Background: an optimization exercise with open tools, aiming at small area. Do not read the settings as production practice. In this exercise RTL edits were held to simulation tests only and were not proved equivalent to the original. Not every run is shown, and edits may drop behaviour that the tests do not exercise.

Run 1, clock tree branches:
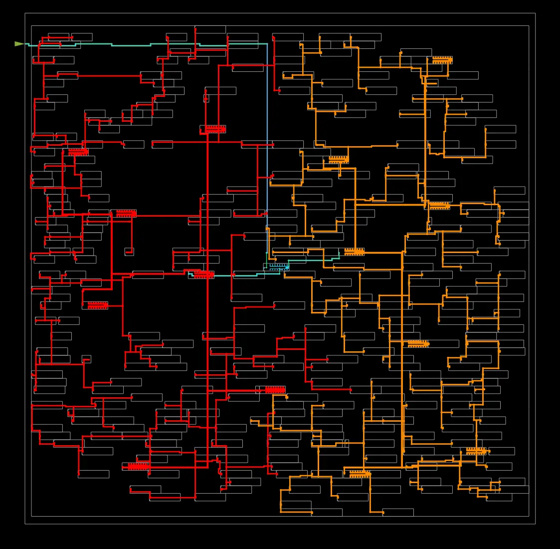
Run 1, gate-type map:
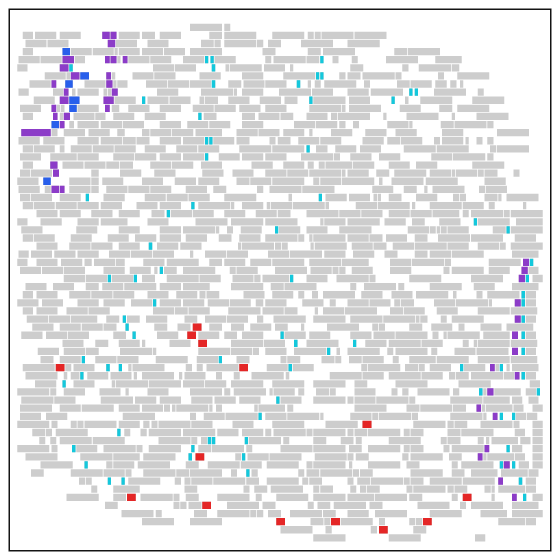
Run 1, congestion heat map:
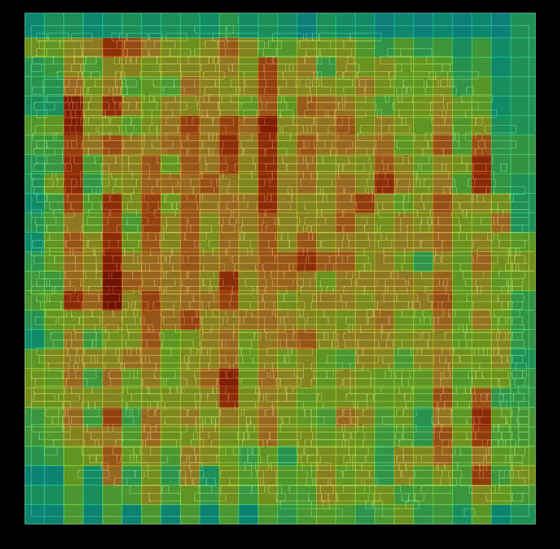
<file path="design/flow/config.mk">
export PLATFORM = sky130hd
export DESIGN_NAME = fir_csm
export DESIGN_NICKNAME = fir_csm
export VERILOG_FILES = /design/flow/design.v
export SDC_FILE = /design/flow/constraint.sdc
export NUM_CORES = 4
export LEC_CHECK = 0
export CAP_MARGIN = 20
export CORE_MARGIN = 2
export CORE_UTILIZATION = 60
export CTS_BUF_LIST = sky130_fd_sc_hd__clkbuf_16
export CTS_CLUSTER_DIAMETER = 100
export CTS_CLUSTER_SIZE = 30
export PLACE_DENSITY = 0.75
export SLEW_MARGIN = 20
export SYNTH_HIERARCHICAL = 1
</file>
<file path="design/flow/constraint.sdc">
create_clock -name core_clock -period 10.0 [get_ports {clk}]
set_input_delay 2.0000 -clock core_clock [delete_from_list [all_inputs] [get_ports {clk}]]
set_output_delay 2.0000 -clock core_clock [all_outputs]
set_load 0.01 [all_outputs]
</file>
<file path="design/flow/design.v">
`timescale 1ns / 1ps
module csm_fa (input wire a, input wire b, input wire c, output wire s, output wire co);
    assign s = a ^ b ^ c;
    assign co = (a & b) | (a & c) | (b & c);
endmodule
module csm_ha (input wire a, input wire b, output wire s, output wire co);
    assign s = a ^ b;
    assign co = a & b;
endmodule
module csm_hc (input wire a, input wire b, output wire s, output wire co);
    assign s = ~(a ^ b);
    assign co = a | b;
endmodule
`timescale 1ns / 1ps
module fir_csm #(
    parameter N = 16
)(
    input wire clk,
    input wire rst,
    input wire data_valid,
    input wire signed [15:0] x_in,
    output wire signed [31:0] y_out
);
    reg [15:0] xa, xb, xc;
    reg [6:0] cr;
    reg [15:1] a1;
    reg va, vb, vc;
    reg first;
    reg [16:0] yr;
    reg [16:0] r0;
    reg [16:0] r1;
    reg [16:0] r2;
    reg [16:0] r3;
    reg [16:0] r4;
    reg [16:0] r5;
    reg [16:0] r6;
    reg [16:0] r7;
    reg [15:0] r8;
    reg [14:0] r9;
    reg [12:0] r10;
    reg [12:0] r11;
    reg [10:0] r12;
    reg [10:0] r13;
    reg [8:0] r14;
    reg [7:0] r15;
    wire [15:0] x = xc;
    always @(posedge clk or posedge rst)
        if (rst) {va, vb, vc} <= 3'b000;
        else {va, vb, vc} <= {data_valid, va, vb};
    always @(posedge clk or posedge rst)
        if (rst) first <= 1'b1;
        else if (vc) first <= 1'b0;
    wire n1 = xb[0] & xb[1];
    wire n2 = (xb[1] & xb[2]) | (xb[1] & n1) | (xb[2] & n1);
    wire n3 = (xb[2] & xb[3]) | (xb[2] & n2) | (xb[3] & n2);
    wire n4 = (xb[3] & xb[4]) | (xb[3] & n3) | (xb[4] & n3);
    wire n5 = (xb[4] & xb[5]) | (xb[4] & n4) | (xb[5] & n4);
    wire n6 = (xb[5] & xb[6]) | (xb[5] & n5) | (xb[6] & n5);
    wire n7 = (xb[6] & xb[7]) | (xb[6] & n6) | (xb[7] & n6);
    wire n8 = (xb[7] & xb[8]) | (xb[7] & n7) | (xb[8] & n7);
    wire n9 = (xb[8] & xb[9]) | (xb[8] & n8) | (xb[9] & n8);
    wire n10 = (xb[9] & xb[10]) | (xb[9] & n9) | (xb[10] & n9);
    wire n11 = (xb[10] & xb[11]) | (xb[10] & n10) | (xb[11] & n10);
    wire n12 = (xb[11] & xb[12]) | (xb[11] & n11) | (xb[12] & n11);
    wire n13 = (xb[12] & xb[13]) | (xb[12] & n12) | (xb[13] & n12);
    wire n14 = xb[0] & xb[2];
    wire n15 = (xb[1] & xb[3]) | (xb[1] & n14) | (xb[3] & n14);
    wire n16 = (xb[2] & xb[4]) | (xb[2] & n15) | (xb[4] & n15);
    wire n17 = (xb[3] & xb[5]) | (xb[3] & n16) | (xb[5] & n16);
    wire n18 = (xb[4] & xb[6]) | (xb[4] & n17) | (xb[6] & n17);
    wire n19 = (xb[5] & xb[7]) | (xb[5] & n18) | (xb[7] & n18);
    wire n20 = (xb[6] & xb[8]) | (xb[6] & n19) | (xb[8] & n19);
    wire n21 = (xb[7] & xb[9]) | (xb[7] & n20) | (xb[9] & n20);
    wire n22 = (xb[8] & xb[10]) | (xb[8] & n21) | (xb[10] & n21);
    wire n23 = (xb[9] & xb[11]) | (xb[9] & n22) | (xb[11] & n22);
    wire n24, n25;
    csm_fa un24 (.a(xb[0]), .b(xb[1]), .c(xb[2]), .s(n24), .co(n25));
    wire n26, n27;
    csm_fa un26 (.a(xb[1]), .b(xb[2]), .c(xb[3]), .s(n26), .co(n27));
    wire n28, n29;
    csm_fa un28 (.a(xb[2]), .b(xb[3]), .c(xb[4]), .s(n28), .co(n29));
    wire n30, n31;
    csm_fa un30 (.a(xb[3]), .b(xb[4]), .c(xb[5]), .s(n30), .co(n31));
    wire n32, n33;
    csm_fa un32 (.a(xb[4]), .b(xb[5]), .c(xb[6]), .s(n32), .co(n33));
    wire n34, n35;
    csm_fa un34 (.a(xb[5]), .b(xb[6]), .c(xb[7]), .s(n34), .co(n35));
    wire n36, n37;
    csm_fa un36 (.a(xb[6]), .b(xb[7]), .c(xb[8]), .s(n36), .co(n37));
    wire n38, n39;
    csm_fa un38 (.a(xb[7]), .b(xb[8]), .c(xb[9]), .s(n38), .co(n39));
    wire n40, n41;
    csm_fa un40 (.a(xb[8]), .b(xb[9]), .c(xb[10]), .s(n40), .co(n41));
    wire n42, n43;
    csm_fa un42 (.a(xb[9]), .b(xb[10]), .c(xb[11]), .s(n42), .co(n43));
    wire n44 = n26 & n25;
    wire n45 = (n28 & n27) | (n28 & n44) | (n27 & n44);
    wire n46 = (n30 & n29) | (n30 & n45) | (n29 & n45);
    wire n47 = (n32 & n31) | (n32 & n46) | (n31 & n46);
    wire n48 = (n34 & n33) | (n34 & n47) | (n33 & n47);
    wire n49 = (n36 & n35) | (n36 & n48) | (n35 & n48);
    wire n50 = (n38 & n37) | (n38 & n49) | (n37 & n49);
    wire n51 = (n40 & n39) | (n40 & n50) | (n39 & n50);
    wire n52 = (n42 & n41) | (n42 & n51) | (n41 & n51);
    wire n53, n54;
    csm_ha un53 (.a(xb[1]), .b(xb[2]), .s(n53), .co(n54));
    wire n55, n56;
    csm_fa un55 (.a(xb[2]), .b(xb[3]), .c(n54), .s(n55), .co(n56));
    wire n57, n58;
    csm_fa un57 (.a(xb[3]), .b(xb[4]), .c(n56), .s(n57), .co(n58));
    wire n59, n60;
    csm_fa un59 (.a(xb[4]), .b(xb[5]), .c(n58), .s(n59), .co(n60));
    wire n61, n62;
    csm_fa un61 (.a(xb[5]), .b(xb[6]), .c(n60), .s(n61), .co(n62));
    wire n63, n64;
    csm_fa un63 (.a(xb[6]), .b(xb[7]), .c(n62), .s(n63), .co(n64));
    wire n65, n66;
    csm_fa un65 (.a(xb[7]), .b(xb[8]), .c(n64), .s(n65), .co(n66));
    wire n67, n68;
    csm_fa un67 (.a(xb[8]), .b(xb[9]), .c(n66), .s(n67), .co(n68));
    wire n69, n70;
    csm_fa un69 (.a(xb[9]), .b(xb[10]), .c(n68), .s(n69), .co(n70));
    wire n71, n72;
    csm_fa un71 (.a(xb[10]), .b(xb[11]), .c(n70), .s(n71), .co(n72));
    wire n73, n74;
    csm_fa un73 (.a(xb[11]), .b(xb[12]), .c(n72), .s(n73), .co(n74));
    wire n75, n76;
    csm_fa un75 (.a(xb[12]), .b(xb[13]), .c(n74), .s(n75), .co(n76));
    wire n77, n78;
    csm_fa un77 (.a(xb[13]), .b(xb[14]), .c(n76), .s(n77), .co(n78));
    wire n79, n80;
    csm_fa un79 (.a(xb[14]), .b(xb[15]), .c(n78), .s(n79), .co(n80));
    wire n81, n82;
    csm_fa un81 (.a(xb[15]), .b(xb[15]), .c(n80), .s(n81), .co(n82));
    wire n83 = xb[15] ^ xb[15] ^ n82;
    wire [15:1] a1_nxt = {n83, n81, n79, n77, n75, n73, n71, n69, n67, n65, n63, n61, n59, n57, n55};
    wire [6:0] c_nxt = {n52, n43, n49, n37, n23, n13, n7};
    always @(posedge clk) begin
        xa <= x_in;
        xb <= xa;
        xc <= {xb[15:2], 2'b00};
        cr <= c_nxt;
        a1 <= a1_nxt;
    end
    wire n84, n85;
    csm_fa un84 (.a(x[7]), .b(x[8]), .c(cr[0]), .s(n84), .co(n85));
    wire n86, n87;
    csm_fa un86 (.a(x[8]), .b(x[9]), .c(n85), .s(n86), .co(n87));
    wire n88, n89;
    csm_fa un88 (.a(x[9]), .b(x[10]), .c(n87), .s(n88), .co(n89));
    wire n90, n91;
    csm_fa un90 (.a(x[10]), .b(x[11]), .c(n89), .s(n90), .co(n91));
    wire n92, n93;
    csm_fa un92 (.a(x[11]), .b(x[12]), .c(n91), .s(n92), .co(n93));
    wire n94, n95;
    csm_fa un94 (.a(x[12]), .b(x[13]), .c(n93), .s(n94), .co(n95));
    wire n96, n97;
    csm_fa un96 (.a(x[13]), .b(x[14]), .c(n95), .s(n96), .co(n97));
    wire n98, n99;
    csm_fa un98 (.a(x[14]), .b(~x[15]), .c(n97), .s(n98), .co(n99));
    wire n100, n101;
    csm_ha un100 (.a(~x[15]), .b(n99), .s(n100), .co(n101));
    wire n102, n103;
    csm_fa un102 (.a(~cr[0]), .b(x[9]), .c(cr[3]), .s(n102), .co(n103));
    wire n104, n105;
    csm_fa un104 (.a(cr[4]), .b(n84), .c(n102), .s(n104), .co(n105));
    wire n106, n107;
    csm_fa un106 (.a(x[10]), .b(n103), .c(n86), .s(n106), .co(n107));
    wire n108, n109;
    csm_ha un108 (.a(n105), .b(n106), .s(n108), .co(n109));
    wire n110, n111;
    csm_fa un110 (.a(x[11]), .b(n107), .c(n88), .s(n110), .co(n111));
    wire n112, n113;
    csm_ha un112 (.a(n109), .b(n110), .s(n112), .co(n113));
    wire n114, n115;
    csm_fa un114 (.a(x[12]), .b(n90), .c(n111), .s(n114), .co(n115));
    wire n116, n117;
    csm_ha un116 (.a(n113), .b(n114), .s(n116), .co(n117));
    wire n118, n119;
    csm_fa un118 (.a(x[13]), .b(n92), .c(n115), .s(n118), .co(n119));
    wire n120, n121;
    csm_ha un120 (.a(n117), .b(n118), .s(n120), .co(n121));
    wire n122, n123;
    csm_fa un122 (.a(x[14]), .b(n94), .c(n119), .s(n122), .co(n123));
    wire n124, n125;
    csm_ha un124 (.a(n121), .b(n122), .s(n124), .co(n125));
    wire n126, n127;
    csm_fa un126 (.a(~x[15]), .b(n96), .c(n123), .s(n126), .co(n127));
    wire n128, n129;
    csm_ha un128 (.a(n125), .b(n126), .s(n128), .co(n129));
    wire n130, n131;
    csm_fa un130 (.a(n98), .b(n127), .c(n129), .s(n130), .co(n131));
    wire n132, n133;
    csm_ha un132 (.a(n100), .b(n131), .s(n132), .co(n133));
    wire n134 = n101 ^ n133;
    wire n135, n136;
    csm_fa un135 (.a(x[13]), .b(x[14]), .c(cr[1]), .s(n135), .co(n136));
    wire n137, n138;
    csm_ha un137 (.a(~x[15]), .b(n135), .s(n137), .co(n138));
    wire n139, n140;
    csm_fa un139 (.a(x[14]), .b(~x[15]), .c(n136), .s(n139), .co(n140));
    wire n141, n142;
    csm_ha un141 (.a(n138), .b(n139), .s(n141), .co(n142));
    wire n143, n144;
    csm_fa un143 (.a(~x[15]), .b(n140), .c(n142), .s(n143), .co(n144));
    wire n145, n146;
    csm_fa un145 (.a(x[9]), .b(x[11]), .c(x[14]), .s(n145), .co(n146));
    wire n147, n148;
    csm_fa un147 (.a(x[10]), .b(x[12]), .c(~x[15]), .s(n147), .co(n148));
    wire n149, n150;
    csm_ha un149 (.a(n146), .b(n147), .s(n149), .co(n150));
    wire n151, n152;
    csm_fa un151 (.a(x[11]), .b(x[13]), .c(n148), .s(n151), .co(n152));
    wire n153, n154;
    csm_ha un153 (.a(n150), .b(n151), .s(n153), .co(n154));
    wire n155, n156;
    csm_fa un155 (.a(x[12]), .b(x[14]), .c(n152), .s(n155), .co(n156));
    wire n157, n158;
    csm_ha un157 (.a(n154), .b(n155), .s(n157), .co(n158));
    wire n159, n160;
    csm_fa un159 (.a(x[13]), .b(~x[15]), .c(n156), .s(n159), .co(n160));
    wire n161, n162;
    csm_ha un161 (.a(n158), .b(n159), .s(n161), .co(n162));
    wire n163, n164;
    csm_fa un163 (.a(x[14]), .b(n160), .c(n162), .s(n163), .co(n164));
    wire n165, n166;
    csm_ha un165 (.a(~x[15]), .b(n164), .s(n165), .co(n166));
    wire n167, n168;
    csm_fa un167 (.a(x[9]), .b(a1[10]), .c(x[14]), .s(n167), .co(n168));
    wire n169, n170;
    csm_fa un169 (.a(x[10]), .b(a1[11]), .c(~x[15]), .s(n169), .co(n170));
    wire n171, n172;
    csm_ha un171 (.a(n168), .b(n169), .s(n171), .co(n172));
    wire n173, n174;
    csm_fa un173 (.a(x[11]), .b(a1[12]), .c(n170), .s(n173), .co(n174));
    wire n175, n176;
    csm_ha un175 (.a(n172), .b(n173), .s(n175), .co(n176));
    wire n177, n178;
    csm_fa un177 (.a(x[12]), .b(a1[13]), .c(n174), .s(n177), .co(n178));
    wire n179, n180;
    csm_ha un179 (.a(n176), .b(n177), .s(n179), .co(n180));
    wire n181, n182;
    csm_fa un181 (.a(x[13]), .b(a1[14]), .c(n178), .s(n181), .co(n182));
    wire n183, n184;
    csm_ha un183 (.a(n180), .b(n181), .s(n183), .co(n184));
    wire n185, n186;
    csm_fa un185 (.a(x[14]), .b(~a1[15]), .c(n182), .s(n185), .co(n186));
    wire n187, n188;
    csm_ha un187 (.a(n184), .b(n185), .s(n187), .co(n188));
    wire n189, n190;
    csm_fa un189 (.a(~x[15]), .b(n186), .c(n188), .s(n189), .co(n190));
    wire n191, n192;
    csm_fa un191 (.a(x[10]), .b(x[12]), .c(cr[2]), .s(n191), .co(n192));
    wire n193, n194;
    csm_fa un193 (.a(a1[13]), .b(~x[15]), .c(n84), .s(n193), .co(n194));
    wire n195, n196;
    csm_ha un195 (.a(n191), .b(n193), .s(n195), .co(n196));
    wire n197, n198;
    csm_fa un197 (.a(x[11]), .b(x[13]), .c(a1[14]), .s(n197), .co(n198));
    wire n199, n200;
    csm_fa un199 (.a(n192), .b(n197), .c(n86), .s(n199), .co(n200));
    wire n201, n202;
    csm_fa un201 (.a(n194), .b(n196), .c(n199), .s(n201), .co(n202));
    wire n203, n204;
    csm_fa un203 (.a(x[12]), .b(x[14]), .c(~a1[15]), .s(n203), .co(n204));
    wire n205, n206;
    csm_fa un205 (.a(n198), .b(n203), .c(n200), .s(n205), .co(n206));
    wire n207, n208;
    csm_fa un207 (.a(n88), .b(n205), .c(n202), .s(n207), .co(n208));
    wire n209, n210;
    csm_fa un209 (.a(x[13]), .b(~x[15]), .c(n204), .s(n209), .co(n210));
    wire n211, n212;
    csm_fa un211 (.a(n209), .b(n90), .c(n206), .s(n211), .co(n212));
    wire n213, n214;
    csm_ha un213 (.a(n211), .b(n208), .s(n213), .co(n214));
    wire n215, n216;
    csm_fa un215 (.a(x[14]), .b(n210), .c(n92), .s(n215), .co(n216));
    wire n217, n218;
    csm_fa un217 (.a(n212), .b(n214), .c(n215), .s(n217), .co(n218));
    wire n219, n220;
    csm_fa un219 (.a(~x[15]), .b(n94), .c(n216), .s(n219), .co(n220));
    wire n221, n222;
    csm_ha un221 (.a(n218), .b(n219), .s(n221), .co(n222));
    wire n223, n224;
    csm_fa un223 (.a(n96), .b(n220), .c(n222), .s(n223), .co(n224));
    wire n225, n226;
    csm_ha un225 (.a(n98), .b(n224), .s(n225), .co(n226));
    wire n227, n228;
    csm_ha un227 (.a(n100), .b(n226), .s(n227), .co(n228));
    wire n229 = n101 ^ n228;
    wire n230, n231;
    csm_fa un230 (.a(x[10]), .b(x[11]), .c(x[12]), .s(n230), .co(n231));
    wire n232, n233;
    csm_fa un232 (.a(cr[5]), .b(cr[6]), .c(x[14]), .s(n232), .co(n233));
    wire n234, n235;
    csm_ha un234 (.a(n230), .b(n232), .s(n234), .co(n235));
    wire n236, n237;
    csm_fa un236 (.a(x[11]), .b(x[12]), .c(x[13]), .s(n236), .co(n237));
    wire n238, n239;
    csm_fa un238 (.a(~x[15]), .b(n231), .c(n233), .s(n238), .co(n239));
    wire n240, n241;
    csm_fa un240 (.a(n236), .b(n235), .c(n238), .s(n240), .co(n241));
    wire n242, n243;
    csm_fa un242 (.a(x[12]), .b(x[13]), .c(x[14]), .s(n242), .co(n243));
    wire n244, n245;
    csm_fa un244 (.a(n237), .b(n242), .c(n239), .s(n244), .co(n245));
    wire n246, n247;
    csm_ha un246 (.a(n241), .b(n244), .s(n246), .co(n247));
    wire n248, n249;
    csm_fa un248 (.a(x[13]), .b(x[14]), .c(~x[15]), .s(n248), .co(n249));
    wire n250, n251;
    csm_fa un250 (.a(n243), .b(n248), .c(n245), .s(n250), .co(n251));
    wire n252, n253;
    csm_ha un252 (.a(n247), .b(n250), .s(n252), .co(n253));
    wire n254, n255;
    csm_fa un254 (.a(x[14]), .b(~x[15]), .c(n249), .s(n254), .co(n255));
    wire n256, n257;
    csm_fa un256 (.a(n254), .b(n251), .c(n253), .s(n256), .co(n257));
    wire n258, n259;
    csm_fa un258 (.a(~x[15]), .b(n255), .c(n257), .s(n258), .co(n259));
    wire n260, n261;
    csm_fa un260 (.a(a1[4]), .b(a1[7]), .c(x[12]), .s(n260), .co(n261));
    wire n262, n263;
    csm_ha un262 (.a(n260), .b(n137), .s(n262), .co(n263));
    wire n264, n265;
    csm_fa un264 (.a(a1[5]), .b(a1[8]), .c(x[13]), .s(n264), .co(n265));
    wire n266, n267;
    csm_fa un266 (.a(n261), .b(n264), .c(n263), .s(n266), .co(n267));
    wire n268, n269;
    csm_ha un268 (.a(n141), .b(n266), .s(n268), .co(n269));
    wire n270, n271;
    csm_fa un270 (.a(a1[6]), .b(a1[9]), .c(x[14]), .s(n270), .co(n271));
    wire n272, n273;
    csm_fa un272 (.a(n265), .b(n270), .c(n267), .s(n272), .co(n273));
    wire n274, n275;
    csm_fa un274 (.a(n143), .b(n269), .c(n272), .s(n274), .co(n275));
    wire n276, n277;
    csm_fa un276 (.a(a1[7]), .b(a1[10]), .c(~x[15]), .s(n276), .co(n277));
    wire n278, n279;
    csm_fa un278 (.a(n271), .b(n276), .c(n144), .s(n278), .co(n279));
    wire n280, n281;
    csm_fa un280 (.a(n273), .b(n278), .c(n275), .s(n280), .co(n281));
    wire n282, n283;
    csm_fa un282 (.a(a1[8]), .b(a1[11]), .c(n277), .s(n282), .co(n283));
    wire n284, n285;
    csm_fa un284 (.a(n282), .b(n279), .c(n281), .s(n284), .co(n285));
    wire n286, n287;
    csm_fa un286 (.a(a1[9]), .b(a1[12]), .c(n283), .s(n286), .co(n287));
    wire n288, n289;
    csm_ha un288 (.a(n286), .b(n285), .s(n288), .co(n289));
    wire n290, n291;
    csm_fa un290 (.a(a1[10]), .b(a1[13]), .c(n287), .s(n290), .co(n291));
    wire n292, n293;
    csm_ha un292 (.a(n290), .b(n289), .s(n292), .co(n293));
    wire n294, n295;
    csm_fa un294 (.a(a1[11]), .b(a1[14]), .c(n291), .s(n294), .co(n295));
    wire n296, n297;
    csm_ha un296 (.a(n294), .b(n293), .s(n296), .co(n297));
    wire n298, n299;
    csm_fa un298 (.a(a1[12]), .b(~a1[15]), .c(n295), .s(n298), .co(n299));
    wire n300, n301;
    csm_ha un300 (.a(n298), .b(n297), .s(n300), .co(n301));
    wire n302, n303;
    csm_fa un302 (.a(a1[13]), .b(n299), .c(n301), .s(n302), .co(n303));
    wire n304, n305;
    csm_ha un304 (.a(a1[14]), .b(n303), .s(n304), .co(n305));
    wire n306 = ~a1[15] ^ n305;
    wire n307, n308;
    csm_fa un307 (.a(x[6]), .b(x[10]), .c(a1[13]), .s(n307), .co(n308));
    wire n309, n310;
    csm_ha un309 (.a(n307), .b(n104), .s(n309), .co(n310));
    wire n311, n312;
    csm_fa un311 (.a(x[7]), .b(x[11]), .c(a1[14]), .s(n311), .co(n312));
    wire n313, n314;
    csm_fa un313 (.a(n308), .b(n311), .c(n310), .s(n313), .co(n314));
    wire n315, n316;
    csm_ha un315 (.a(n108), .b(n313), .s(n315), .co(n316));
    wire n317, n318;
    csm_fa un317 (.a(x[8]), .b(x[12]), .c(~a1[15]), .s(n317), .co(n318));
    wire n319, n320;
    csm_fa un319 (.a(n312), .b(n317), .c(n314), .s(n319), .co(n320));
    wire n321, n322;
    csm_fa un321 (.a(n316), .b(n112), .c(n319), .s(n321), .co(n322));
    wire n323, n324;
    csm_fa un323 (.a(x[9]), .b(x[13]), .c(n318), .s(n323), .co(n324));
    wire n325, n326;
    csm_fa un325 (.a(n323), .b(n320), .c(n116), .s(n325), .co(n326));
    wire n327, n328;
    csm_ha un327 (.a(n322), .b(n325), .s(n327), .co(n328));
    wire n329, n330;
    csm_fa un329 (.a(x[10]), .b(x[14]), .c(n324), .s(n329), .co(n330));
    wire n331, n332;
    csm_fa un331 (.a(n329), .b(n120), .c(n326), .s(n331), .co(n332));
    wire n333, n334;
    csm_ha un333 (.a(n328), .b(n331), .s(n333), .co(n334));
    wire n335, n336;
    csm_fa un335 (.a(x[11]), .b(~x[15]), .c(n330), .s(n335), .co(n336));
    wire n337, n338;
    csm_fa un337 (.a(n335), .b(n124), .c(n332), .s(n337), .co(n338));
    wire n339, n340;
    csm_ha un339 (.a(n334), .b(n337), .s(n339), .co(n340));
    wire n341, n342;
    csm_fa un341 (.a(x[12]), .b(n336), .c(n128), .s(n341), .co(n342));
    wire n343, n344;
    csm_fa un343 (.a(n338), .b(n340), .c(n341), .s(n343), .co(n344));
    wire n345, n346;
    csm_fa un345 (.a(x[13]), .b(n342), .c(n130), .s(n345), .co(n346));
    wire n347, n348;
    csm_ha un347 (.a(n344), .b(n345), .s(n347), .co(n348));
    wire n349, n350;
    csm_fa un349 (.a(x[14]), .b(n132), .c(n346), .s(n349), .co(n350));
    wire n351, n352;
    csm_ha un351 (.a(n348), .b(n349), .s(n351), .co(n352));
    wire n353, n354;
    csm_fa un353 (.a(~x[15]), .b(n134), .c(n350), .s(n353), .co(n354));
    wire n355, n356;
    csm_ha un355 (.a(n352), .b(n353), .s(n355), .co(n356));
    wire n357 = n354 ^ n356;
    wire n358, n359;
    csm_fa un358 (.a(x[3]), .b(x[5]), .c(~x[15]), .s(n358), .co(n359));
    wire n360, n361;
    csm_fa un360 (.a(~x[15]), .b(n358), .c(n104), .s(n360), .co(n361));
    wire n362, n363;
    csm_fa un362 (.a(x[4]), .b(x[6]), .c(n359), .s(n362), .co(n363));
    wire n364, n365;
    csm_fa un364 (.a(n362), .b(n361), .c(n108), .s(n364), .co(n365));
    wire n366, n367;
    csm_fa un366 (.a(x[5]), .b(x[7]), .c(n363), .s(n366), .co(n367));
    wire n368, n369;
    csm_fa un368 (.a(n366), .b(n112), .c(n365), .s(n368), .co(n369));
    wire n370, n371;
    csm_fa un370 (.a(x[6]), .b(x[8]), .c(n367), .s(n370), .co(n371));
    wire n372, n373;
    csm_fa un372 (.a(n370), .b(n116), .c(n369), .s(n372), .co(n373));
    wire n374, n375;
    csm_fa un374 (.a(x[7]), .b(x[9]), .c(n371), .s(n374), .co(n375));
    wire n376, n377;
    csm_fa un376 (.a(n374), .b(n120), .c(n373), .s(n376), .co(n377));
    wire n378, n379;
    csm_fa un378 (.a(x[8]), .b(x[10]), .c(n375), .s(n378), .co(n379));
    wire n380, n381;
    csm_fa un380 (.a(n378), .b(n124), .c(n377), .s(n380), .co(n381));
    wire n382, n383;
    csm_fa un382 (.a(x[9]), .b(x[11]), .c(n379), .s(n382), .co(n383));
    wire n384, n385;
    csm_fa un384 (.a(n382), .b(n128), .c(n381), .s(n384), .co(n385));
    wire n386, n387;
    csm_fa un386 (.a(x[10]), .b(x[12]), .c(n383), .s(n386), .co(n387));
    wire n388, n389;
    csm_fa un388 (.a(n386), .b(n385), .c(n130), .s(n388), .co(n389));
    wire n390, n391;
    csm_fa un390 (.a(x[11]), .b(x[13]), .c(n387), .s(n390), .co(n391));
    wire n392, n393;
    csm_fa un392 (.a(n390), .b(n132), .c(n389), .s(n392), .co(n393));
    wire n394, n395;
    csm_fa un394 (.a(x[12]), .b(x[14]), .c(n391), .s(n394), .co(n395));
    wire n396, n397;
    csm_fa un396 (.a(n394), .b(n134), .c(n393), .s(n396), .co(n397));
    wire n398, n399;
    csm_fa un398 (.a(x[13]), .b(~x[15]), .c(n395), .s(n398), .co(n399));
    wire n400, n401;
    csm_ha un400 (.a(n398), .b(n397), .s(n400), .co(n401));
    wire n402, n403;
    csm_fa un402 (.a(x[14]), .b(n399), .c(n401), .s(n402), .co(n403));
    wire n404, n405;
    csm_ha un404 (.a(x[15]), .b(~n403), .s(n404), .co(n405));
    wire n406, n407;
    csm_fa un406 (.a(a1[1]), .b(x[6]), .c(n84), .s(n406), .co(n407));
    wire n408, n409;
    csm_ha un408 (.a(~n137), .b(~n406), .s(n408), .co(n409));
    wire n410, n411;
    csm_fa un410 (.a(a1[2]), .b(x[7]), .c(n86), .s(n410), .co(n411));
    wire n412, n413;
    csm_fa un412 (.a(n407), .b(n141), .c(n410), .s(n412), .co(n413));
    wire n414, n415;
    csm_ha un414 (.a(n409), .b(~n412), .s(n414), .co(n415));
    wire n416, n417;
    csm_fa un416 (.a(a1[3]), .b(x[8]), .c(n411), .s(n416), .co(n417));
    wire n418, n419;
    csm_fa un418 (.a(n88), .b(n143), .c(n416), .s(n418), .co(n419));
    wire n420, n421;
    csm_fa un420 (.a(n413), .b(~n415), .c(n418), .s(n420), .co(n421));
    wire n422, n423;
    csm_fa un422 (.a(a1[4]), .b(x[9]), .c(n144), .s(n422), .co(n423));
    wire n424, n425;
    csm_fa un424 (.a(n90), .b(n417), .c(n422), .s(n424), .co(n425));
    wire n426, n427;
    csm_fa un426 (.a(n419), .b(n424), .c(n421), .s(n426), .co(n427));
    wire n428, n429;
    csm_fa un428 (.a(a1[5]), .b(x[10]), .c(n423), .s(n428), .co(n429));
    wire n430, n431;
    csm_fa un430 (.a(n92), .b(n425), .c(n428), .s(n430), .co(n431));
    wire n432, n433;
    csm_fa un432 (.a(n430), .b(n427), .c(n426), .s(n432), .co(n433));
    wire n434, n435;
    csm_fa un434 (.a(a1[6]), .b(x[11]), .c(n429), .s(n434), .co(n435));
    wire n436, n437;
    csm_fa un436 (.a(n94), .b(n431), .c(n434), .s(n436), .co(n437));
    wire n438, n439;
    csm_ha un438 (.a(n436), .b(n433), .s(n438), .co(n439));
    wire n440, n441;
    csm_fa un440 (.a(a1[7]), .b(x[12]), .c(n435), .s(n440), .co(n441));
    wire n442, n443;
    csm_fa un442 (.a(n96), .b(n437), .c(n440), .s(n442), .co(n443));
    wire n444, n445;
    csm_ha un444 (.a(~n442), .b(~n439), .s(n444), .co(n445));
    wire n446, n447;
    csm_fa un446 (.a(a1[8]), .b(x[13]), .c(n441), .s(n446), .co(n447));
    wire n448, n449;
    csm_fa un448 (.a(n98), .b(n443), .c(n446), .s(n448), .co(n449));
    wire n450, n451;
    csm_ha un450 (.a(~n448), .b(n445), .s(n450), .co(n451));
    wire n452, n453;
    csm_fa un452 (.a(a1[9]), .b(x[14]), .c(n100), .s(n452), .co(n453));
    wire n454, n455;
    csm_fa un454 (.a(n447), .b(n452), .c(n449), .s(n454), .co(n455));
    wire n456, n457;
    csm_ha un456 (.a(~n451), .b(n454), .s(n456), .co(n457));
    wire n458, n459;
    csm_fa un458 (.a(a1[10]), .b(~x[15]), .c(n101), .s(n458), .co(n459));
    wire n460, n461;
    csm_fa un460 (.a(n453), .b(n458), .c(n455), .s(n460), .co(n461));
    wire n462, n463;
    csm_ha un462 (.a(n457), .b(n460), .s(n462), .co(n463));
    wire n464, n465;
    csm_fa un464 (.a(a1[11]), .b(n459), .c(n461), .s(n464), .co(n465));
    wire n466, n467;
    csm_ha un466 (.a(n463), .b(n464), .s(n466), .co(n467));
    wire n468, n469;
    csm_fa un468 (.a(a1[12]), .b(n465), .c(n467), .s(n468), .co(n469));
    wire n470, n471;
    csm_fa un470 (.a(a1[13]), .b(n469), .c(n468), .s(n470), .co(n471));
    wire n472, n473;
    csm_ha un472 (.a(a1[14]), .b(n471), .s(n472), .co(n473));
    wire n474 = ~a1[15] ^ n473;
    wire [16:0] m1 = {(r1[16] & ~first), (r1[15] | first), (r1[14] | first), (r1[13] | first), (r1[12] | first), (r1[11] | first), (r1[10] | first), (r1[9] | first), (r1[8] | first), (r1[7] & ~first), (r1[6] | first), (r1[5] | first), (r1[4] & ~first), (r1[3] & ~first), (r1[2] & ~first), (r1[1] | first), (r1[0] | first)};
    wire [16:0] m2 = {(r2[16] & ~first), (r2[15] | first), (r2[14] | first), (r2[13] | first), (r2[12] | first), (r2[11] | first), (r2[10] | first), (r2[9] | first), (r2[8] | first), (r2[7] & ~first), (r2[6] & ~first), (r2[5] & ~first), (r2[4] | first), (r2[3] & ~first), (r2[2] & ~first), (r2[1] & ~first), (r2[0] | first)};
    wire [16:0] m3 = {(r3[16] & ~first), (r3[15] | first), (r3[14] | first), (r3[13] | first), (r3[12] | first), (r3[11] | first), (r3[10] | first), (r3[9] & ~first), (r3[8] | first), (r3[7] & ~first), (~r3[6] | first), (~r3[5] | first), (~r3[4] & ~first), (~r3[3] & ~first), (~r3[2] | first), (~r3[1] & ~first), (r3[0] & ~first)};
    wire [16:0] m4 = {(r4[16] & ~first), (r4[15] | first), (r4[14] | first), (r4[13] | first), (r4[12] | first), (~r4[11] | first), (r4[10] | first), (r4[9] & ~first), (r4[8] | first), (r4[7] & ~first), (r4[6] & ~first), (r4[5] & ~first), (r4[4] | first), (r4[3] | first), (r4[2] | first), (r4[1] | first), (r4[0] | first)};
    wire [16:0] m5 = {(r5[16] & ~first), (r5[15] | first), (r5[14] | first), (r5[13] | first), (r5[12] | first), (r5[11] & ~first), (~r5[10] | first), (~r5[9] | first), (~r5[8] & ~first), (~r5[7] & ~first), (~r5[6] & ~first), (~r5[5] | first), (~r5[4] & ~first), (~r5[3] | first), (~r5[2] | first), (~r5[1] | first), (r5[0] | first)};
    wire [16:0] m6 = {(r6[16] & ~first), (r6[15] | first), (r6[14] | first), (~r6[13] | first), (~r6[12] | first), (r6[11] & ~first), (r6[10] & ~first), (r6[9] | first), (r6[8] & ~first), (r6[7] & ~first), (r6[6] & ~first), (r6[5] & ~first), (r6[4] | first), (r6[3] & ~first), (r6[2] | first), (r6[1] & ~first), (r6[0] | first)};
    wire [16:0] m7 = {(r7[16] & ~first), (r7[15] | first), (r7[14] | first), (r7[13] & ~first), (r7[12] & ~first), (r7[11] | first), (r7[10] | first), (r7[9] & ~first), (r7[8] & ~first), (r7[7] & ~first), (r7[6] | first), (r7[5] & ~first), (r7[4] | first), (r7[3] & ~first), (r7[2] & ~first), (r7[1] | first), (r7[0] & ~first)};
    wire [15:0] m8 = {(r8[15] | first), (r8[14] & ~first), (r8[13] & ~first), (r8[12] & ~first), (~r8[11] & ~first), (~r8[10] & ~first), (~r8[9] & ~first), (~r8[8] & ~first), (~r8[7] & ~first), (~r8[6] & ~first), (~r8[5] & ~first), (~r8[4] & ~first), (~r8[3] & ~first), (~r8[2] & ~first), (~r8[1] & ~first), (r8[0] & ~first)};
    wire [14:0] m9 = {(r9[14] & ~first), (r9[13] | first), (~r9[12] | first), (r9[11] & ~first), (r9[10] & ~first), (r9[9] | first), (r9[8] | first), (r9[7] | first), (r9[6] & ~first), (r9[5] | first), (r9[4] & ~first), (r9[3] | first), (r9[2] | first), (r9[1] | first), (r9[0] & ~first)};
    wire [12:0] m10 = {(r10[12] & ~first), (r10[11] | first), (~r10[10] | first), (~r10[9] & ~first), (~r10[8] | first), (~r10[7] | first), (~r10[6] | first), (~r10[5] | first), (~r10[4] & ~first), (~r10[3] | first), (~r10[2] & ~first), (~r10[1] | first), (r10[0] | first)};
    wire [12:0] m11 = {(r11[12] & ~first), (r11[11] | first), (~r11[10] & ~first), (~r11[9] & ~first), (~r11[8] | first), (~r11[7] | first), (r11[6] | first), (r11[5] & ~first), (r11[4] | first), (r11[3] & ~first), (r11[2] & ~first), (r11[1] & ~first), (r11[0] | first)};
    wire [10:0] m12 = {(r12[10] & ~first), (r12[9] | first), (r12[8] & ~first), (r12[7] | first), (~r12[6] | first), (~r12[5] | first), (~r12[4] & ~first), (~r12[3] & ~first), (~r12[2] & ~first), (~r12[1] & ~first), (r12[0] | first)};
    wire [10:0] m13 = {(r13[10] & ~first), (r13[9] | first), (r13[8] & ~first), (r13[7] | first), (r13[6] & ~first), (r13[5] & ~first), (r13[4] | first), (r13[3] | first), (r13[2] | first), (r13[1] & ~first), (r13[0] & ~first)};
    wire [8:0] m14 = {(r14[8] & ~first), (r14[7] | first), (r14[6] | first), (r14[5] | first), (r14[4] & ~first), (r14[3] | first), (r14[2] | first), (r14[1] | first), (r14[0] | first)};
    wire [7:0] m15 = {(~r15[7] | first), (~r15[6] & ~first), (~r15[5] & ~first), (~r15[4] | first), (~r15[3] | first), (~r15[2] | first), (~r15[1] & ~first), (~r15[0] | first)};
    wire [7:0] s15 = {n190, n189, n187, n183, n179, n175, n171, n167};
    wire n475, n476;
    csm_ha un475 (.a(m15[0]), .b(n145), .s(n475), .co(n476));
    wire n477, n478;
    csm_fa un477 (.a(m15[1]), .b(n476), .c(n149), .s(n477), .co(n478));
    wire n479, n480;
    csm_fa un479 (.a(m15[2]), .b(n153), .c(n478), .s(n479), .co(n480));
    wire n481, n482;
    csm_fa un481 (.a(m15[3]), .b(n157), .c(n480), .s(n481), .co(n482));
    wire n483, n484;
    csm_fa un483 (.a(m15[4]), .b(n161), .c(n482), .s(n483), .co(n484));
    wire n485, n486;
    csm_fa un485 (.a(m15[5]), .b(n484), .c(n163), .s(n485), .co(n486));
    wire n487, n488;
    csm_fa un487 (.a(m15[6]), .b(n165), .c(n486), .s(n487), .co(n488));
    wire n489, n490;
    csm_fa un489 (.a(m15[7]), .b(n166), .c(n488), .s(n489), .co(n490));
    wire [8:0] s14 = {n490, n489, n487, n485, n483, n481, n479, n477, n475};
    wire n491, n492;
    csm_ha un491 (.a(m14[0]), .b(n195), .s(n491), .co(n492));
    wire n493, n494;
    csm_fa un493 (.a(m14[1]), .b(n492), .c(n201), .s(n493), .co(n494));
    wire n495, n496;
    csm_fa un495 (.a(m14[2]), .b(n207), .c(n494), .s(n495), .co(n496));
    wire n497, n498;
    csm_fa un497 (.a(m14[3]), .b(n213), .c(n496), .s(n497), .co(n498));
    wire n499, n500;
    csm_fa un499 (.a(m14[4]), .b(n217), .c(n498), .s(n499), .co(n500));
    wire n501, n502;
    csm_fa un501 (.a(m14[5]), .b(n221), .c(n500), .s(n501), .co(n502));
    wire n503, n504;
    csm_fa un503 (.a(m14[6]), .b(n223), .c(n502), .s(n503), .co(n504));
    wire n505, n506;
    csm_fa un505 (.a(m14[7]), .b(n225), .c(n504), .s(n505), .co(n506));
    wire n507, n508;
    csm_fa un507 (.a(m14[8]), .b(n227), .c(n506), .s(n507), .co(n508));
    wire n509, n510;
    csm_ha un509 (.a(n229), .b(n508), .s(n509), .co(n510));
    wire [10:0] s13 = {n510, n509, n507, n505, n503, n501, n499, n497, n495, n493, n491};
    wire n511, n512;
    csm_ha un511 (.a(m13[0]), .b(~n234), .s(n511), .co(n512));
    wire n513, n514;
    csm_fa un513 (.a(~m13[1]), .b(~n512), .c(n240), .s(n513), .co(n514));
    wire n515, n516;
    csm_fa un515 (.a(~m13[2]), .b(n246), .c(n514), .s(n515), .co(n516));
    wire n517, n518;
    csm_fa un517 (.a(~m13[3]), .b(n252), .c(n516), .s(n517), .co(n518));
    wire n519, n520;
    csm_fa un519 (.a(~m13[4]), .b(n256), .c(n518), .s(n519), .co(n520));
    wire n521, n522;
    csm_fa un521 (.a(~m13[5]), .b(n258), .c(n520), .s(n521), .co(n522));
    wire n523, n524;
    csm_fa un523 (.a(~m13[6]), .b(n259), .c(n522), .s(n523), .co(n524));
    wire n525, n526;
    csm_ha un525 (.a(m13[7]), .b(~n524), .s(n525), .co(n526));
    wire n527, n528;
    csm_ha un527 (.a(m13[8]), .b(n526), .s(n527), .co(n528));
    wire n529, n530;
    csm_ha un529 (.a(m13[9]), .b(n528), .s(n529), .co(n530));
    wire n531 = m13[10] ^ n530;
    wire [10:0] s12 = {n531, n529, n527, n525, n523, n521, n519, n517, n515, n513, n511};
    wire n532, n533;
    csm_ha un532 (.a(m12[0]), .b(~n262), .s(n532), .co(n533));
    wire n534, n535;
    csm_fa un534 (.a(m12[1]), .b(n533), .c(~n268), .s(n534), .co(n535));
    wire n536, n537;
    csm_fa un536 (.a(m12[2]), .b(n535), .c(~n274), .s(n536), .co(n537));
    wire n538, n539;
    csm_fa un538 (.a(m12[3]), .b(~n280), .c(n537), .s(n538), .co(n539));
    wire n540, n541;
    csm_fa un540 (.a(m12[4]), .b(~n284), .c(n539), .s(n540), .co(n541));
    wire n542, n543;
    csm_fa un542 (.a(m12[5]), .b(~n288), .c(n541), .s(n542), .co(n543));
    wire n544, n545;
    csm_fa un544 (.a(m12[6]), .b(~n292), .c(n543), .s(n544), .co(n545));
    wire n546, n547;
    csm_fa un546 (.a(~m12[7]), .b(n296), .c(~n545), .s(n546), .co(n547));
    wire n548, n549;
    csm_fa un548 (.a(~m12[8]), .b(n300), .c(n547), .s(n548), .co(n549));
    wire n550, n551;
    csm_fa un550 (.a(~m12[9]), .b(n302), .c(n549), .s(n550), .co(n551));
    wire n552, n553;
    csm_fa un552 (.a(~m12[10]), .b(n304), .c(n551), .s(n552), .co(n553));
    wire n554, n555;
    csm_ha un554 (.a(~n306), .b(~n553), .s(n554), .co(n555));
    wire [12:0] s11 = {n555, n554, n552, n550, n548, n546, n544, n542, n540, n538, n536, n534, n532};
    wire n556, n557;
    csm_ha un556 (.a(m11[0]), .b(~n309), .s(n556), .co(n557));
    wire n558, n559;
    csm_fa un558 (.a(~m11[1]), .b(~n557), .c(n315), .s(n558), .co(n559));
    wire n560, n561;
    csm_fa un560 (.a(~m11[2]), .b(n559), .c(n321), .s(n560), .co(n561));
    wire n562, n563;
    csm_fa un562 (.a(~m11[3]), .b(n561), .c(n327), .s(n562), .co(n563));
    wire n564, n565;
    csm_fa un564 (.a(~m11[4]), .b(n563), .c(n333), .s(n564), .co(n565));
    wire n566, n567;
    csm_fa un566 (.a(~m11[5]), .b(n339), .c(n565), .s(n566), .co(n567));
    wire n568, n569;
    csm_fa un568 (.a(~m11[6]), .b(n567), .c(n343), .s(n568), .co(n569));
    wire n570, n571;
    csm_fa un570 (.a(~m11[7]), .b(n347), .c(n569), .s(n570), .co(n571));
    wire n572, n573;
    csm_fa un572 (.a(~m11[8]), .b(n351), .c(n571), .s(n572), .co(n573));
    wire n574, n575;
    csm_fa un574 (.a(~m11[9]), .b(n355), .c(n573), .s(n574), .co(n575));
    wire n576, n577;
    csm_fa un576 (.a(~m11[10]), .b(n357), .c(n575), .s(n576), .co(n577));
    wire n578, n579;
    csm_ha un578 (.a(m11[11]), .b(~n577), .s(n578), .co(n579));
    wire n580 = m11[12] ^ n579;
    wire [12:0] s10 = {n580, n578, n576, n574, n572, n570, n568, n566, n564, n562, n560, n558, n556};
    wire n581, n582;
    csm_ha un581 (.a(m10[0]), .b(n360), .s(n581), .co(n582));
    wire n583, n584;
    csm_fa un583 (.a(m10[1]), .b(n582), .c(n364), .s(n583), .co(n584));
    wire n585, n586;
    csm_fa un585 (.a(m10[2]), .b(n368), .c(n584), .s(n585), .co(n586));
    wire n587, n588;
    csm_fa un587 (.a(m10[3]), .b(n372), .c(n586), .s(n587), .co(n588));
    wire n589, n590;
    csm_fa un589 (.a(m10[4]), .b(n376), .c(n588), .s(n589), .co(n590));
    wire n591, n592;
    csm_fa un591 (.a(m10[5]), .b(n380), .c(n590), .s(n591), .co(n592));
    wire n593, n594;
    csm_fa un593 (.a(m10[6]), .b(n384), .c(n592), .s(n593), .co(n594));
    wire n595, n596;
    csm_fa un595 (.a(m10[7]), .b(n594), .c(n388), .s(n595), .co(n596));
    wire n597, n598;
    csm_fa un597 (.a(m10[8]), .b(n392), .c(n596), .s(n597), .co(n598));
    wire n599, n600;
    csm_fa un599 (.a(m10[9]), .b(n396), .c(n598), .s(n599), .co(n600));
    wire n601, n602;
    csm_fa un601 (.a(m10[10]), .b(n400), .c(n600), .s(n601), .co(n602));
    wire n603, n604;
    csm_fa un603 (.a(m10[11]), .b(n402), .c(n602), .s(n603), .co(n604));
    wire n605, n606;
    csm_fa un605 (.a(~m10[12]), .b(n404), .c(~n604), .s(n605), .co(n606));
    wire n607, n608;
    csm_ha un607 (.a(~n405), .b(~n606), .s(n607), .co(n608));
    wire [14:0] s9 = {n608, n607, n605, n603, n601, n599, n597, n595, n593, n591, n589, n587, n585, n583, n581};
    wire n609, n610;
    csm_ha un609 (.a(m9[0]), .b(~n408), .s(n609), .co(n610));
    wire n611, n612;
    csm_fa un611 (.a(~m9[1]), .b(~n610), .c(n414), .s(n611), .co(n612));
    wire n613, n614;
    csm_fa un613 (.a(~m9[2]), .b(n612), .c(~n420), .s(n613), .co(n614));
    wire n615, n616;
    csm_fa un615 (.a(~m9[3]), .b(n426), .c(n614), .s(n615), .co(n616));
    wire n617, n618;
    csm_fa un617 (.a(~m9[4]), .b(~n432), .c(n616), .s(n617), .co(n618));
    wire n619, n620;
    csm_fa un619 (.a(~m9[5]), .b(~n438), .c(n618), .s(n619), .co(n620));
    wire n621, n622;
    csm_fa un621 (.a(~m9[6]), .b(n444), .c(n620), .s(n621), .co(n622));
    wire n623, n624;
    csm_fa un623 (.a(~m9[7]), .b(n450), .c(n622), .s(n623), .co(n624));
    wire n625, n626;
    csm_fa un625 (.a(~m9[8]), .b(~n456), .c(n624), .s(n625), .co(n626));
    wire n627, n628;
    csm_fa un627 (.a(~m9[9]), .b(~n462), .c(n626), .s(n627), .co(n628));
    wire n629, n630;
    csm_fa un629 (.a(~m9[10]), .b(~n466), .c(n628), .s(n629), .co(n630));
    wire n631, n632;
    csm_fa un631 (.a(~m9[11]), .b(n468), .c(n630), .s(n631), .co(n632));
    wire n633, n634;
    csm_fa un633 (.a(m9[12]), .b(n470), .c(~n632), .s(n633), .co(n634));
    wire n635, n636;
    csm_fa un635 (.a(m9[13]), .b(n472), .c(n634), .s(n635), .co(n636));
    wire n637, n638;
    csm_fa un637 (.a(m9[14]), .b(n474), .c(n636), .s(n637), .co(n638));
    wire [15:0] s8 = {n638, n637, n635, n633, n631, n629, n627, n625, n623, n621, n619, n617, n615, n613, n611, n609};
    wire n639, n640;
    csm_ha un639 (.a(m8[0]), .b(~n408), .s(n639), .co(n640));
    wire n641, n642;
    csm_fa un641 (.a(m8[1]), .b(n640), .c(~n414), .s(n641), .co(n642));
    wire n643, n644;
    csm_fa un643 (.a(m8[2]), .b(n642), .c(n420), .s(n643), .co(n644));
    wire n645, n646;
    csm_fa un645 (.a(m8[3]), .b(~n426), .c(n644), .s(n645), .co(n646));
    wire n647, n648;
    csm_fa un647 (.a(m8[4]), .b(n432), .c(n646), .s(n647), .co(n648));
    wire n649, n650;
    csm_fa un649 (.a(m8[5]), .b(n438), .c(n648), .s(n649), .co(n650));
    wire n651, n652;
    csm_fa un651 (.a(m8[6]), .b(~n444), .c(n650), .s(n651), .co(n652));
    wire n653, n654;
    csm_fa un653 (.a(m8[7]), .b(~n450), .c(n652), .s(n653), .co(n654));
    wire n655, n656;
    csm_fa un655 (.a(m8[8]), .b(n456), .c(n654), .s(n655), .co(n656));
    wire n657, n658;
    csm_fa un657 (.a(m8[9]), .b(n462), .c(n656), .s(n657), .co(n658));
    wire n659, n660;
    csm_fa un659 (.a(m8[10]), .b(n466), .c(n658), .s(n659), .co(n660));
    wire n661, n662;
    csm_fa un661 (.a(m8[11]), .b(~n468), .c(n660), .s(n661), .co(n662));
    wire n663, n664;
    csm_fa un663 (.a(m8[12]), .b(n470), .c(n662), .s(n663), .co(n664));
    wire n665, n666;
    csm_fa un665 (.a(m8[13]), .b(n472), .c(n664), .s(n665), .co(n666));
    wire n667, n668;
    csm_fa un667 (.a(m8[14]), .b(n474), .c(n666), .s(n667), .co(n668));
    wire n669, n670;
    csm_ha un669 (.a(m8[15]), .b(n668), .s(n669), .co(n670));
    wire [16:0] s7 = {n670, n669, n667, n665, n663, n661, n659, n657, n655, n653, n651, n649, n647, n645, n643, n641, n639};
    wire n671, n672;
    csm_ha un671 (.a(m7[0]), .b(n360), .s(n671), .co(n672));
    wire n673, n674;
    csm_fa un673 (.a(m7[1]), .b(n672), .c(n364), .s(n673), .co(n674));
    wire n675, n676;
    csm_fa un675 (.a(m7[2]), .b(n368), .c(n674), .s(n675), .co(n676));
    wire n677, n678;
    csm_fa un677 (.a(m7[3]), .b(n372), .c(n676), .s(n677), .co(n678));
    wire n679, n680;
    csm_fa un679 (.a(m7[4]), .b(n376), .c(n678), .s(n679), .co(n680));
    wire n681, n682;
    csm_fa un681 (.a(m7[5]), .b(n380), .c(n680), .s(n681), .co(n682));
    wire n683, n684;
    csm_fa un683 (.a(m7[6]), .b(n384), .c(n682), .s(n683), .co(n684));
    wire n685, n686;
    csm_fa un685 (.a(m7[7]), .b(n684), .c(n388), .s(n685), .co(n686));
    wire n687, n688;
    csm_fa un687 (.a(m7[8]), .b(n392), .c(n686), .s(n687), .co(n688));
    wire n689, n690;
    csm_fa un689 (.a(m7[9]), .b(n396), .c(n688), .s(n689), .co(n690));
    wire n691, n692;
    csm_fa un691 (.a(m7[10]), .b(n400), .c(n690), .s(n691), .co(n692));
    wire n693, n694;
    csm_fa un693 (.a(m7[11]), .b(n402), .c(n692), .s(n693), .co(n694));
    wire n695, n696;
    csm_fa un695 (.a(~m7[12]), .b(n404), .c(~n694), .s(n695), .co(n696));
    wire n697, n698;
    csm_fa un697 (.a(~m7[13]), .b(n405), .c(n696), .s(n697), .co(n698));
    wire n699, n700;
    csm_ha un699 (.a(m7[14]), .b(~n698), .s(n699), .co(n700));
    wire n701, n702;
    csm_ha un701 (.a(m7[15]), .b(n700), .s(n701), .co(n702));
    wire n703 = m7[16] ^ n702;
    wire [16:0] s6 = {n703, n701, n699, n697, n695, n693, n691, n689, n687, n685, n683, n681, n679, n677, n675, n673, n671};
    wire n704, n705;
    csm_ha un704 (.a(m6[0]), .b(~n309), .s(n704), .co(n705));
    wire n706, n707;
    csm_fa un706 (.a(~m6[1]), .b(~n705), .c(n315), .s(n706), .co(n707));
    wire n708, n709;
    csm_fa un708 (.a(~m6[2]), .b(n707), .c(n321), .s(n708), .co(n709));
    wire n710, n711;
    csm_fa un710 (.a(~m6[3]), .b(n709), .c(n327), .s(n710), .co(n711));
    wire n712, n713;
    csm_fa un712 (.a(~m6[4]), .b(n711), .c(n333), .s(n712), .co(n713));
    wire n714, n715;
    csm_fa un714 (.a(~m6[5]), .b(n339), .c(n713), .s(n714), .co(n715));
    wire n716, n717;
    csm_fa un716 (.a(~m6[6]), .b(n715), .c(n343), .s(n716), .co(n717));
    wire n718, n719;
    csm_fa un718 (.a(~m6[7]), .b(n347), .c(n717), .s(n718), .co(n719));
    wire n720, n721;
    csm_fa un720 (.a(~m6[8]), .b(n351), .c(n719), .s(n720), .co(n721));
    wire n722, n723;
    csm_fa un722 (.a(~m6[9]), .b(n355), .c(n721), .s(n722), .co(n723));
    wire n724, n725;
    csm_fa un724 (.a(~m6[10]), .b(n357), .c(n723), .s(n724), .co(n725));
    wire n726, n727;
    csm_ha un726 (.a(m6[11]), .b(~n725), .s(n726), .co(n727));
    wire n728, n729;
    csm_ha un728 (.a(m6[12]), .b(n727), .s(n728), .co(n729));
    wire n730, n731;
    csm_ha un730 (.a(m6[13]), .b(n729), .s(n730), .co(n731));
    wire n732, n733;
    csm_ha un732 (.a(m6[14]), .b(n731), .s(n732), .co(n733));
    wire n734, n735;
    csm_ha un734 (.a(m6[15]), .b(n733), .s(n734), .co(n735));
    wire n736 = m6[16] ^ n735;
    wire [16:0] s5 = {n736, n734, n732, n730, n728, n726, n724, n722, n720, n718, n716, n714, n712, n710, n708, n706, n704};
    wire n737, n738;
    csm_ha un737 (.a(m5[0]), .b(~n262), .s(n737), .co(n738));
    wire n739, n740;
    csm_fa un739 (.a(m5[1]), .b(n738), .c(~n268), .s(n739), .co(n740));
    wire n741, n742;
    csm_fa un741 (.a(m5[2]), .b(n740), .c(~n274), .s(n741), .co(n742));
    wire n743, n744;
    csm_fa un743 (.a(m5[3]), .b(~n280), .c(n742), .s(n743), .co(n744));
    wire n745, n746;
    csm_fa un745 (.a(m5[4]), .b(~n284), .c(n744), .s(n745), .co(n746));
    wire n747, n748;
    csm_fa un747 (.a(m5[5]), .b(~n288), .c(n746), .s(n747), .co(n748));
    wire n749, n750;
    csm_fa un749 (.a(m5[6]), .b(~n292), .c(n748), .s(n749), .co(n750));
    wire n751, n752;
    csm_fa un751 (.a(m5[7]), .b(~n296), .c(n750), .s(n751), .co(n752));
    wire n753, n754;
    csm_fa un753 (.a(m5[8]), .b(~n300), .c(n752), .s(n753), .co(n754));
    wire n755, n756;
    csm_fa un755 (.a(m5[9]), .b(~n302), .c(n754), .s(n755), .co(n756));
    wire n757, n758;
    csm_fa un757 (.a(m5[10]), .b(~n304), .c(n756), .s(n757), .co(n758));
    wire n759, n760;
    csm_fa un759 (.a(~m5[11]), .b(n306), .c(~n758), .s(n759), .co(n760));
    wire n761, n762;
    csm_ha un761 (.a(m5[12]), .b(~n760), .s(n761), .co(n762));
    wire n763, n764;
    csm_ha un763 (.a(m5[13]), .b(n762), .s(n763), .co(n764));
    wire n765, n766;
    csm_ha un765 (.a(m5[14]), .b(n764), .s(n765), .co(n766));
    wire n767, n768;
    csm_ha un767 (.a(m5[15]), .b(n766), .s(n767), .co(n768));
    wire n769 = m5[16] ^ n768;
    wire [16:0] s4 = {n769, n767, n765, n763, n761, n759, n757, n755, n753, n751, n749, n747, n745, n743, n741, n739, n737};
    wire n770, n771;
    csm_ha un770 (.a(m4[0]), .b(~n234), .s(n770), .co(n771));
    wire n772, n773;
    csm_fa un772 (.a(~m4[1]), .b(~n771), .c(n240), .s(n772), .co(n773));
    wire n774, n775;
    csm_fa un774 (.a(~m4[2]), .b(n246), .c(n773), .s(n774), .co(n775));
    wire n776, n777;
    csm_fa un776 (.a(~m4[3]), .b(n252), .c(n775), .s(n776), .co(n777));
    wire n778, n779;
    csm_fa un778 (.a(~m4[4]), .b(n256), .c(n777), .s(n778), .co(n779));
    wire n780, n781;
    csm_fa un780 (.a(~m4[5]), .b(n258), .c(n779), .s(n780), .co(n781));
    wire n782, n783;
    csm_fa un782 (.a(~m4[6]), .b(n259), .c(n781), .s(n782), .co(n783));
    wire n784, n785;
    csm_ha un784 (.a(m4[7]), .b(~n783), .s(n784), .co(n785));
    wire n786, n787;
    csm_ha un786 (.a(m4[8]), .b(n785), .s(n786), .co(n787));
    wire n788, n789;
    csm_ha un788 (.a(m4[9]), .b(n787), .s(n788), .co(n789));
    wire n790, n791;
    csm_ha un790 (.a(m4[10]), .b(n789), .s(n790), .co(n791));
    wire n792, n793;
    csm_ha un792 (.a(m4[11]), .b(n791), .s(n792), .co(n793));
    wire n794, n795;
    csm_ha un794 (.a(m4[12]), .b(n793), .s(n794), .co(n795));
    wire n796, n797;
    csm_ha un796 (.a(m4[13]), .b(n795), .s(n796), .co(n797));
    wire n798, n799;
    csm_ha un798 (.a(m4[14]), .b(n797), .s(n798), .co(n799));
    wire n800, n801;
    csm_ha un800 (.a(m4[15]), .b(n799), .s(n800), .co(n801));
    wire n802 = m4[16] ^ n801;
    wire [16:0] s3 = {n802, n800, n798, n796, n794, n792, n790, n788, n786, n784, n782, n780, n778, n776, n774, n772, n770};
    wire n803, n804;
    csm_ha un803 (.a(m3[0]), .b(n195), .s(n803), .co(n804));
    wire n805, n806;
    csm_fa un805 (.a(m3[1]), .b(n804), .c(n201), .s(n805), .co(n806));
    wire n807, n808;
    csm_fa un807 (.a(m3[2]), .b(n207), .c(n806), .s(n807), .co(n808));
    wire n809, n810;
    csm_fa un809 (.a(m3[3]), .b(n213), .c(n808), .s(n809), .co(n810));
    wire n811, n812;
    csm_fa un811 (.a(m3[4]), .b(n217), .c(n810), .s(n811), .co(n812));
    wire n813, n814;
    csm_fa un813 (.a(m3[5]), .b(n221), .c(n812), .s(n813), .co(n814));
    wire n815, n816;
    csm_fa un815 (.a(m3[6]), .b(n223), .c(n814), .s(n815), .co(n816));
    wire n817, n818;
    csm_fa un817 (.a(m3[7]), .b(n225), .c(n816), .s(n817), .co(n818));
    wire n819, n820;
    csm_fa un819 (.a(m3[8]), .b(n227), .c(n818), .s(n819), .co(n820));
    wire n821, n822;
    csm_fa un821 (.a(m3[9]), .b(n229), .c(n820), .s(n821), .co(n822));
    wire n823, n824;
    csm_ha un823 (.a(m3[10]), .b(n822), .s(n823), .co(n824));
    wire n825, n826;
    csm_ha un825 (.a(m3[11]), .b(n824), .s(n825), .co(n826));
    wire n827, n828;
    csm_ha un827 (.a(m3[12]), .b(n826), .s(n827), .co(n828));
    wire n829, n830;
    csm_ha un829 (.a(m3[13]), .b(n828), .s(n829), .co(n830));
    wire n831, n832;
    csm_ha un831 (.a(m3[14]), .b(n830), .s(n831), .co(n832));
    wire n833, n834;
    csm_ha un833 (.a(m3[15]), .b(n832), .s(n833), .co(n834));
    wire n835 = m3[16] ^ n834;
    wire [16:0] s2 = {n835, n833, n831, n829, n827, n825, n823, n821, n819, n817, n815, n813, n811, n809, n807, n805, n803};
    wire n836, n837;
    csm_ha un836 (.a(m2[0]), .b(n145), .s(n836), .co(n837));
    wire n838, n839;
    csm_fa un838 (.a(m2[1]), .b(n837), .c(n149), .s(n838), .co(n839));
    wire n840, n841;
    csm_fa un840 (.a(m2[2]), .b(n153), .c(n839), .s(n840), .co(n841));
    wire n842, n843;
    csm_fa un842 (.a(m2[3]), .b(n157), .c(n841), .s(n842), .co(n843));
    wire n844, n845;
    csm_fa un844 (.a(m2[4]), .b(n161), .c(n843), .s(n844), .co(n845));
    wire n846, n847;
    csm_fa un846 (.a(m2[5]), .b(n845), .c(n163), .s(n846), .co(n847));
    wire n848, n849;
    csm_fa un848 (.a(m2[6]), .b(n165), .c(n847), .s(n848), .co(n849));
    wire n850, n851;
    csm_fa un850 (.a(m2[7]), .b(n166), .c(n849), .s(n850), .co(n851));
    wire n852, n853;
    csm_ha un852 (.a(m2[8]), .b(n851), .s(n852), .co(n853));
    wire n854, n855;
    csm_ha un854 (.a(m2[9]), .b(n853), .s(n854), .co(n855));
    wire n856, n857;
    csm_ha un856 (.a(m2[10]), .b(n855), .s(n856), .co(n857));
    wire n858, n859;
    csm_ha un858 (.a(m2[11]), .b(n857), .s(n858), .co(n859));
    wire n860, n861;
    csm_ha un860 (.a(m2[12]), .b(n859), .s(n860), .co(n861));
    wire n862, n863;
    csm_ha un862 (.a(m2[13]), .b(n861), .s(n862), .co(n863));
    wire n864, n865;
    csm_ha un864 (.a(m2[14]), .b(n863), .s(n864), .co(n865));
    wire n866, n867;
    csm_ha un866 (.a(m2[15]), .b(n865), .s(n866), .co(n867));
    wire n868 = m2[16] ^ n867;
    wire [16:0] s1 = {n868, n866, n864, n862, n860, n858, n856, n854, n852, n850, n848, n846, n844, n842, n840, n838, n836};
    wire n869, n870;
    csm_ha un869 (.a(m1[0]), .b(~n167), .s(n869), .co(n870));
    wire n871, n872;
    csm_fa un871 (.a(~m1[1]), .b(n171), .c(~n870), .s(n871), .co(n872));
    wire n873, n874;
    csm_fa un873 (.a(~m1[2]), .b(n175), .c(n872), .s(n873), .co(n874));
    wire n875, n876;
    csm_fa un875 (.a(~m1[3]), .b(n179), .c(n874), .s(n875), .co(n876));
    wire n877, n878;
    csm_fa un877 (.a(~m1[4]), .b(n183), .c(n876), .s(n877), .co(n878));
    wire n879, n880;
    csm_fa un879 (.a(~m1[5]), .b(n187), .c(n878), .s(n879), .co(n880));
    wire n881, n882;
    csm_fa un881 (.a(~m1[6]), .b(n189), .c(n880), .s(n881), .co(n882));
    wire n883, n884;
    csm_fa un883 (.a(~m1[7]), .b(n190), .c(n882), .s(n883), .co(n884));
    wire n885, n886;
    csm_ha un885 (.a(m1[8]), .b(~n884), .s(n885), .co(n886));
    wire n887, n888;
    csm_ha un887 (.a(m1[9]), .b(n886), .s(n887), .co(n888));
    wire n889, n890;
    csm_ha un889 (.a(m1[10]), .b(n888), .s(n889), .co(n890));
    wire n891, n892;
    csm_ha un891 (.a(m1[11]), .b(n890), .s(n891), .co(n892));
    wire n893, n894;
    csm_ha un893 (.a(m1[12]), .b(n892), .s(n893), .co(n894));
    wire n895, n896;
    csm_ha un895 (.a(m1[13]), .b(n894), .s(n895), .co(n896));
    wire n897, n898;
    csm_ha un897 (.a(m1[14]), .b(n896), .s(n897), .co(n898));
    wire n899, n900;
    csm_ha un899 (.a(m1[15]), .b(n898), .s(n899), .co(n900));
    wire n901 = m1[16] ^ n900;
    wire [16:0] s0 = {n901, n899, n897, n895, n893, n891, n889, n887, n885, n883, n881, n879, n877, n875, n873, n871, n869};
    always @(posedge clk)
        if (vc) begin
            r0 <= s0;
            r1 <= s1;
            r2 <= s2;
            r3 <= s3;
            r4 <= s4;
            r5 <= s5;
            r6 <= s6;
            r7 <= s7;
            r8 <= s8;
            r9 <= s9;
            r10 <= s10;
            r11 <= s11;
            r12 <= s12;
            r13 <= s13;
            r14 <= s14;
            r15 <= s15;
        end
    always @(posedge clk or posedge rst)
        if (rst) yr <= 17'd0;
        else if (vc) yr <= first ? 17'd0 : (r0 ^ 17'b10000000011111110);
    assign y_out = {{15{yr[16]}}, yr};
endmodule
</file>
<file path="design/flow/run.sh">
#!/bin/bash
# synth_recipe.tcl (not shown) runs the flow's synth.tcl, then flattens the netlist and writes it again
# the make line also repeats each setting of config.mk as NAME=value (left out here)
make -C /OpenROAD-flow-scripts/flow DESIGN_CONFIG=/design/flow/config.mk WORK_HOME=/design/flow/orfs CLKGATE_MAP_FILE= SYNTH_SCRIPT=/design/flow/synth_recipe.tcl finish
</file>
==> results.yml, run 1 <==
run_status:
  outcome: "timing/DRC/antenna clean"
floorplanning:
  die_x_um: 181
  die_y_um: 181
  io_pins: 51
  fp.coreArea_um2: 30700
  row_count: 64
  initial_core_util_pct: 61.3
  die_area_um2: 32800
  tap_cells: 396
synth:
  synth_cell_type_count: 38
  synth.most_common_cell: "fa_1"
  avgSynthCellArea_um2: 16.0
  yosysSeqAreaShare_pct: 46.9
  syn_area_um2: 18800
  synthSimpleGateAreaFrac_pct: 7.06
  synth-adder-area-share_pct: 40.8
  synth_edf_count: 232
  ys_top_cells_by_area: "edfxtp_1 (37%), fa_1 (33%), ha_1 (8.0%)"
  muxShareOfSynthArea_pct: 0
  synthXorXnorAreaFrac_pct: 0.651
  synth_compound_area_share_pct: 1.83
  synth_seq_cells: 320
  synth_top_area_share_pct: 37.0
  yosys_warnings: 7
  synth_top_family_by_area: "adder cells"
  ys.flop_type: "edfxtp_1"
  synth_common_cells: "fa_1 (307), edfxtp_1 (232), ha_1 (120)"
  ys_async_sr_fraction_pct: 6.56
  yosysTopAreaCell: "edfxtp_1"
  synth_cells: 1179
critical_path:
  cp.required_ns: 10.27
  r2r_cells: 20
  endpoint_kind: "flop"
  cp_common_cell: "fa_1"
  slowest_delay_ns: 0.60
  start_kind: "flop"
  reg2reg_slack_ns: 0.86
  path_depth: 20
  cpLargestDelayFamily: "adder cells"
  crit_chain: "fa_1, fa_1, fa_1, fa_1, fa_1, fa_1, fa_1, fa_1, fa_1, fa_1, fa_1, fa_1, fa_1, fa_1, fa_1, fa_1, fa_1, fa_1, fa_1, ha_1"
  path_buf_inv: 0
  cp_max_fo: 5
  worstSetupEndpoint: "r7[15]"
  cp.arrival_ns: 9.41
  path_class: "flop to flop"
  reg2reg_to: "r7[15]"
  slowest_stage: "fa_1"
  crit_start: "xc[7]"
  r2r_start: "xc[7]"
layout:
  final_area_um2: 20200
  drive_above_1_share_pct: 3.03
  nNonClkBuffers: 61
  final_cell_mix: "fa_1 (307), edfxtp_1 (232), ha_1 (120)"
  buffer_area_share_pct: 2.95
  regArea_um2: 8840
  fillers: 2201
  multi_input_area_um2: 9490
  dominant_cells: "multi-input gates"
  syn_to_final_growth_pct: 7.04
  nNonClkInverters: 79
  n_clock_buffer: 16
  clk_share_pct: 2.28
  multi_input_gates: 737
  antenna_cells: 0
  seq_share_pct: 43.8
  fin_nets: 1660
min_path:
  hp-class: "flop to flop"
  holdCritStartpoint: "xa[13]"
  hold_path_depth: 0
  worstHoldEndpoint: "xb[13]"
grt:
  antenna_found_initial: 0
  use_met3_pct: 2.12
  busiest_layer: "met2"
  grt_pass1_vias: 9710
  grt_max_degree: 192
  grt-ovfl-total: 0
  grt_pass1_wl_um: 51600
detailed_routing:
  dr_wl_met2_um: 16000
  drtIter0Drc: 587
  drt_wl_total_um: 31600
  vias: 8801
  maxUsedRoutingLayer: "met4"
  wl_met1_um: 14200
  drtPass1Iterations: 5
  routed-wl-met3_um: 1030
  antenna_left: 0
  drc: 0
  via_per_inst: 5.44
cts:
  insertion_delay_ns: 0.52
  cts.clk_slew.worst_paths_ns: 0.12
  post_cts_buffers: 0
  clock_tree.buffer_depth: 3
  cts_tree: "built"
  hold_buffers: 0
  cts_resized: 0
placement:
  place_area_um2: 19700
  gp_congestion: 0.838
  dp.cells: 1593
  place_ws_ns: 0.839
  dp.final_hpwl_um: 23300
  port_buffers: 50
sta:
  relSlewSlack_pct: 29.1
  final_max_slew_viol_count: 0
  worst-slew-pin-transition_ns: 1.06
  min_period_ns: 9.14
  fmax_mhz: 109
  rsz0062_at_grt: "no"
  finalSetupViolations: 0
  setup_ws_ns: 0.865
  fin_skew_ns: 0.0304
  period_share_pct: 91.4
  whs_ns: 0.337
  finalHoldViolCount: 0
  setup_tns_ns: 0
job:
  drv_cap: 0
-- 'clock tree branches' (at the start) --
htree depth: 1
CTS sink count: 320
Root Buffer: clkbuf_16
Seq cells: 320
TritonCTS Buffers: 15

-- 'gate-type map' (at the start) --
color	family	cells
purple	aoi and oai cells	43
red	xor and xnor cells	14
cyan	inv cells	79
blue	non-inverting ao/oa cells	7
fraction of area in multi-input gates: 47.0%
commonest non-fill, non-tap cell in the layout: fa_1
final non-filler cell total: 1618

-- 'congestion heat map' (at the start) --
met2 Track Usage GR: 34.0%
GR Layer Usage met1: 30.7%
post-layout util: 65.6%
total track usage: 20.5%
WL/cell: 19.5 um

Run 1, wiring by layer:
Two of the layers only.
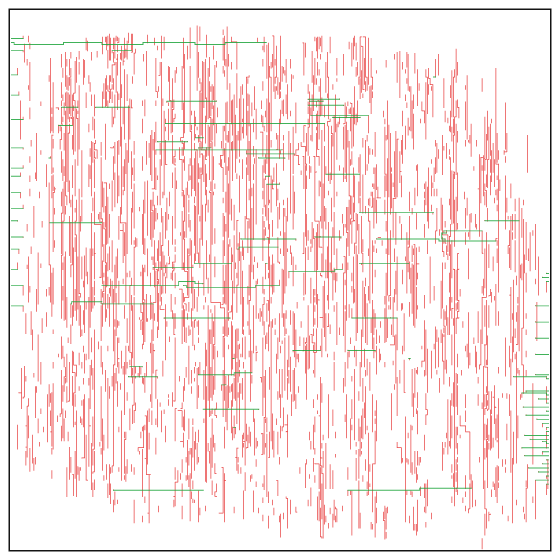

--- run 2: outline of the changes from run 1 ---
design/flow/design.v: 1017 -> 963 lines; modules unchanged: 3
  fir_csm: edited, 1003 -> 949 lines
==> design/flow/flow/run.sh (new file) <==
#!/bin/bash
# The standard layout (standard.sh: ORFS synthesis to finish, unchanged
# synthesis), except that the buffers ORFS puts on every input and output
# port are made from the smallest buffer cell. Tool output goes to standard.log.
set -o pipefail
export BUFFER_PORTS_ARGS="-buffer_cell sky130_fd_sc_hd__buf_1"
bash standard.sh > standard.log 2>&1
==> design/flow/standard.sh (new file) <==
#!/bin/bash
# synth_recipe.tcl (not shown) runs the flow's synth.tcl, then flattens the netlist and writes it again
# the make line also repeats each setting of config.mk as NAME=value (left out here)
make -C /OpenROAD-flow-scripts/flow DESIGN_CONFIG=/design/flow/config.mk WORK_HOME=/design/flow/orfs CLKGATE_MAP_FILE= SYNTH_SCRIPT=/design/flow/synth_recipe.tcl "${@:-finish}"
==> design/flow/config.mk (replaced) <==
export PLATFORM = sky130hd
export DESIGN_NAME = fir_csm
export DESIGN_NICKNAME = fir_csm
export VERILOG_FILES = /design/flow/design.v
export SDC_FILE = /design/flow/constraint.sdc
export NUM_CORES = 4
export LEC_CHECK = 0
export ABC_AREA = 1
export CAP_MARGIN = 20
export CORE_MARGIN = 2
export CORE_UTILIZATION = 75
export CTS_BUF_LIST = sky130_fd_sc_hd__clkbuf_8
export CTS_CLUSTER_DIAMETER = 60
export CTS_CLUSTER_SIZE = 20
export PLACE_DENSITY = 0.85
export SLEW_MARGIN = 20
export SYNTH_HIERARCHICAL = 1
removed: design/flow/run.sh
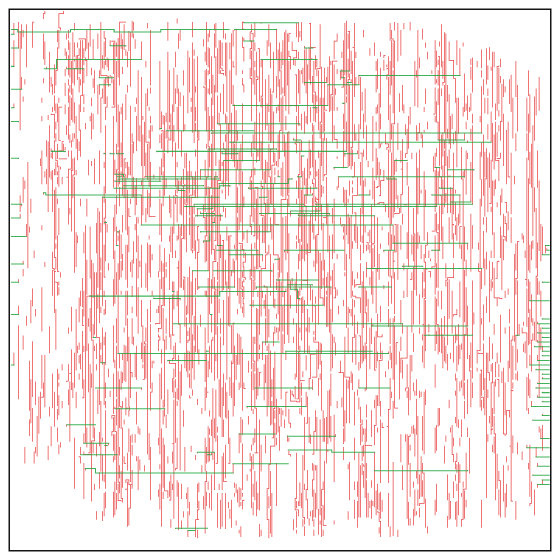
Run 2: wiring by layer
Two of the layers only.
color	layer	wire length
green	metal 3	2150 um
red	metal 2	16700 um
wirelength, routed: 32300 um
WL/cell: 20.1 um
via count: 9073

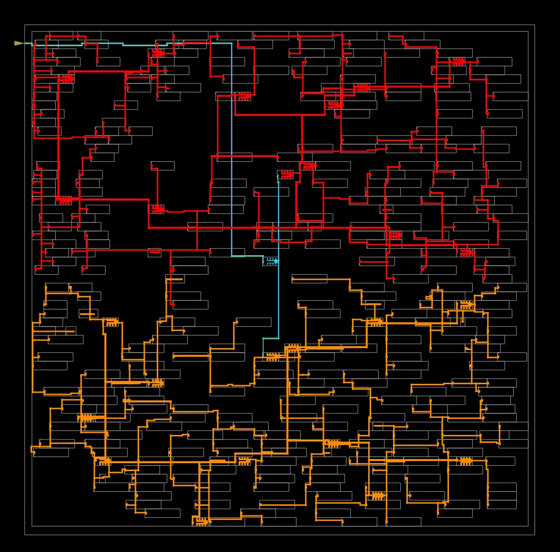
Run 2: clock tree branches
Root Buffer: clkbuf_8
TritonCTS Buffers: 26
Seq cells: 317
CTS sink count: 317

==> results.yml, run 2 <==
detailed_routing:
  drc: 0
  wl_met1_um: 12800
  routed-wl-met3_um: 2150
  dr_wl_met2_um: 16700
  antenna_left: 0
grt:
  use_met2_pct: 46.5
  grt_max_degree: 121
  use_met1_pct: 37.6
  track_usage_pct: 27.5
  antenna_found_initial: 0
  use_met3_pct: 5.56
sta:
  finalHoldViolCount: 0
  fmax_mhz: 111
  min_period_ns: 8.98
  period_share_pct: 89.8
  finalSetupViolations: 0
  final_max_slew_viol_count: 0
  fin_skew_ns: 0.0299
  rsz0062_at_grt: "no"
critical_path:
  cp.arrival_ns: 9.32
  reg2reg_to: "r7[15]"
  cp_max_fo: 7
  cpLargestDelayFamily: "adder cells"
  start_kind: "flop"
  cp.required_ns: 10.34
  reg2reg_slack_ns: 1.02
  crit_start: "xc[8]"
  path_buf_inv: 0
  slowest_delay_ns: 0.51
  crit_chain: "fa_1, fa_1, fa_1, fa_1, fa_1, fa_1, fa_1, fa_1, fa_1, fa_1, fa_1, fa_1, fa_1, fa_1, fa_1, fa_1, fa_1, fa_1, fa_1, ha_1"
  r2r_start: "xc[8]"
layout:
  regArea_um2: 8780
  multi_input_area_um2: 8720
  nNonClkInverters: 132
  n_clock_buffer: 28
  fin_cells: 1606
  final_area_um2: 19300
  seq_share_pct: 45.5
  multi_input_gates: 727
  buffer_area_share_pct: 1.39
  fillers: 1290
  antenna_cells: 0
  syn_to_final_growth_pct: 5.92
synth:
  synth_edf_count: 232
  synth_top_family_by_area: "adder cells"
  ys.flop_type: "edfxtp_1"
  syn_area_um2: 18200
  synth-adder-area-share_pct: 39.4
  yosysSeqAreaShare_pct: 48.2
  muxShareOfSynthArea_pct: 0
  synthSimpleGateAreaFrac_pct: 6.72
  synth_common_cells: "fa_1 (288), edfxtp_1 (232), inv_1 (132)"
  ys_async_sr_fraction_pct: 6.62
  synth_cells: 1218
  yosysTopAreaCell: "edfxtp_1"
  synthXorXnorAreaFrac_pct: 0.721
  synth.most_common_cell: "fa_1"
  yosys_warnings: 7
cts:
  hold_buffers: 0
  cts_tree: "built"
  cts.clk_slew.worst_paths_ns: 0.11
  post_cts_buffers: 0
placement:
  place_ws_ns: 1.05
  dp.final_hpwl_um: 24000
  place_area_um2: 18700
min_path:
  hp-class: "flop to flop"
  worstHoldEndpoint: "xb[13]"
  holdCritStartpoint: "xa[13]"
run_status:
  outcome: "timing/DRC/antenna clean"
floorplanning:
  initial_core_util_pct: 75.5
  tap_cells: 324
  fp.coreArea_um2: 24100
  die_x_um: 160
Run 2, zoomed window:
Window x 70 to 90, y 102 to 122 um. Cells in gray, sequential cells in the stronger gray; small squares are vias.
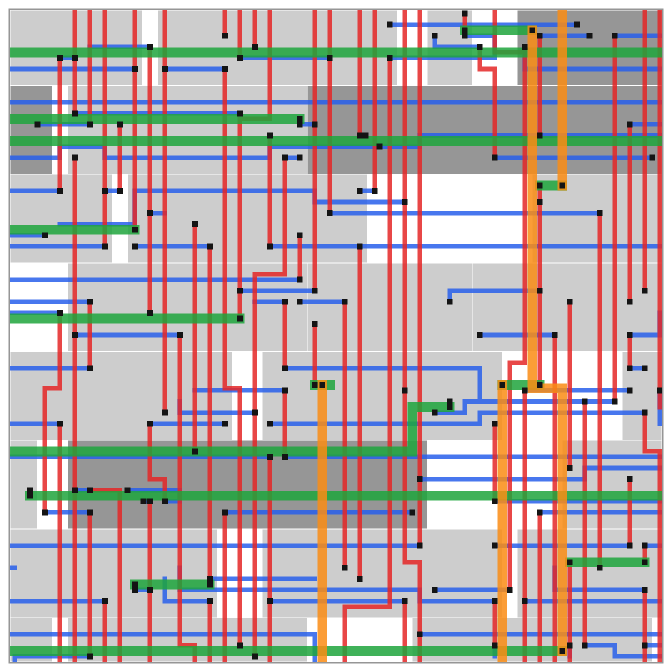

## Run 3: what changed since run 2
--- a/design/flow/config.mk
+++ b/design/flow/config.mk
@@ -9,9 +9,9 @@
 export CAP_MARGIN = 20
 export CORE_MARGIN = 2
-export CORE_UTILIZATION = 75
+export CORE_UTILIZATION = 60
 export CTS_BUF_LIST = sky130_fd_sc_hd__clkbuf_8
-export CTS_CLUSTER_DIAMETER = 60
-export CTS_CLUSTER_SIZE = 20
-export PLACE_DENSITY = 0.85
+export CTS_CLUSTER_DIAMETER = 70
+export CTS_CLUSTER_SIZE = 16
+export PLACE_DENSITY = 0.75
 export SLEW_MARGIN = 20
 export SYNTH_HIERARCHICAL = 1
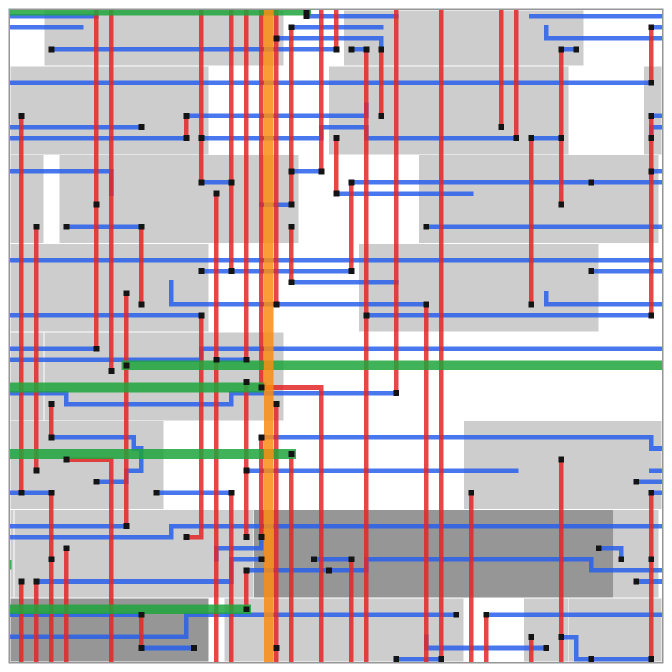
Run 3: zoomed window
Window x 79 to 99, y 115 to 135 um. Cells in gray, sequential cells in the stronger gray; small squares are vias.
color	layer
green	metal 3
orange	metal 4
blue	metal 1
red	metal 2
cells with their middle in the window	17
most frequent	fa_1 (13), nor2_1 (2), edfxtp_1 (2)
netlist names of flops here include	`r6` (1), `r9` (1)
sequential cells in the window	2

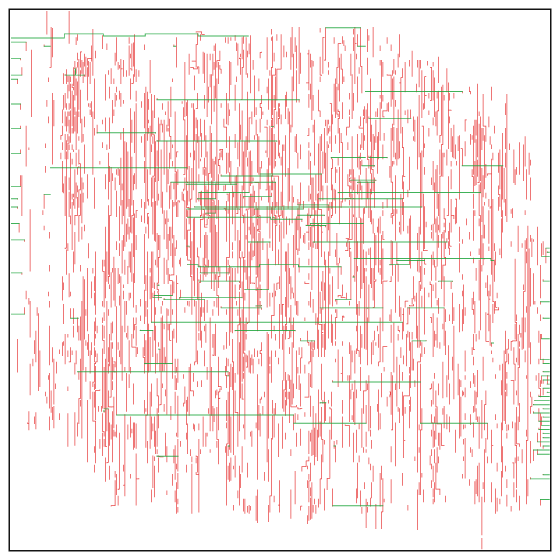
Run 3: wiring by layer
Two of the layers only.
color	layer	wire length
green	metal 3	1520 um
red	metal 2	15200 um
WL/cell: 18.4 um
wirelength, routed: 30700 um

==> results.yml, run 3 <==
critical_path:
  cp_max_fo: 7
  cpLargestDelayFamily: "adder cells"
  crit_start: "xc[8]"
  worstSetupEndpoint: "r7[15]"
  cp.arrival_ns: 9.35
  slowest_delay_ns: 0.51
  reg2reg_slack_ns: 0.96
  path_buf_inv: 0
  path_depth: 20
  start_kind: "flop"
  reg2reg_to: "r7[15]"
  crit_chain: "fa_1, fa_1, fa_1, fa_1, fa_1, fa_1, fa_1, fa_1, fa_1, fa_1, fa_1, fa_1, fa_1, fa_1, fa_1, fa_1, fa_1, fa_1, fa_1, ha_1"
  cp.required_ns: 10.31
  r2r_start: "xc[8]"
  r2r_cells: 20
layout:
  nNonClkInverters: 132
  antenna_cells: 0
  syn_to_final_growth_pct: 5.58
  multi_input_area_um2: 8720
  dominant_cells: "registers"
  n_clock_buffer: 25
  nFlopsAndLatches: 317
  fillers: 2140
  final_area_um2: 19200
  final_common_cell: "fa_1"
  multi_input_gates: 727
  buffer_area_share_pct: 1.44
  nNonClkBuffers: 62
  seq_share_pct: 45.7
  drive_above_1_share_pct: 8.59
  fin_cells: 1671
  regArea_um2: 8780
  clk_share_pct: 2.41
floorplanning:
  die_area_um2: 31800
  die_y_um: 178
  row_count: 63
  die_x_um: 178
  initial_core_util_pct: 61.1
  tap_cells: 390
  fp.coreArea_um2: 29800
sta:
  final_max_slew_viol_count: 0
  min_period_ns: 9.04
  finalHoldViolCount: 0
  period_share_pct: 90.4
  fin_skew_ns: 0.0243
  worst-slew-pin-transition_ns: 1.01
  fmax_mhz: 111
  finalSetupViolations: 0
  setup_ws_ns: 0.958
  whs_ns: 0.328
  rsz0062_at_grt: "no"
placement:
  place_ws_ns: 0.959
  place_area_um2: 18800
  dp.final_hpwl_um: 22900
  gp_congestion: 0.860
grt:
  track_usage_pct: 21.0
  grt_pass1_wl_um: 50500
  use_met3_pct: 2.81
  grt_max_degree: 81
  grt_pass1_vias: 9602
  use_met1_pct: 31.0
  antenna_found_initial: 0
  grt-ovfl-total: 0
  use_met2_pct: 34.8
  busiest_layer: "met2"
detailed_routing:
  dr_wl_met2_um: 15200
  antenna_left: 0
  via_per_inst: 5.28
  wl_met1_um: 13500
  drc: 0
  routed-wl-met3_um: 1520
  drtPass1Iterations: 7
  drtIter0Drc: 627
  vias: 8820
cts:
  cts.clk_slew.worst_paths_ns: 0.10
  hold_buffers: 0
  cts_tree: "built"
  htreeDepth: 1
  cts.sinks: 317
  post_cts_buffers: 0
  cts_buffers: 25
  root_buffer: "clkbuf_8"
synth:
  syn_area_um2: 18200
  avgSynthCellArea_um2: 15.0
  synth_edf_count: 232
  synth_seq_cells: 317
  muxShareOfSynthArea_pct: 0
  yosysTopAreaCell: "edfxtp_1"
  ys_async_sr_fraction_pct: 6.62
  synth_compound_area_share_pct: 1.02
  synth_cells: 1218
  ys.flop_type: "edfxtp_1"
  yosys_warnings: 7
  synth_common_cells: "fa_1 (288), edfxtp_1 (232), inv_1 (132)"
  synthXorXnorAreaFrac_pct: 0.721
  synth-adder-area-share_pct: 39.4
  yosysSeqAreaShare_pct: 48.2
  synth.most_common_cell: "fa_1"
  synthSimpleGateAreaFrac_pct: 6.72
  synth_top_family_by_area: "adder cells"
  synth_top_area_share_pct: 38.3
min_path:
  hp-class: "flop to flop"
  hold_path_depth: 0
  worstHoldEndpoint: "xb[9]"
  holdCritStartpoint: "xa[9]"
run_status:
  outcome: "timing/DRC/antenna clean"
Run 3, gate-type map:
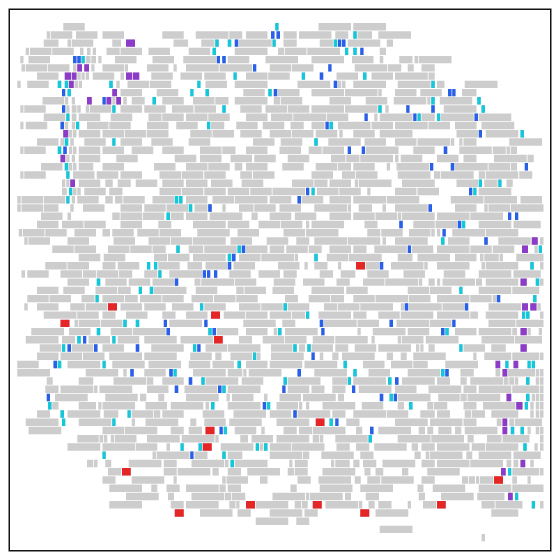

## Run 4: large edit since run 3, in outline
design/flow/design.v: 963 -> 942 lines; modules unchanged: 3
  fir_csm: edited, 949 -> 928 lines
--- a/design/flow/config.mk
+++ b/design/flow/config.mk
@@ -9,9 +9,9 @@
 export CAP_MARGIN = 20
 export CORE_MARGIN = 2
-export CORE_UTILIZATION = 60
+export CORE_UTILIZATION = 50
 export CTS_BUF_LIST = sky130_fd_sc_hd__clkbuf_8
 export CTS_CLUSTER_DIAMETER = 70
 export CTS_CLUSTER_SIZE = 16
-export PLACE_DENSITY = 0.75
+export PLACE_DENSITY = 0.65
 export SLEW_MARGIN = 20
 export SYNTH_HIERARCHICAL = 1
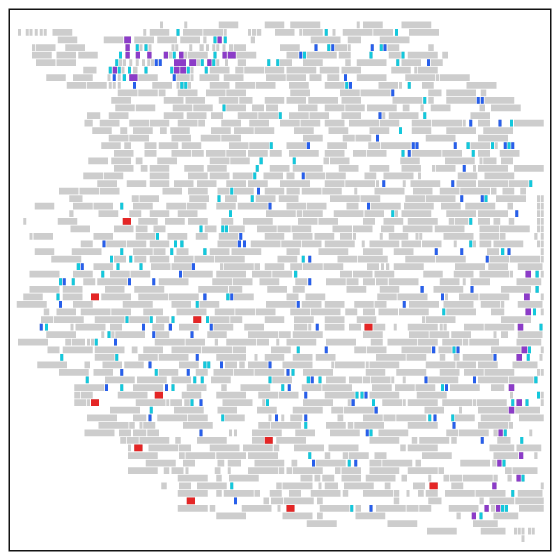
Run 4: gate-type map
color	family	cells
red	xor and xnor cells	11
cyan	inv cells	141
blue	nor cells	104
purple	aoi and oai cells	34

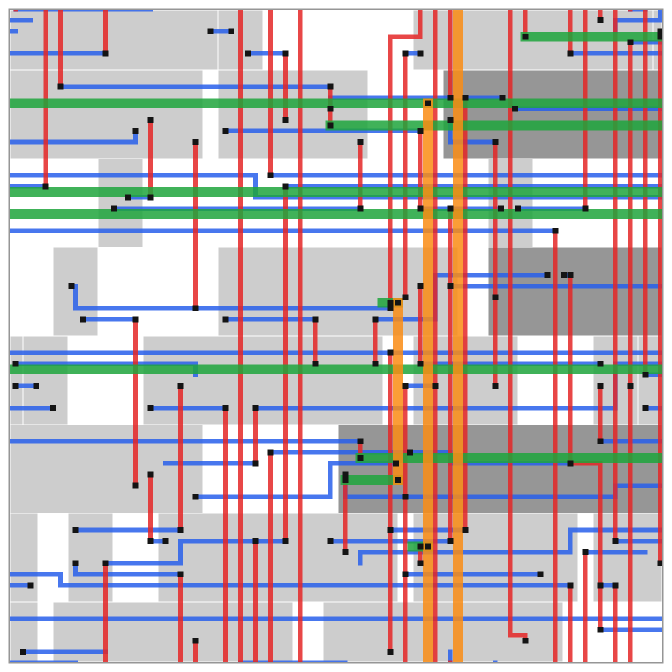
Run 4: zoomed window
Window x 87 to 107, y 126 to 146 um. Cells in gray, sequential cells in the stronger gray; small squares are vias.
color	layer
orange	metal 4
blue	metal 1
green	metal 3
red	metal 2
cells with their middle in the window	22
sequential cells in the window	2
netlist names of flops here include	`r8` (2)
most frequent	fa_1 (9), inv_1 (6)

==> results.yml, run 4 <==
grt:
  grt_pass1_wl_um: 53600
  use_met3_pct: 3.18
  track_usage_pct: 18.3
  grt_max_degree: 83
  busiest_layer: "met2"
  antenna_found_initial: 0
  grt-ovfl-total: 0
  grt_pass1_vias: 9639
  use_met2_pct: 29.1
  use_met1_pct: 27.0
critical_path:
  worstSetupEndpoint: "r7[15]"
  path_class: "flop to flop"
  r2r_cells: 20
  cp_max_fo: 7
  r2r_start: "xc[8]"
  cp.arrival_ns: 9.30
  start_kind: "flop"
  reg2reg_slack_ns: 1.06
  slowest_stage: "fa_1"
  cpLargestDelayFamily: "adder cells"
  endpoint_kind: "flop"
  cp.required_ns: 10.36
  reg2reg_to: "r7[15]"
  crit_start: "xc[8]"
  path_buf_inv: 0
  crit_chain: "fa_1, fa_1, fa_1, fa_1, fa_1, fa_1, fa_1, fa_1, fa_1, fa_1, fa_1, fa_1, fa_1, fa_1, fa_1, fa_1, fa_1, fa_1, fa_1, ha_1"
  path_depth: 20
  slowest_delay_ns: 0.51
floorplanning:
  die_y_um: 194
  io_pins: 51
  die_area_um2: 37800
  fp.coreArea_um2: 35700
  tap_cells: 461
  row_count: 69
  initial_core_util_pct: 50.8
  die_x_um: 194
sta:
  relSlewSlack_pct: 26.9
  fmax_mhz: 112
  fin_skew_ns: 0.0234
  final_max_slew_viol_count: 0
  setup_tns_ns: 0
  whs_ns: 0.324
  period_share_pct: 89.4
  rsz0062_at_grt: "no"
  setup_ws_ns: 1.06
  min_period_ns: 8.94
  finalSetupViolations: 0
  finalHoldViolCount: 0
  worst-slew-pin-transition_ns: 1.10
min_path:
  hp-class: "flop to flop"
  holdCritStartpoint: "xa[2]"
  worstHoldEndpoint: "xb[2]"
  hold_path_depth: 0
detailed_routing:
  maxUsedRoutingLayer: "met4"
  antenna_left: 0
  wl_met1_um: 14900
  routedWlPerCell_um: 18.8
  vias: 8811
  drtIter0Drc: 567
  drc: 0
  routed-wl-met3_um: 1370
  drt_wl_total_um: 32700
  drtPass1Iterations: 20
  dr_wl_met2_um: 15800
  via_per_inst: 5.07
synth:
  muxShareOfSynthArea_pct: 0
  ys.flop_type: "edfxtp_1"
  synth_top_area_share_pct: 38.8
  synthSimpleGateAreaFrac_pct: 6.57
  synthXorXnorAreaFrac_pct: 0.532
  synth_compound_area_share_pct: 1.17
  synth_cell_type_count: 27
  synth_seq_cells: 319
  synth-adder-area-share_pct: 38.7
  yosysSeqAreaShare_pct: 48.8
  avgSynthCellArea_um2: 15.0
  yosys_warnings: 7
  yosysTopAreaCell: "edfxtp_1"
  syn_area_um2: 18100
  synth_edf_count: 234
  synth_top_family_by_area: "adder cells"
  synth_common_cells: "fa_1 (288), edfxtp_1 (234), inv_1 (139)"
  synth.most_common_cell: "fa_1"
  synth_cells: 1208
  ys_async_sr_fraction_pct: 6.58
cts:
  cts_buffers: 27
  cts_tree: "built"
  cts_resized: 0
  root_buffer: "clkbuf_8"
  cts.clk_slew.worst_paths_ns: 0.11
  clock_tree.buffer_depth: 3
  post_cts_buffers: 0
  cts.sinks: 319
  hold_buffers: 0
  htreeDepth: 1
layout:
  antenna_cells: 0
  clk_share_pct: 2.73
  fin_nets: 1665
  final_area_um2: 19300
  final_cell_mix: "fa_1 (288), edfxtp_1 (234), inv_1 (148)"
  fin_cells: 1738
  nNonClkInverters: 141
  regArea_um2: 8840
  buffer_area_share_pct: 1.52
  n_clock_buffer: 30
  multi_input_area_um2: 8520
  syn_to_final_growth_pct: 6.41
  multi_input_area_share_pct: 44.2
  final_common_cell: "fa_1"
  seq_share_pct: 45.9
  nNonClkBuffers: 64
  multi_input_gates: 705
  dominant_cells: "registers"
  nFlopsAndLatches: 319
  drive_above_1_share_pct: 9.48
  fillers: 2925
run_status:
  outcome: "timing/DRC/antenna clean"
job:
  drv_cap: 0
placement:
  place_area_um2: 18800
  dp.final_hpwl_um: 24000
  dp.cells: 1690
  place_ws_ns: 1.01
  port_buffers: 50
  gp_congestion: 0.821
Run 4, congestion heat map:
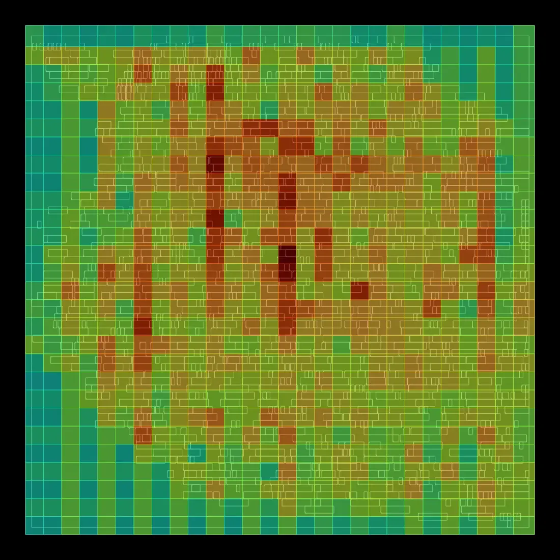

## Run 5: what changed since run 4
--- a/design/flow/config.mk
+++ b/design/flow/config.mk
@@ -9,9 +9,9 @@
 export CAP_MARGIN = 20
 export CORE_MARGIN = 2
-export CORE_UTILIZATION = 50
+export CORE_UTILIZATION = 60
 export CTS_BUF_LIST = sky130_fd_sc_hd__clkbuf_8
 export CTS_CLUSTER_DIAMETER = 70
-export CTS_CLUSTER_SIZE = 16
-export PLACE_DENSITY = 0.65
+export CTS_CLUSTER_SIZE = 18
+export PLACE_DENSITY = 0.75
 export SLEW_MARGIN = 20
 export SYNTH_HIERARCHICAL = 1
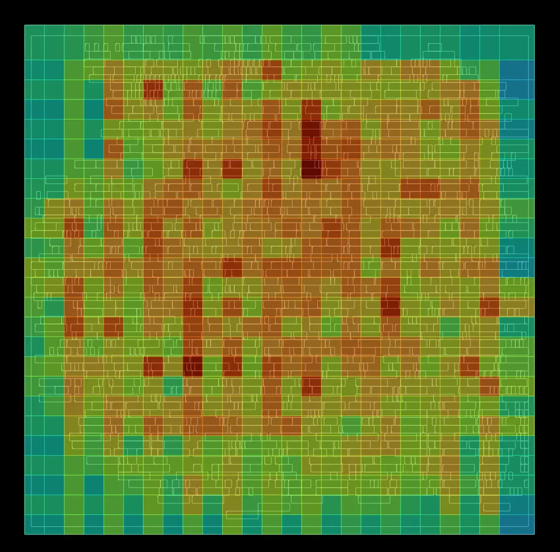
Run 5: congestion heat map
busiest layer in global routing: met2
GR Util met3: 3.86%
GR Layer Usage met1: 32.0%
WL/cell: 19.1 um
post-layout util: 64.5%

==> results.yml, run 5 <==
placement:
  port_buffers: 50
  gp_congestion: 0.850
synth:
  synthSimpleGateAreaFrac_pct: 6.57
  ys_async_sr_fraction_pct: 6.58
  synth_cells: 1208
  yosysTopAreaCell: "edfxtp_1"
  synthXorXnorAreaFrac_pct: 0.532
  syn_area_um2: 18100
  muxShareOfSynthArea_pct: 0
  synth_top_family_by_area: "adder cells"
sta:
  setup_tns_ns: 0
  min_period_ns: 8.97
  period_share_pct: 89.7
  whs_ns: 0.336
  final_max_slew_viol_count: 0
  setup_ws_ns: 1.03
  relSlewSlack_pct: 29.8
  fmax_mhz: 111
detailed_routing:
  drtIter0Drc: 618
  vias: 8667
  wl_met1_um: 13700
  antenna_left: 0
  routed-wl-met3_um: 1860
  drtPass1Iterations: 5
critical_path:
  reg2reg_slack_ns: 1.03
  slowest_delay_ns: 0.51
  crit_start: "xc[8]"
  slowest_stage: "fa_1"
  path_class: "flop to flop"
  reg2reg_to: "r7[15]"
  r2r_start: "xc[8]"
  endpoint_kind: "flop"
layout:
  drive_above_1_share_pct: 9.12
  nNonClkInverters: 141
  dominant_cells: "registers"
  final_cell_mix: "fa_1 (288), edfxtp_1 (234), inv_1 (148)"
  antenna_cells: 0
  multi_input_gates: 705
  multi_input_area_um2: 8520
  seq_share_pct: 46.1
  regArea_um2: 8840
  fillers: 2100
  nFlopsAndLatches: 319
  nNonClkBuffers: 64
run_status:
  outcome: "timing/DRC/antenna clean"
cts:
  hold_buffers: 0
  cts.clk_slew.worst_paths_ns: 0.11
  cts_tree: "built"
  root_buffer: "clkbuf_8"
  cts_resized: 0
  clock_tree.buffer_depth: 3
  post_cts_buffers: 0
floorplanning:
  die_area_um2: 31600
  tap_cells: 390
  initial_core_util_pct: 61.0
  die_x_um: 178
grt:
  use_met2_pct: 35.0
  antenna_found_initial: 0
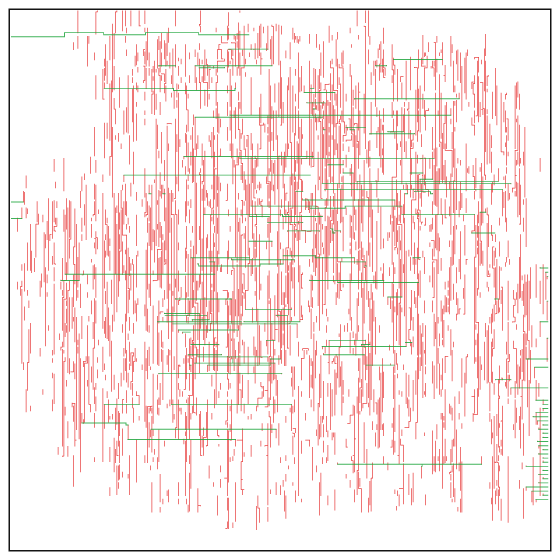
Run 5: wiring by layer
Two of the layers only.
color	layer	wire length
red	metal 2	15600 um
green	metal 3	1860 um

Run 5, clock tree branches:
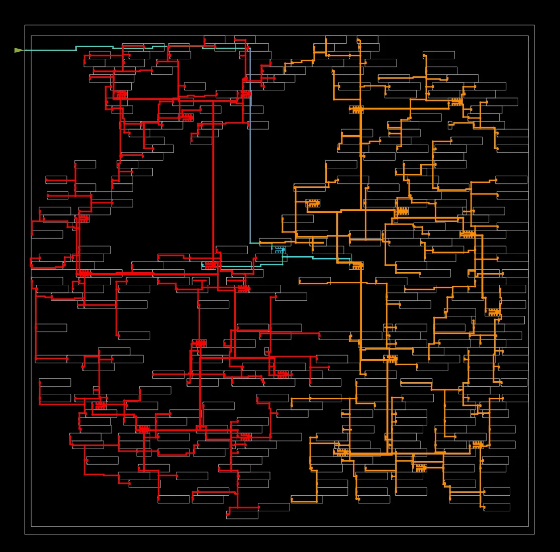

## Run 6: what changed since run 5
--- a/design/flow/flow/run.sh
+++ b/design/flow/flow/run.sh
@@ -5,3 +5,4 @@
 set -o pipefail
 export BUFFER_PORTS_ARGS="-buffer_cell sky130_fd_sc_hd__buf_1"
+export REMOVE_ABC_BUFFERS=1
 bash standard.sh > standard.log 2>&1
--- a/design/flow/config.mk
+++ b/design/flow/config.mk
@@ -12,5 +12,5 @@
 export CTS_BUF_LIST = sky130_fd_sc_hd__clkbuf_8
 export CTS_CLUSTER_DIAMETER = 70
-export CTS_CLUSTER_SIZE = 18
+export CTS_CLUSTER_SIZE = 16
 export PLACE_DENSITY = 0.75
 export SLEW_MARGIN = 20
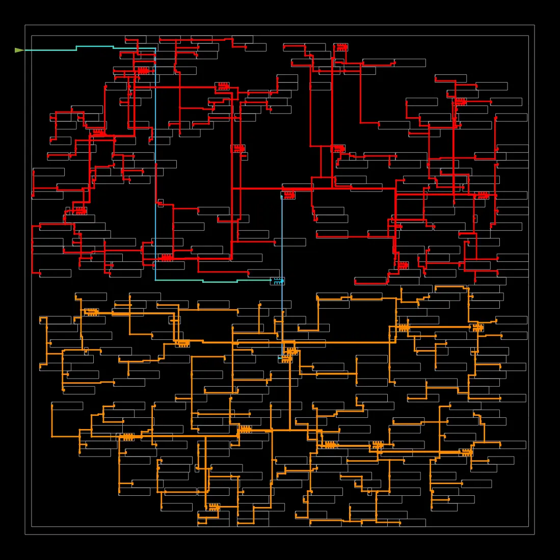
Run 6: clock tree branches
CTS sink count: 319
TritonCTS Buffers: 25
Seq cells: 319

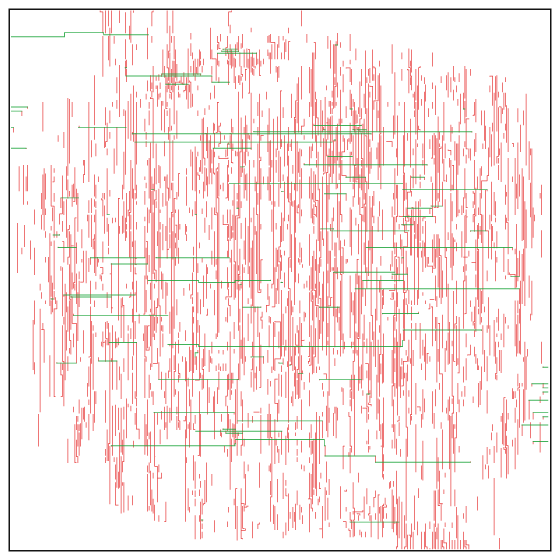
Run 6: wiring by layer
Two of the layers only.
color	layer	wire length
red	metal 2	15100 um
green	metal 3	1410 um
total track usage: 21.5%
WL/cell: 18.6 um

==> results.yml, run 6 <==
run_status:
  outcome: "timing/DRC/antenna clean"
layout:
  syn_to_final_growth_pct: 5.51
  buffer_area_share_pct: 1.62
  multi_input_gates: 705
  drive_above_1_share_pct: 8.81
  final_area_um2: 19100
  dominant_cells: "registers"
  fin_cells: 1661
  fin_nets: 1661
  regArea_um2: 8840
  multi_input_area_share_pct: 44.5
  seq_share_pct: 46.2
  clk_share_pct: 2.28
  final_common_cell: "fa_1"
  final_cell_mix: "fa_1 (288), edfxtp_1 (234), inv_1 (151)"
  multi_input_area_um2: 8520
  fin_util_pct: 64.3
  fillers: 2168
  nNonClkInverters: 141
  n_clock_buffer: 25
  nNonClkBuffers: 62
  antenna_cells: 0
synth:
  yosys_warnings: 7
  synth_top_area_share_pct: 38.8
  synth_cell_type_count: 27
  synthSimpleGateAreaFrac_pct: 6.57
  synth-adder-area-share_pct: 38.7
  synth_cells: 1208
  synthXorXnorAreaFrac_pct: 0.532
  synth_common_cells: "fa_1 (288), edfxtp_1 (234), inv_1 (139)"
  avgSynthCellArea_um2: 15.0
  synth_seq_cells: 319
  syn_area_um2: 18100
  synth_edf_count: 234
  synth_compound_area_share_pct: 1.17
  yosysTopAreaCell: "edfxtp_1"
  muxShareOfSynthArea_pct: 0
  ys_top_cells_by_area: "edfxtp_1 (39%), fa_1 (32%), dfxtp_1 (7.1%)"
  yosysSeqAreaShare_pct: 48.8
  synth_top_family_by_area: "adder cells"
  ys_async_sr_fraction_pct: 6.58
  synth.most_common_cell: "fa_1"
  ys.flop_type: "edfxtp_1"
detailed_routing:
  dr_wl_met2_um: 15100
  vias: 8649
  drtPass1Iterations: 5
  maxUsedRoutingLayer: "met4"
  drtIter0Drc: 579
  wl_met1_um: 13600
  via_per_inst: 5.21
  drt_wl_total_um: 30900
  routed-wl-met3_um: 1410
  antenna_left: 0
  drc: 0
sta:
  fmax_mhz: 112
  setup_ws_ns: 1.10
  worst-slew-pin-transition_ns: 0.969
  rsz0062_at_grt: "no"
  finalSetupViolations: 0
  finalHoldViolCount: 0
  setup_tns_ns: 0
  whs_ns: 0.333
  relSlewSlack_pct: 35.3
  min_period_ns: 8.90
  final_max_slew_viol_count: 0
  fin_skew_ns: 0.0384
  period_share_pct: 89.0
cts:
  cts.clk_slew.worst_paths_ns: 0.10
  cts_tree: "built"
  post_cts_buffers: 0
  cts_resized: 0
  root_buffer: "clkbuf_8"
  clock_tree.buffer_depth: 3
  hold_buffers: 0
  htreeDepth: 1
  insertion_delay_ns: 0.59
placement:
  place_ws_ns: 0.986
  port_buffers: 50
  gp_congestion: 0.843
  dp.cells: 1616
  dp.final_hpwl_um: 22800
  place_area_um2: 18700
critical_path:
  cp_max_fo: 7
  cp.arrival_ns: 9.24
  crit_start: "xc[8]"
  r2r_cells: 20
  cp_common_cell: "fa_1"
  path_buf_inv: 0
  slowest_delay_ns: 0.50
  cp.required_ns: 10.34
  path_depth: 20
  reg2reg_to: "r7[15]"
  cpLargestDelayFamily: "adder cells"
  crit_chain: "fa_1, fa_1, fa_1, fa_1, fa_1, fa_1, fa_1, fa_1, fa_1, fa_1, fa_1, fa_1, fa_1, fa_1, fa_1, fa_1, fa_1, fa_1, fa_1, ha_1"
  slowest_stage: "fa_1"
  reg2reg_slack_ns: 1.10
  endpoint_kind: "flop"
  path_class: "flop to flop"
  worstSetupEndpoint: "r7[15]"
  r2r_start: "xc[8]"
  start_kind: "flop"
min_path:
  worstHoldEndpoint: "xb[5]"
  holdCritStartpoint: "xa[5]"
  hold_path_depth: 0
  hp-class: "flop to flop"
floorplanning:
  row_count: 63
  fp.coreArea_um2: 29700
  initial_core_util_pct: 61.0
  die_area_um2: 31600
  die_y_um: 178
  tap_cells: 390
  die_x_um: 178
  io_pins: 51
grt:
  antenna_found_initial: 0
  grt_pass1_vias: 9584
  grt_max_degree: 203
  use_met2_pct: 34.0
  use_met3_pct: 3.56
  grt_pass1_wl_um: 51400
  use_met1_pct: 31.4
  busiest_layer: "met2"
  grt-ovfl-total: 0
job:
  drv_cap: 0
Run 6, clock distribution:
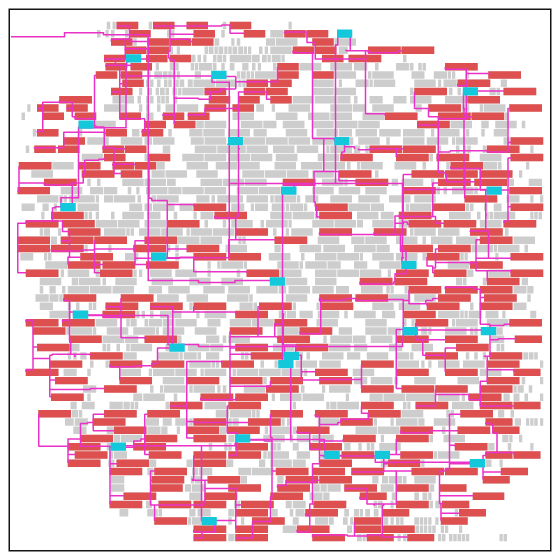

## Run 7: what changed since run 6
--- a/design/flow/flow/run.sh
+++ b/design/flow/flow/run.sh
@@ -5,4 +5,3 @@
 set -o pipefail
 export BUFFER_PORTS_ARGS="-buffer_cell sky130_fd_sc_hd__buf_1"
-export REMOVE_ABC_BUFFERS=1
 bash standard.sh > standard.log 2>&1
--- a/design/flow/config.mk
+++ b/design/flow/config.mk
@@ -6,5 +6,4 @@
 export NUM_CORES = 4
 export LEC_CHECK = 0
-export ABC_AREA = 1
 export CAP_MARGIN = 20
 export CORE_MARGIN = 2
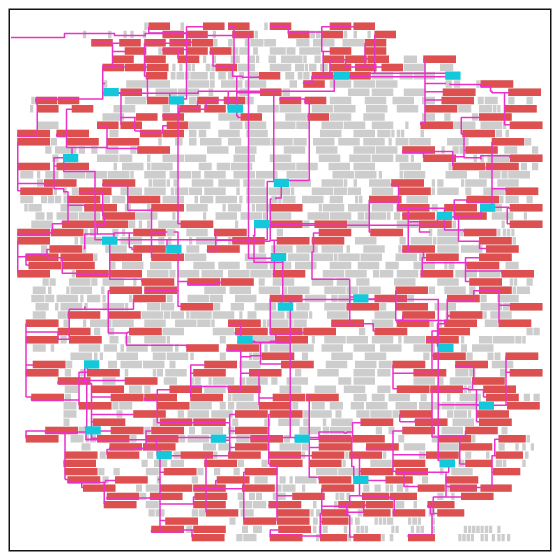
Run 7: clock distribution
[magenta] clock wires | length: 3670 um
[cyan] clock drivers | count: 25
[red] flip-flops | count: 319
flops lie	all over the die
Skew-Pair Late Insertion Delay: 0.56 ns
clock skew: 0.0320 ns

==> results.yml, run 7 <==
layout:
  fin_util_pct: 64.4
  clk_share_pct: 2.27
  final_common_cell: "fa_1"
  fillers: 2129
  nNonClkBuffers: 60
  fin_nets: 1587
  fin_cells: 1587
  multi_input_area_um2: 8770
  nNonClkInverters: 84
  nFlopsAndLatches: 319
  multi_input_gates: 690
  antenna_cells: 0
critical_path:
  cp.arrival_ns: 9.16
  path_depth: 20
  path_class: "flop to flop"
  crit_start: "xc[7]"
  cp_common_cell: "fa_1"
  path_buf_inv: 0
  cp_max_fo: 6
  crit_chain: "fa_1, fa_1, fa_1, fa_1, fa_1, fa_1, fa_1, fa_1, fa_1, fa_1, fa_1, fa_1, fa_1, fa_1, fa_1, fa_1, fa_1, fa_1, fa_1, ha_1"
  endpoint_kind: "flop"
min_path:
  worstHoldEndpoint: "xb[5]"
  hp-class: "flop to flop"
  hold_path_depth: 0
synth:
  muxShareOfSynthArea_pct: 0
  yosys_warnings: 7
  synth_compound_area_share_pct: 1.84
  ys.flop_type: "edfxtp_1"
  yosysSeqAreaShare_pct: 48.6
  ys_async_sr_fraction_pct: 6.58
  synth-adder-area-share_pct: 38.7
  syn_area_um2: 18200
  synth_cells: 1139
  synth_edf_count: 234
  synth_seq_cells: 319
  synth_top_family_by_area: "adder cells"
  avgSynthCellArea_um2: 16.0
  yosysTopAreaCell: "edfxtp_1"
cts:
  post_cts_buffers: 0
  cts_tree: "built"
  root_buffer: "clkbuf_8"
  cts.sinks: 319
  htreeDepth: 1
  cts_resized: 0
  clock_tree.buffer_depth: 3
run_status:
  outcome: "timing/DRC/antenna clean"
sta:
  whs_ns: 0.329
  setup_tns_ns: 0
  worst-slew-pin-transition_ns: 1.06
  finalHoldViolCount: 0
  finalSetupViolations: 0
  rsz0062_at_grt: "no"
  setup_ws_ns: 1.16
grt:
  track_usage_pct: 20.7
  grt_pass1_wl_um: 49800
  use_met2_pct: 33.4
  grt-ovfl-total: 0
detailed_routing:
  routedWlPerCell_um: 18.9
  drtIter0Drc: 613
  vias: 8386
  drtPass1Iterations: 4
  maxUsedRoutingLayer: "met4"
floorplanning:
  tap_cells: 390
  fp.coreArea_um2: 29700
  die_y_um: 178
placement:
  place_ws_ns: 1.02
  gp_congestion: 0.834
  place_area_um2: 18700
job:
  drv_cap: 0
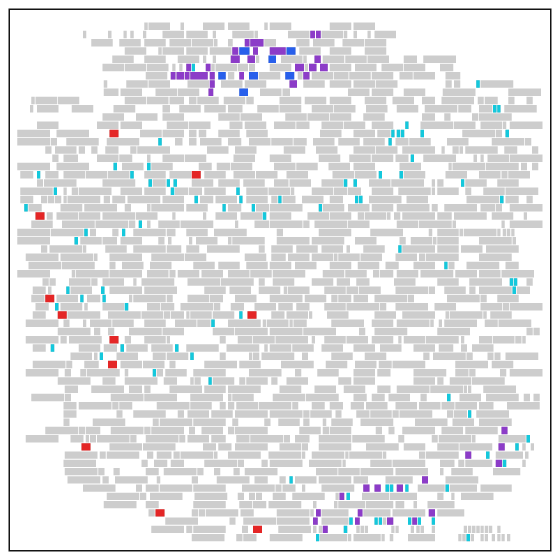
Run 7: gate-type map
color	family	cells
cyan	inv cells	84
red	xor and xnor cells	11
blue	non-inverting ao/oa cells	7
purple	aoi and oai cells	42

Run 7, clock tree branches:
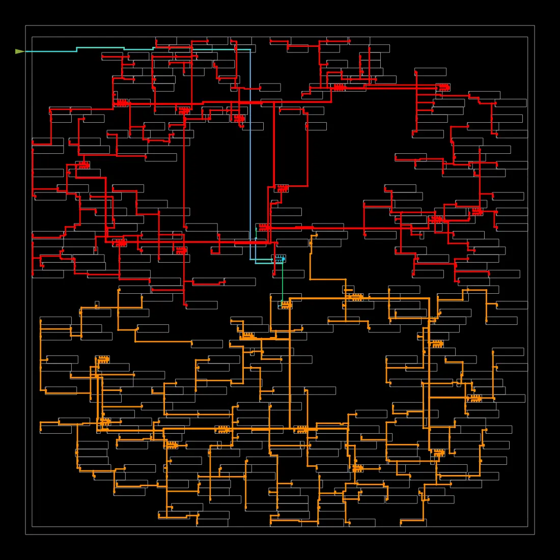

## Run 8: what changed since run 7
--- a/design/flow/config.mk
+++ b/design/flow/config.mk
@@ -6,4 +6,5 @@
 export NUM_CORES = 4
 export LEC_CHECK = 0
+export ABC_AREA = 1
 export CAP_MARGIN = 20
 export CORE_MARGIN = 2
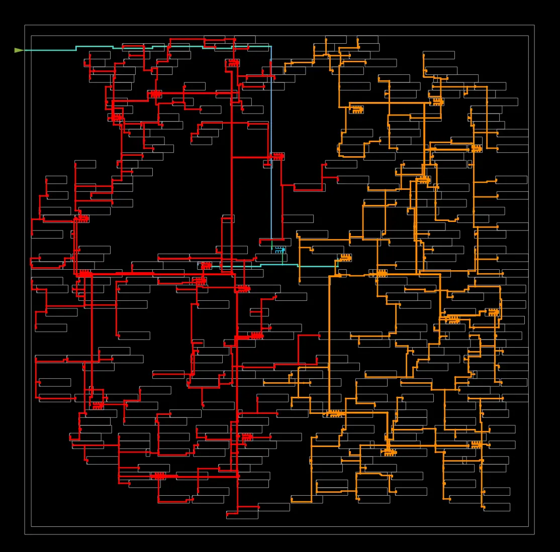
Run 8: clock tree branches

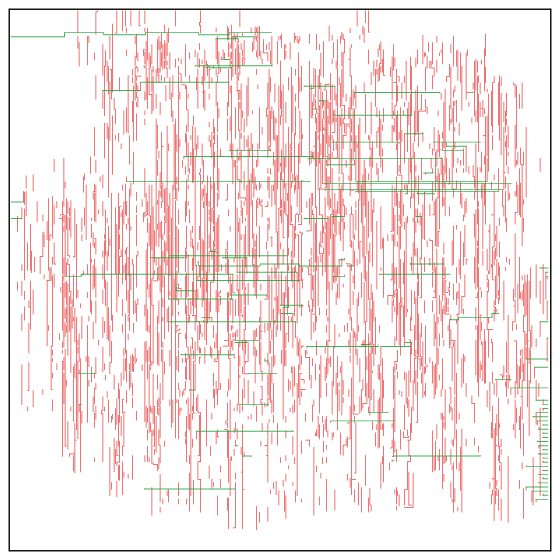
Run 8: wiring by layer
Two of the layers only.
color	layer	wire length
green	metal 3	1420 um
red	metal 2	15700 um
total track usage: 21.7%
wirelength, routed: 31400 um
via count: 8678
WL/cell: 18.9 um

==> results.yml, run 8 <==
detailed_routing:
  dr_wl_met2_um: 15700
  drtPass1Iterations: 5
  drtIter0Drc: 638
  maxUsedRoutingLayer: "met4"
  via_per_inst: 5.22
synth:
  synth_common_cells: "fa_1 (288), edfxtp_1 (234), inv_1 (139)"
  synth_top_family_by_area: "adder cells"
  synth.most_common_cell: "fa_1"
  synthSimpleGateAreaFrac_pct: 6.57
  synth_seq_cells: 319
  yosys_warnings: 7
  ys_top_cells_by_area: "edfxtp_1 (39%), fa_1 (32%), dfxtp_1 (7.1%)"
  avgSynthCellArea_um2: 15.0
  ys_async_sr_fraction_pct: 6.58
  synth_edf_count: 234
  yosysSeqAreaShare_pct: 48.8
  ys.flop_type: "edfxtp_1"
  syn_area_um2: 18100
  muxShareOfSynthArea_pct: 0
  synth-adder-area-share_pct: 38.7
  synth_compound_area_share_pct: 1.17
  yosysTopAreaCell: "edfxtp_1"
  synth_cells: 1208
sta:
  period_share_pct: 89.8
  setup_ws_ns: 1.02
  final_max_slew_viol_count: 0
  whs_ns: 0.335
  rsz0062_at_grt: "no"
  fin_skew_ns: 0.0226
  worst-slew-pin-transition_ns: 1.05
  finalSetupViolations: 0
  setup_tns_ns: 0
  fmax_mhz: 111
  relSlewSlack_pct: 30.1
  finalHoldViolCount: 0
layout:
  final_cell_mix: "fa_1 (288), edfxtp_1 (234), inv_1 (151)"
  drive_above_1_share_pct: 8.96
  nNonClkInverters: 141
  final_area_um2: 19100
  final_common_cell: "fa_1"
  fin_nets: 1663
  antenna_cells: 0
  fin_cells: 1663
  multi_input_gates: 705
  syn_to_final_growth_pct: 5.52
  clk_share_pct: 2.38
  fin_util_pct: 64.4
  multi_input_area_um2: 8520
  nNonClkBuffers: 64
  fillers: 2094
  buffer_area_share_pct: 1.53
  nFlopsAndLatches: 319
cts:
  cts.clk_slew.worst_paths_ns: 0.11
  clock_tree.buffer_depth: 3
  cts_resized: 0
  htreeDepth: 1
  post_cts_buffers: 0
  cts.sinks: 319
  insertion_delay_ns: 0.59
  root_buffer: "clkbuf_8"
  cts_buffers: 25
  cts_tree: "built"
floorplanning:
  fp.coreArea_um2: 29700
  die_y_um: 178
  initial_core_util_pct: 61.0
  row_count: 63
  io_pins: 51
  tap_cells: 390
placement:
  gp_congestion: 0.850
  dp.final_hpwl_um: 23700
  place_area_um2: 18700
  place_ws_ns: 0.903
critical_path:
  path_buf_inv: 0
  crit_chain: "fa_1, fa_1, fa_1, fa_1, fa_1, fa_1, fa_1, fa_1, fa_1, fa_1, fa_1, fa_1, fa_1, fa_1, fa_1, fa_1, fa_1, fa_1, fa_1, ha_1"
  reg2reg_slack_ns: 1.02
  cp_max_fo: 7
  cp_common_cell: "fa_1"
  cp.arrival_ns: 9.33
  path_class: "flop to flop"
  path_depth: 20
  endpoint_kind: "flop"
  crit_start: "xc[8]"
min_path:
  worstHoldEndpoint: "xb[9]"
  hold_path_depth: 0
  hp-class: "flop to flop"
grt:
  grt_pass1_wl_um: 51600
  use_met2_pct: 35.0
  use_met1_pct: 32.3
  grt_pass1_vias: 9429
  use_met3_pct: 3.30
  antenna_found_initial: 0
  grt-ovfl-total: 0
job:
  drv_cap: 0
run_status:
  outcome: "timing/DRC/antenna clean"

==> notes/layouts.md <==
Pictures saved along the way, in no particular order.

Congestion heat map.
(a)
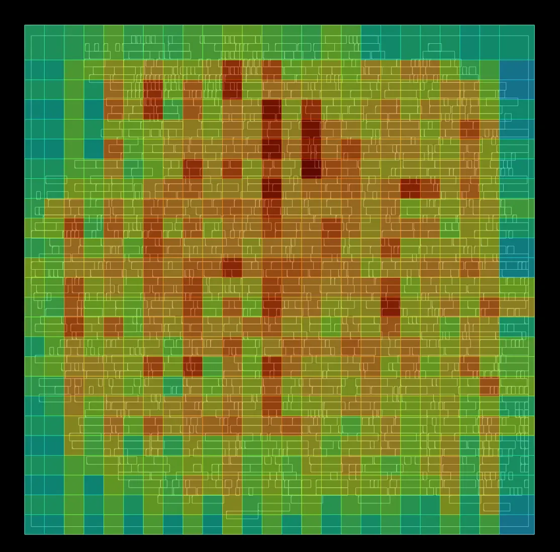
(b)
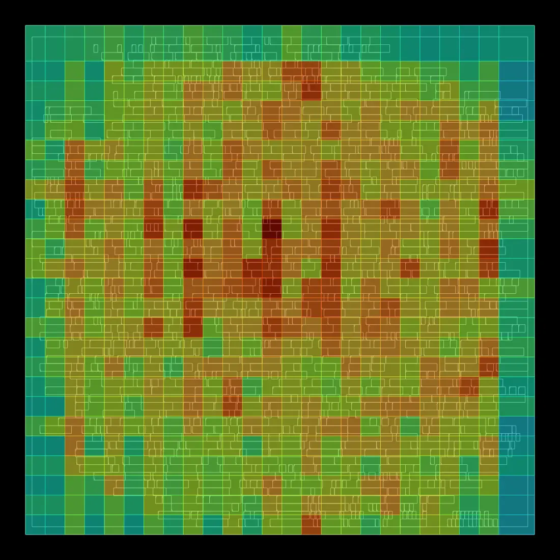
(c)
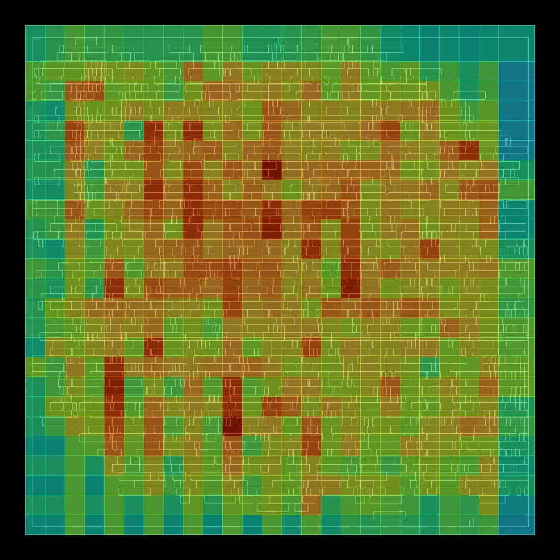
(d)
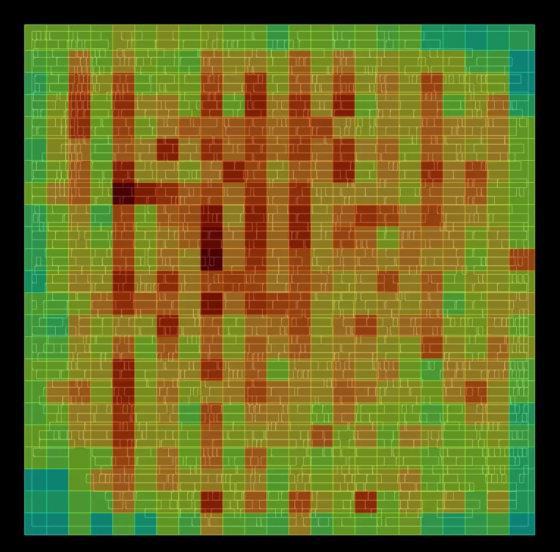
Of these, highest track usage: (d)
| from | picture |
|---|---|
| run 2 | (d) |
| run 3 | (c) |
| run 8 | (a) |
| run 7 | (b) |


==> gallery <==
Clock distribution.
Plate I
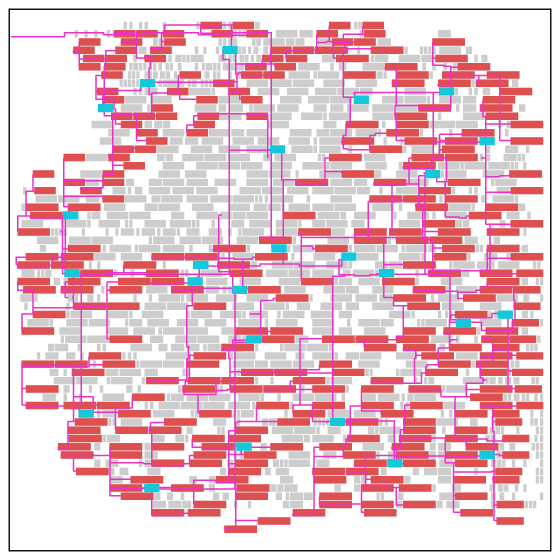
Plate II
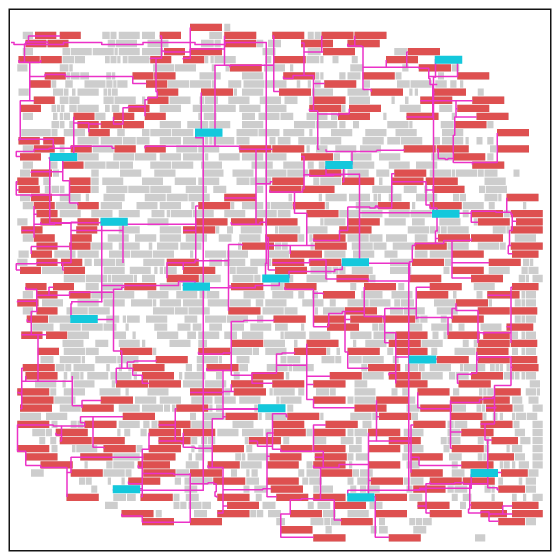
For run 1, see Plate II.
For run 8, see Plate I.

Key to Plate I:
[magenta] clock wires | length: 3760 um
[cyan] clock drivers | count: 25
[red] flip-flops | count: 319
flops lie	all over the die

## re-timing with driven ports
In the flow no input, the clock included, has a driving cell. The finished layouts below were timed again as built, in two steps.
Step 1, drivers: a clkbuf_16 drives clk and a buf_2 each remaining input, both assumed.
Step 2, shift: input delay + t, output delay - t, t = (earliest + latest rising clock arrival at the registers) / 2. This alone moves slack from input paths to output paths.
Three values: ideal ports, drivers, drivers and shift; two values: the first two.
run	shift t [ns]	slack for setup (ns)	hold slack, ns	worst setup path at the end
run 1	0.560	0.865 / 0.865 / 0.865	0.337 / 0.337 / 0.337	register to register
run 2	0.623	1.025 / 1.025 / 1.025	0.336 / 0.336 / 0.336	register to register
run 3	0.611	0.958 / 0.958 / 0.958	0.328 / 0.328 / 0.328	register to register
run 4	0.635	1.062 / 1.062 / 1.062	0.324 / 0.324 / 0.324	register to register
run 5	0.614	1.027 / 1.027 / 1.027	0.336 / 0.336 / 0.336	register to register
run 6	0.615	1.105 / 1.105 / 1.105	0.333 / 0.333 / 0.333	register to register
run 7	0.589	1.163 / 1.163 / 1.163	0.329 / 0.329 / 0.329	register to register
run 8	0.621	1.025 / 1.025 / 1.025	0.335 / 0.335 / 0.335	register to register
After both steps setup and hold are still met in every run listed.
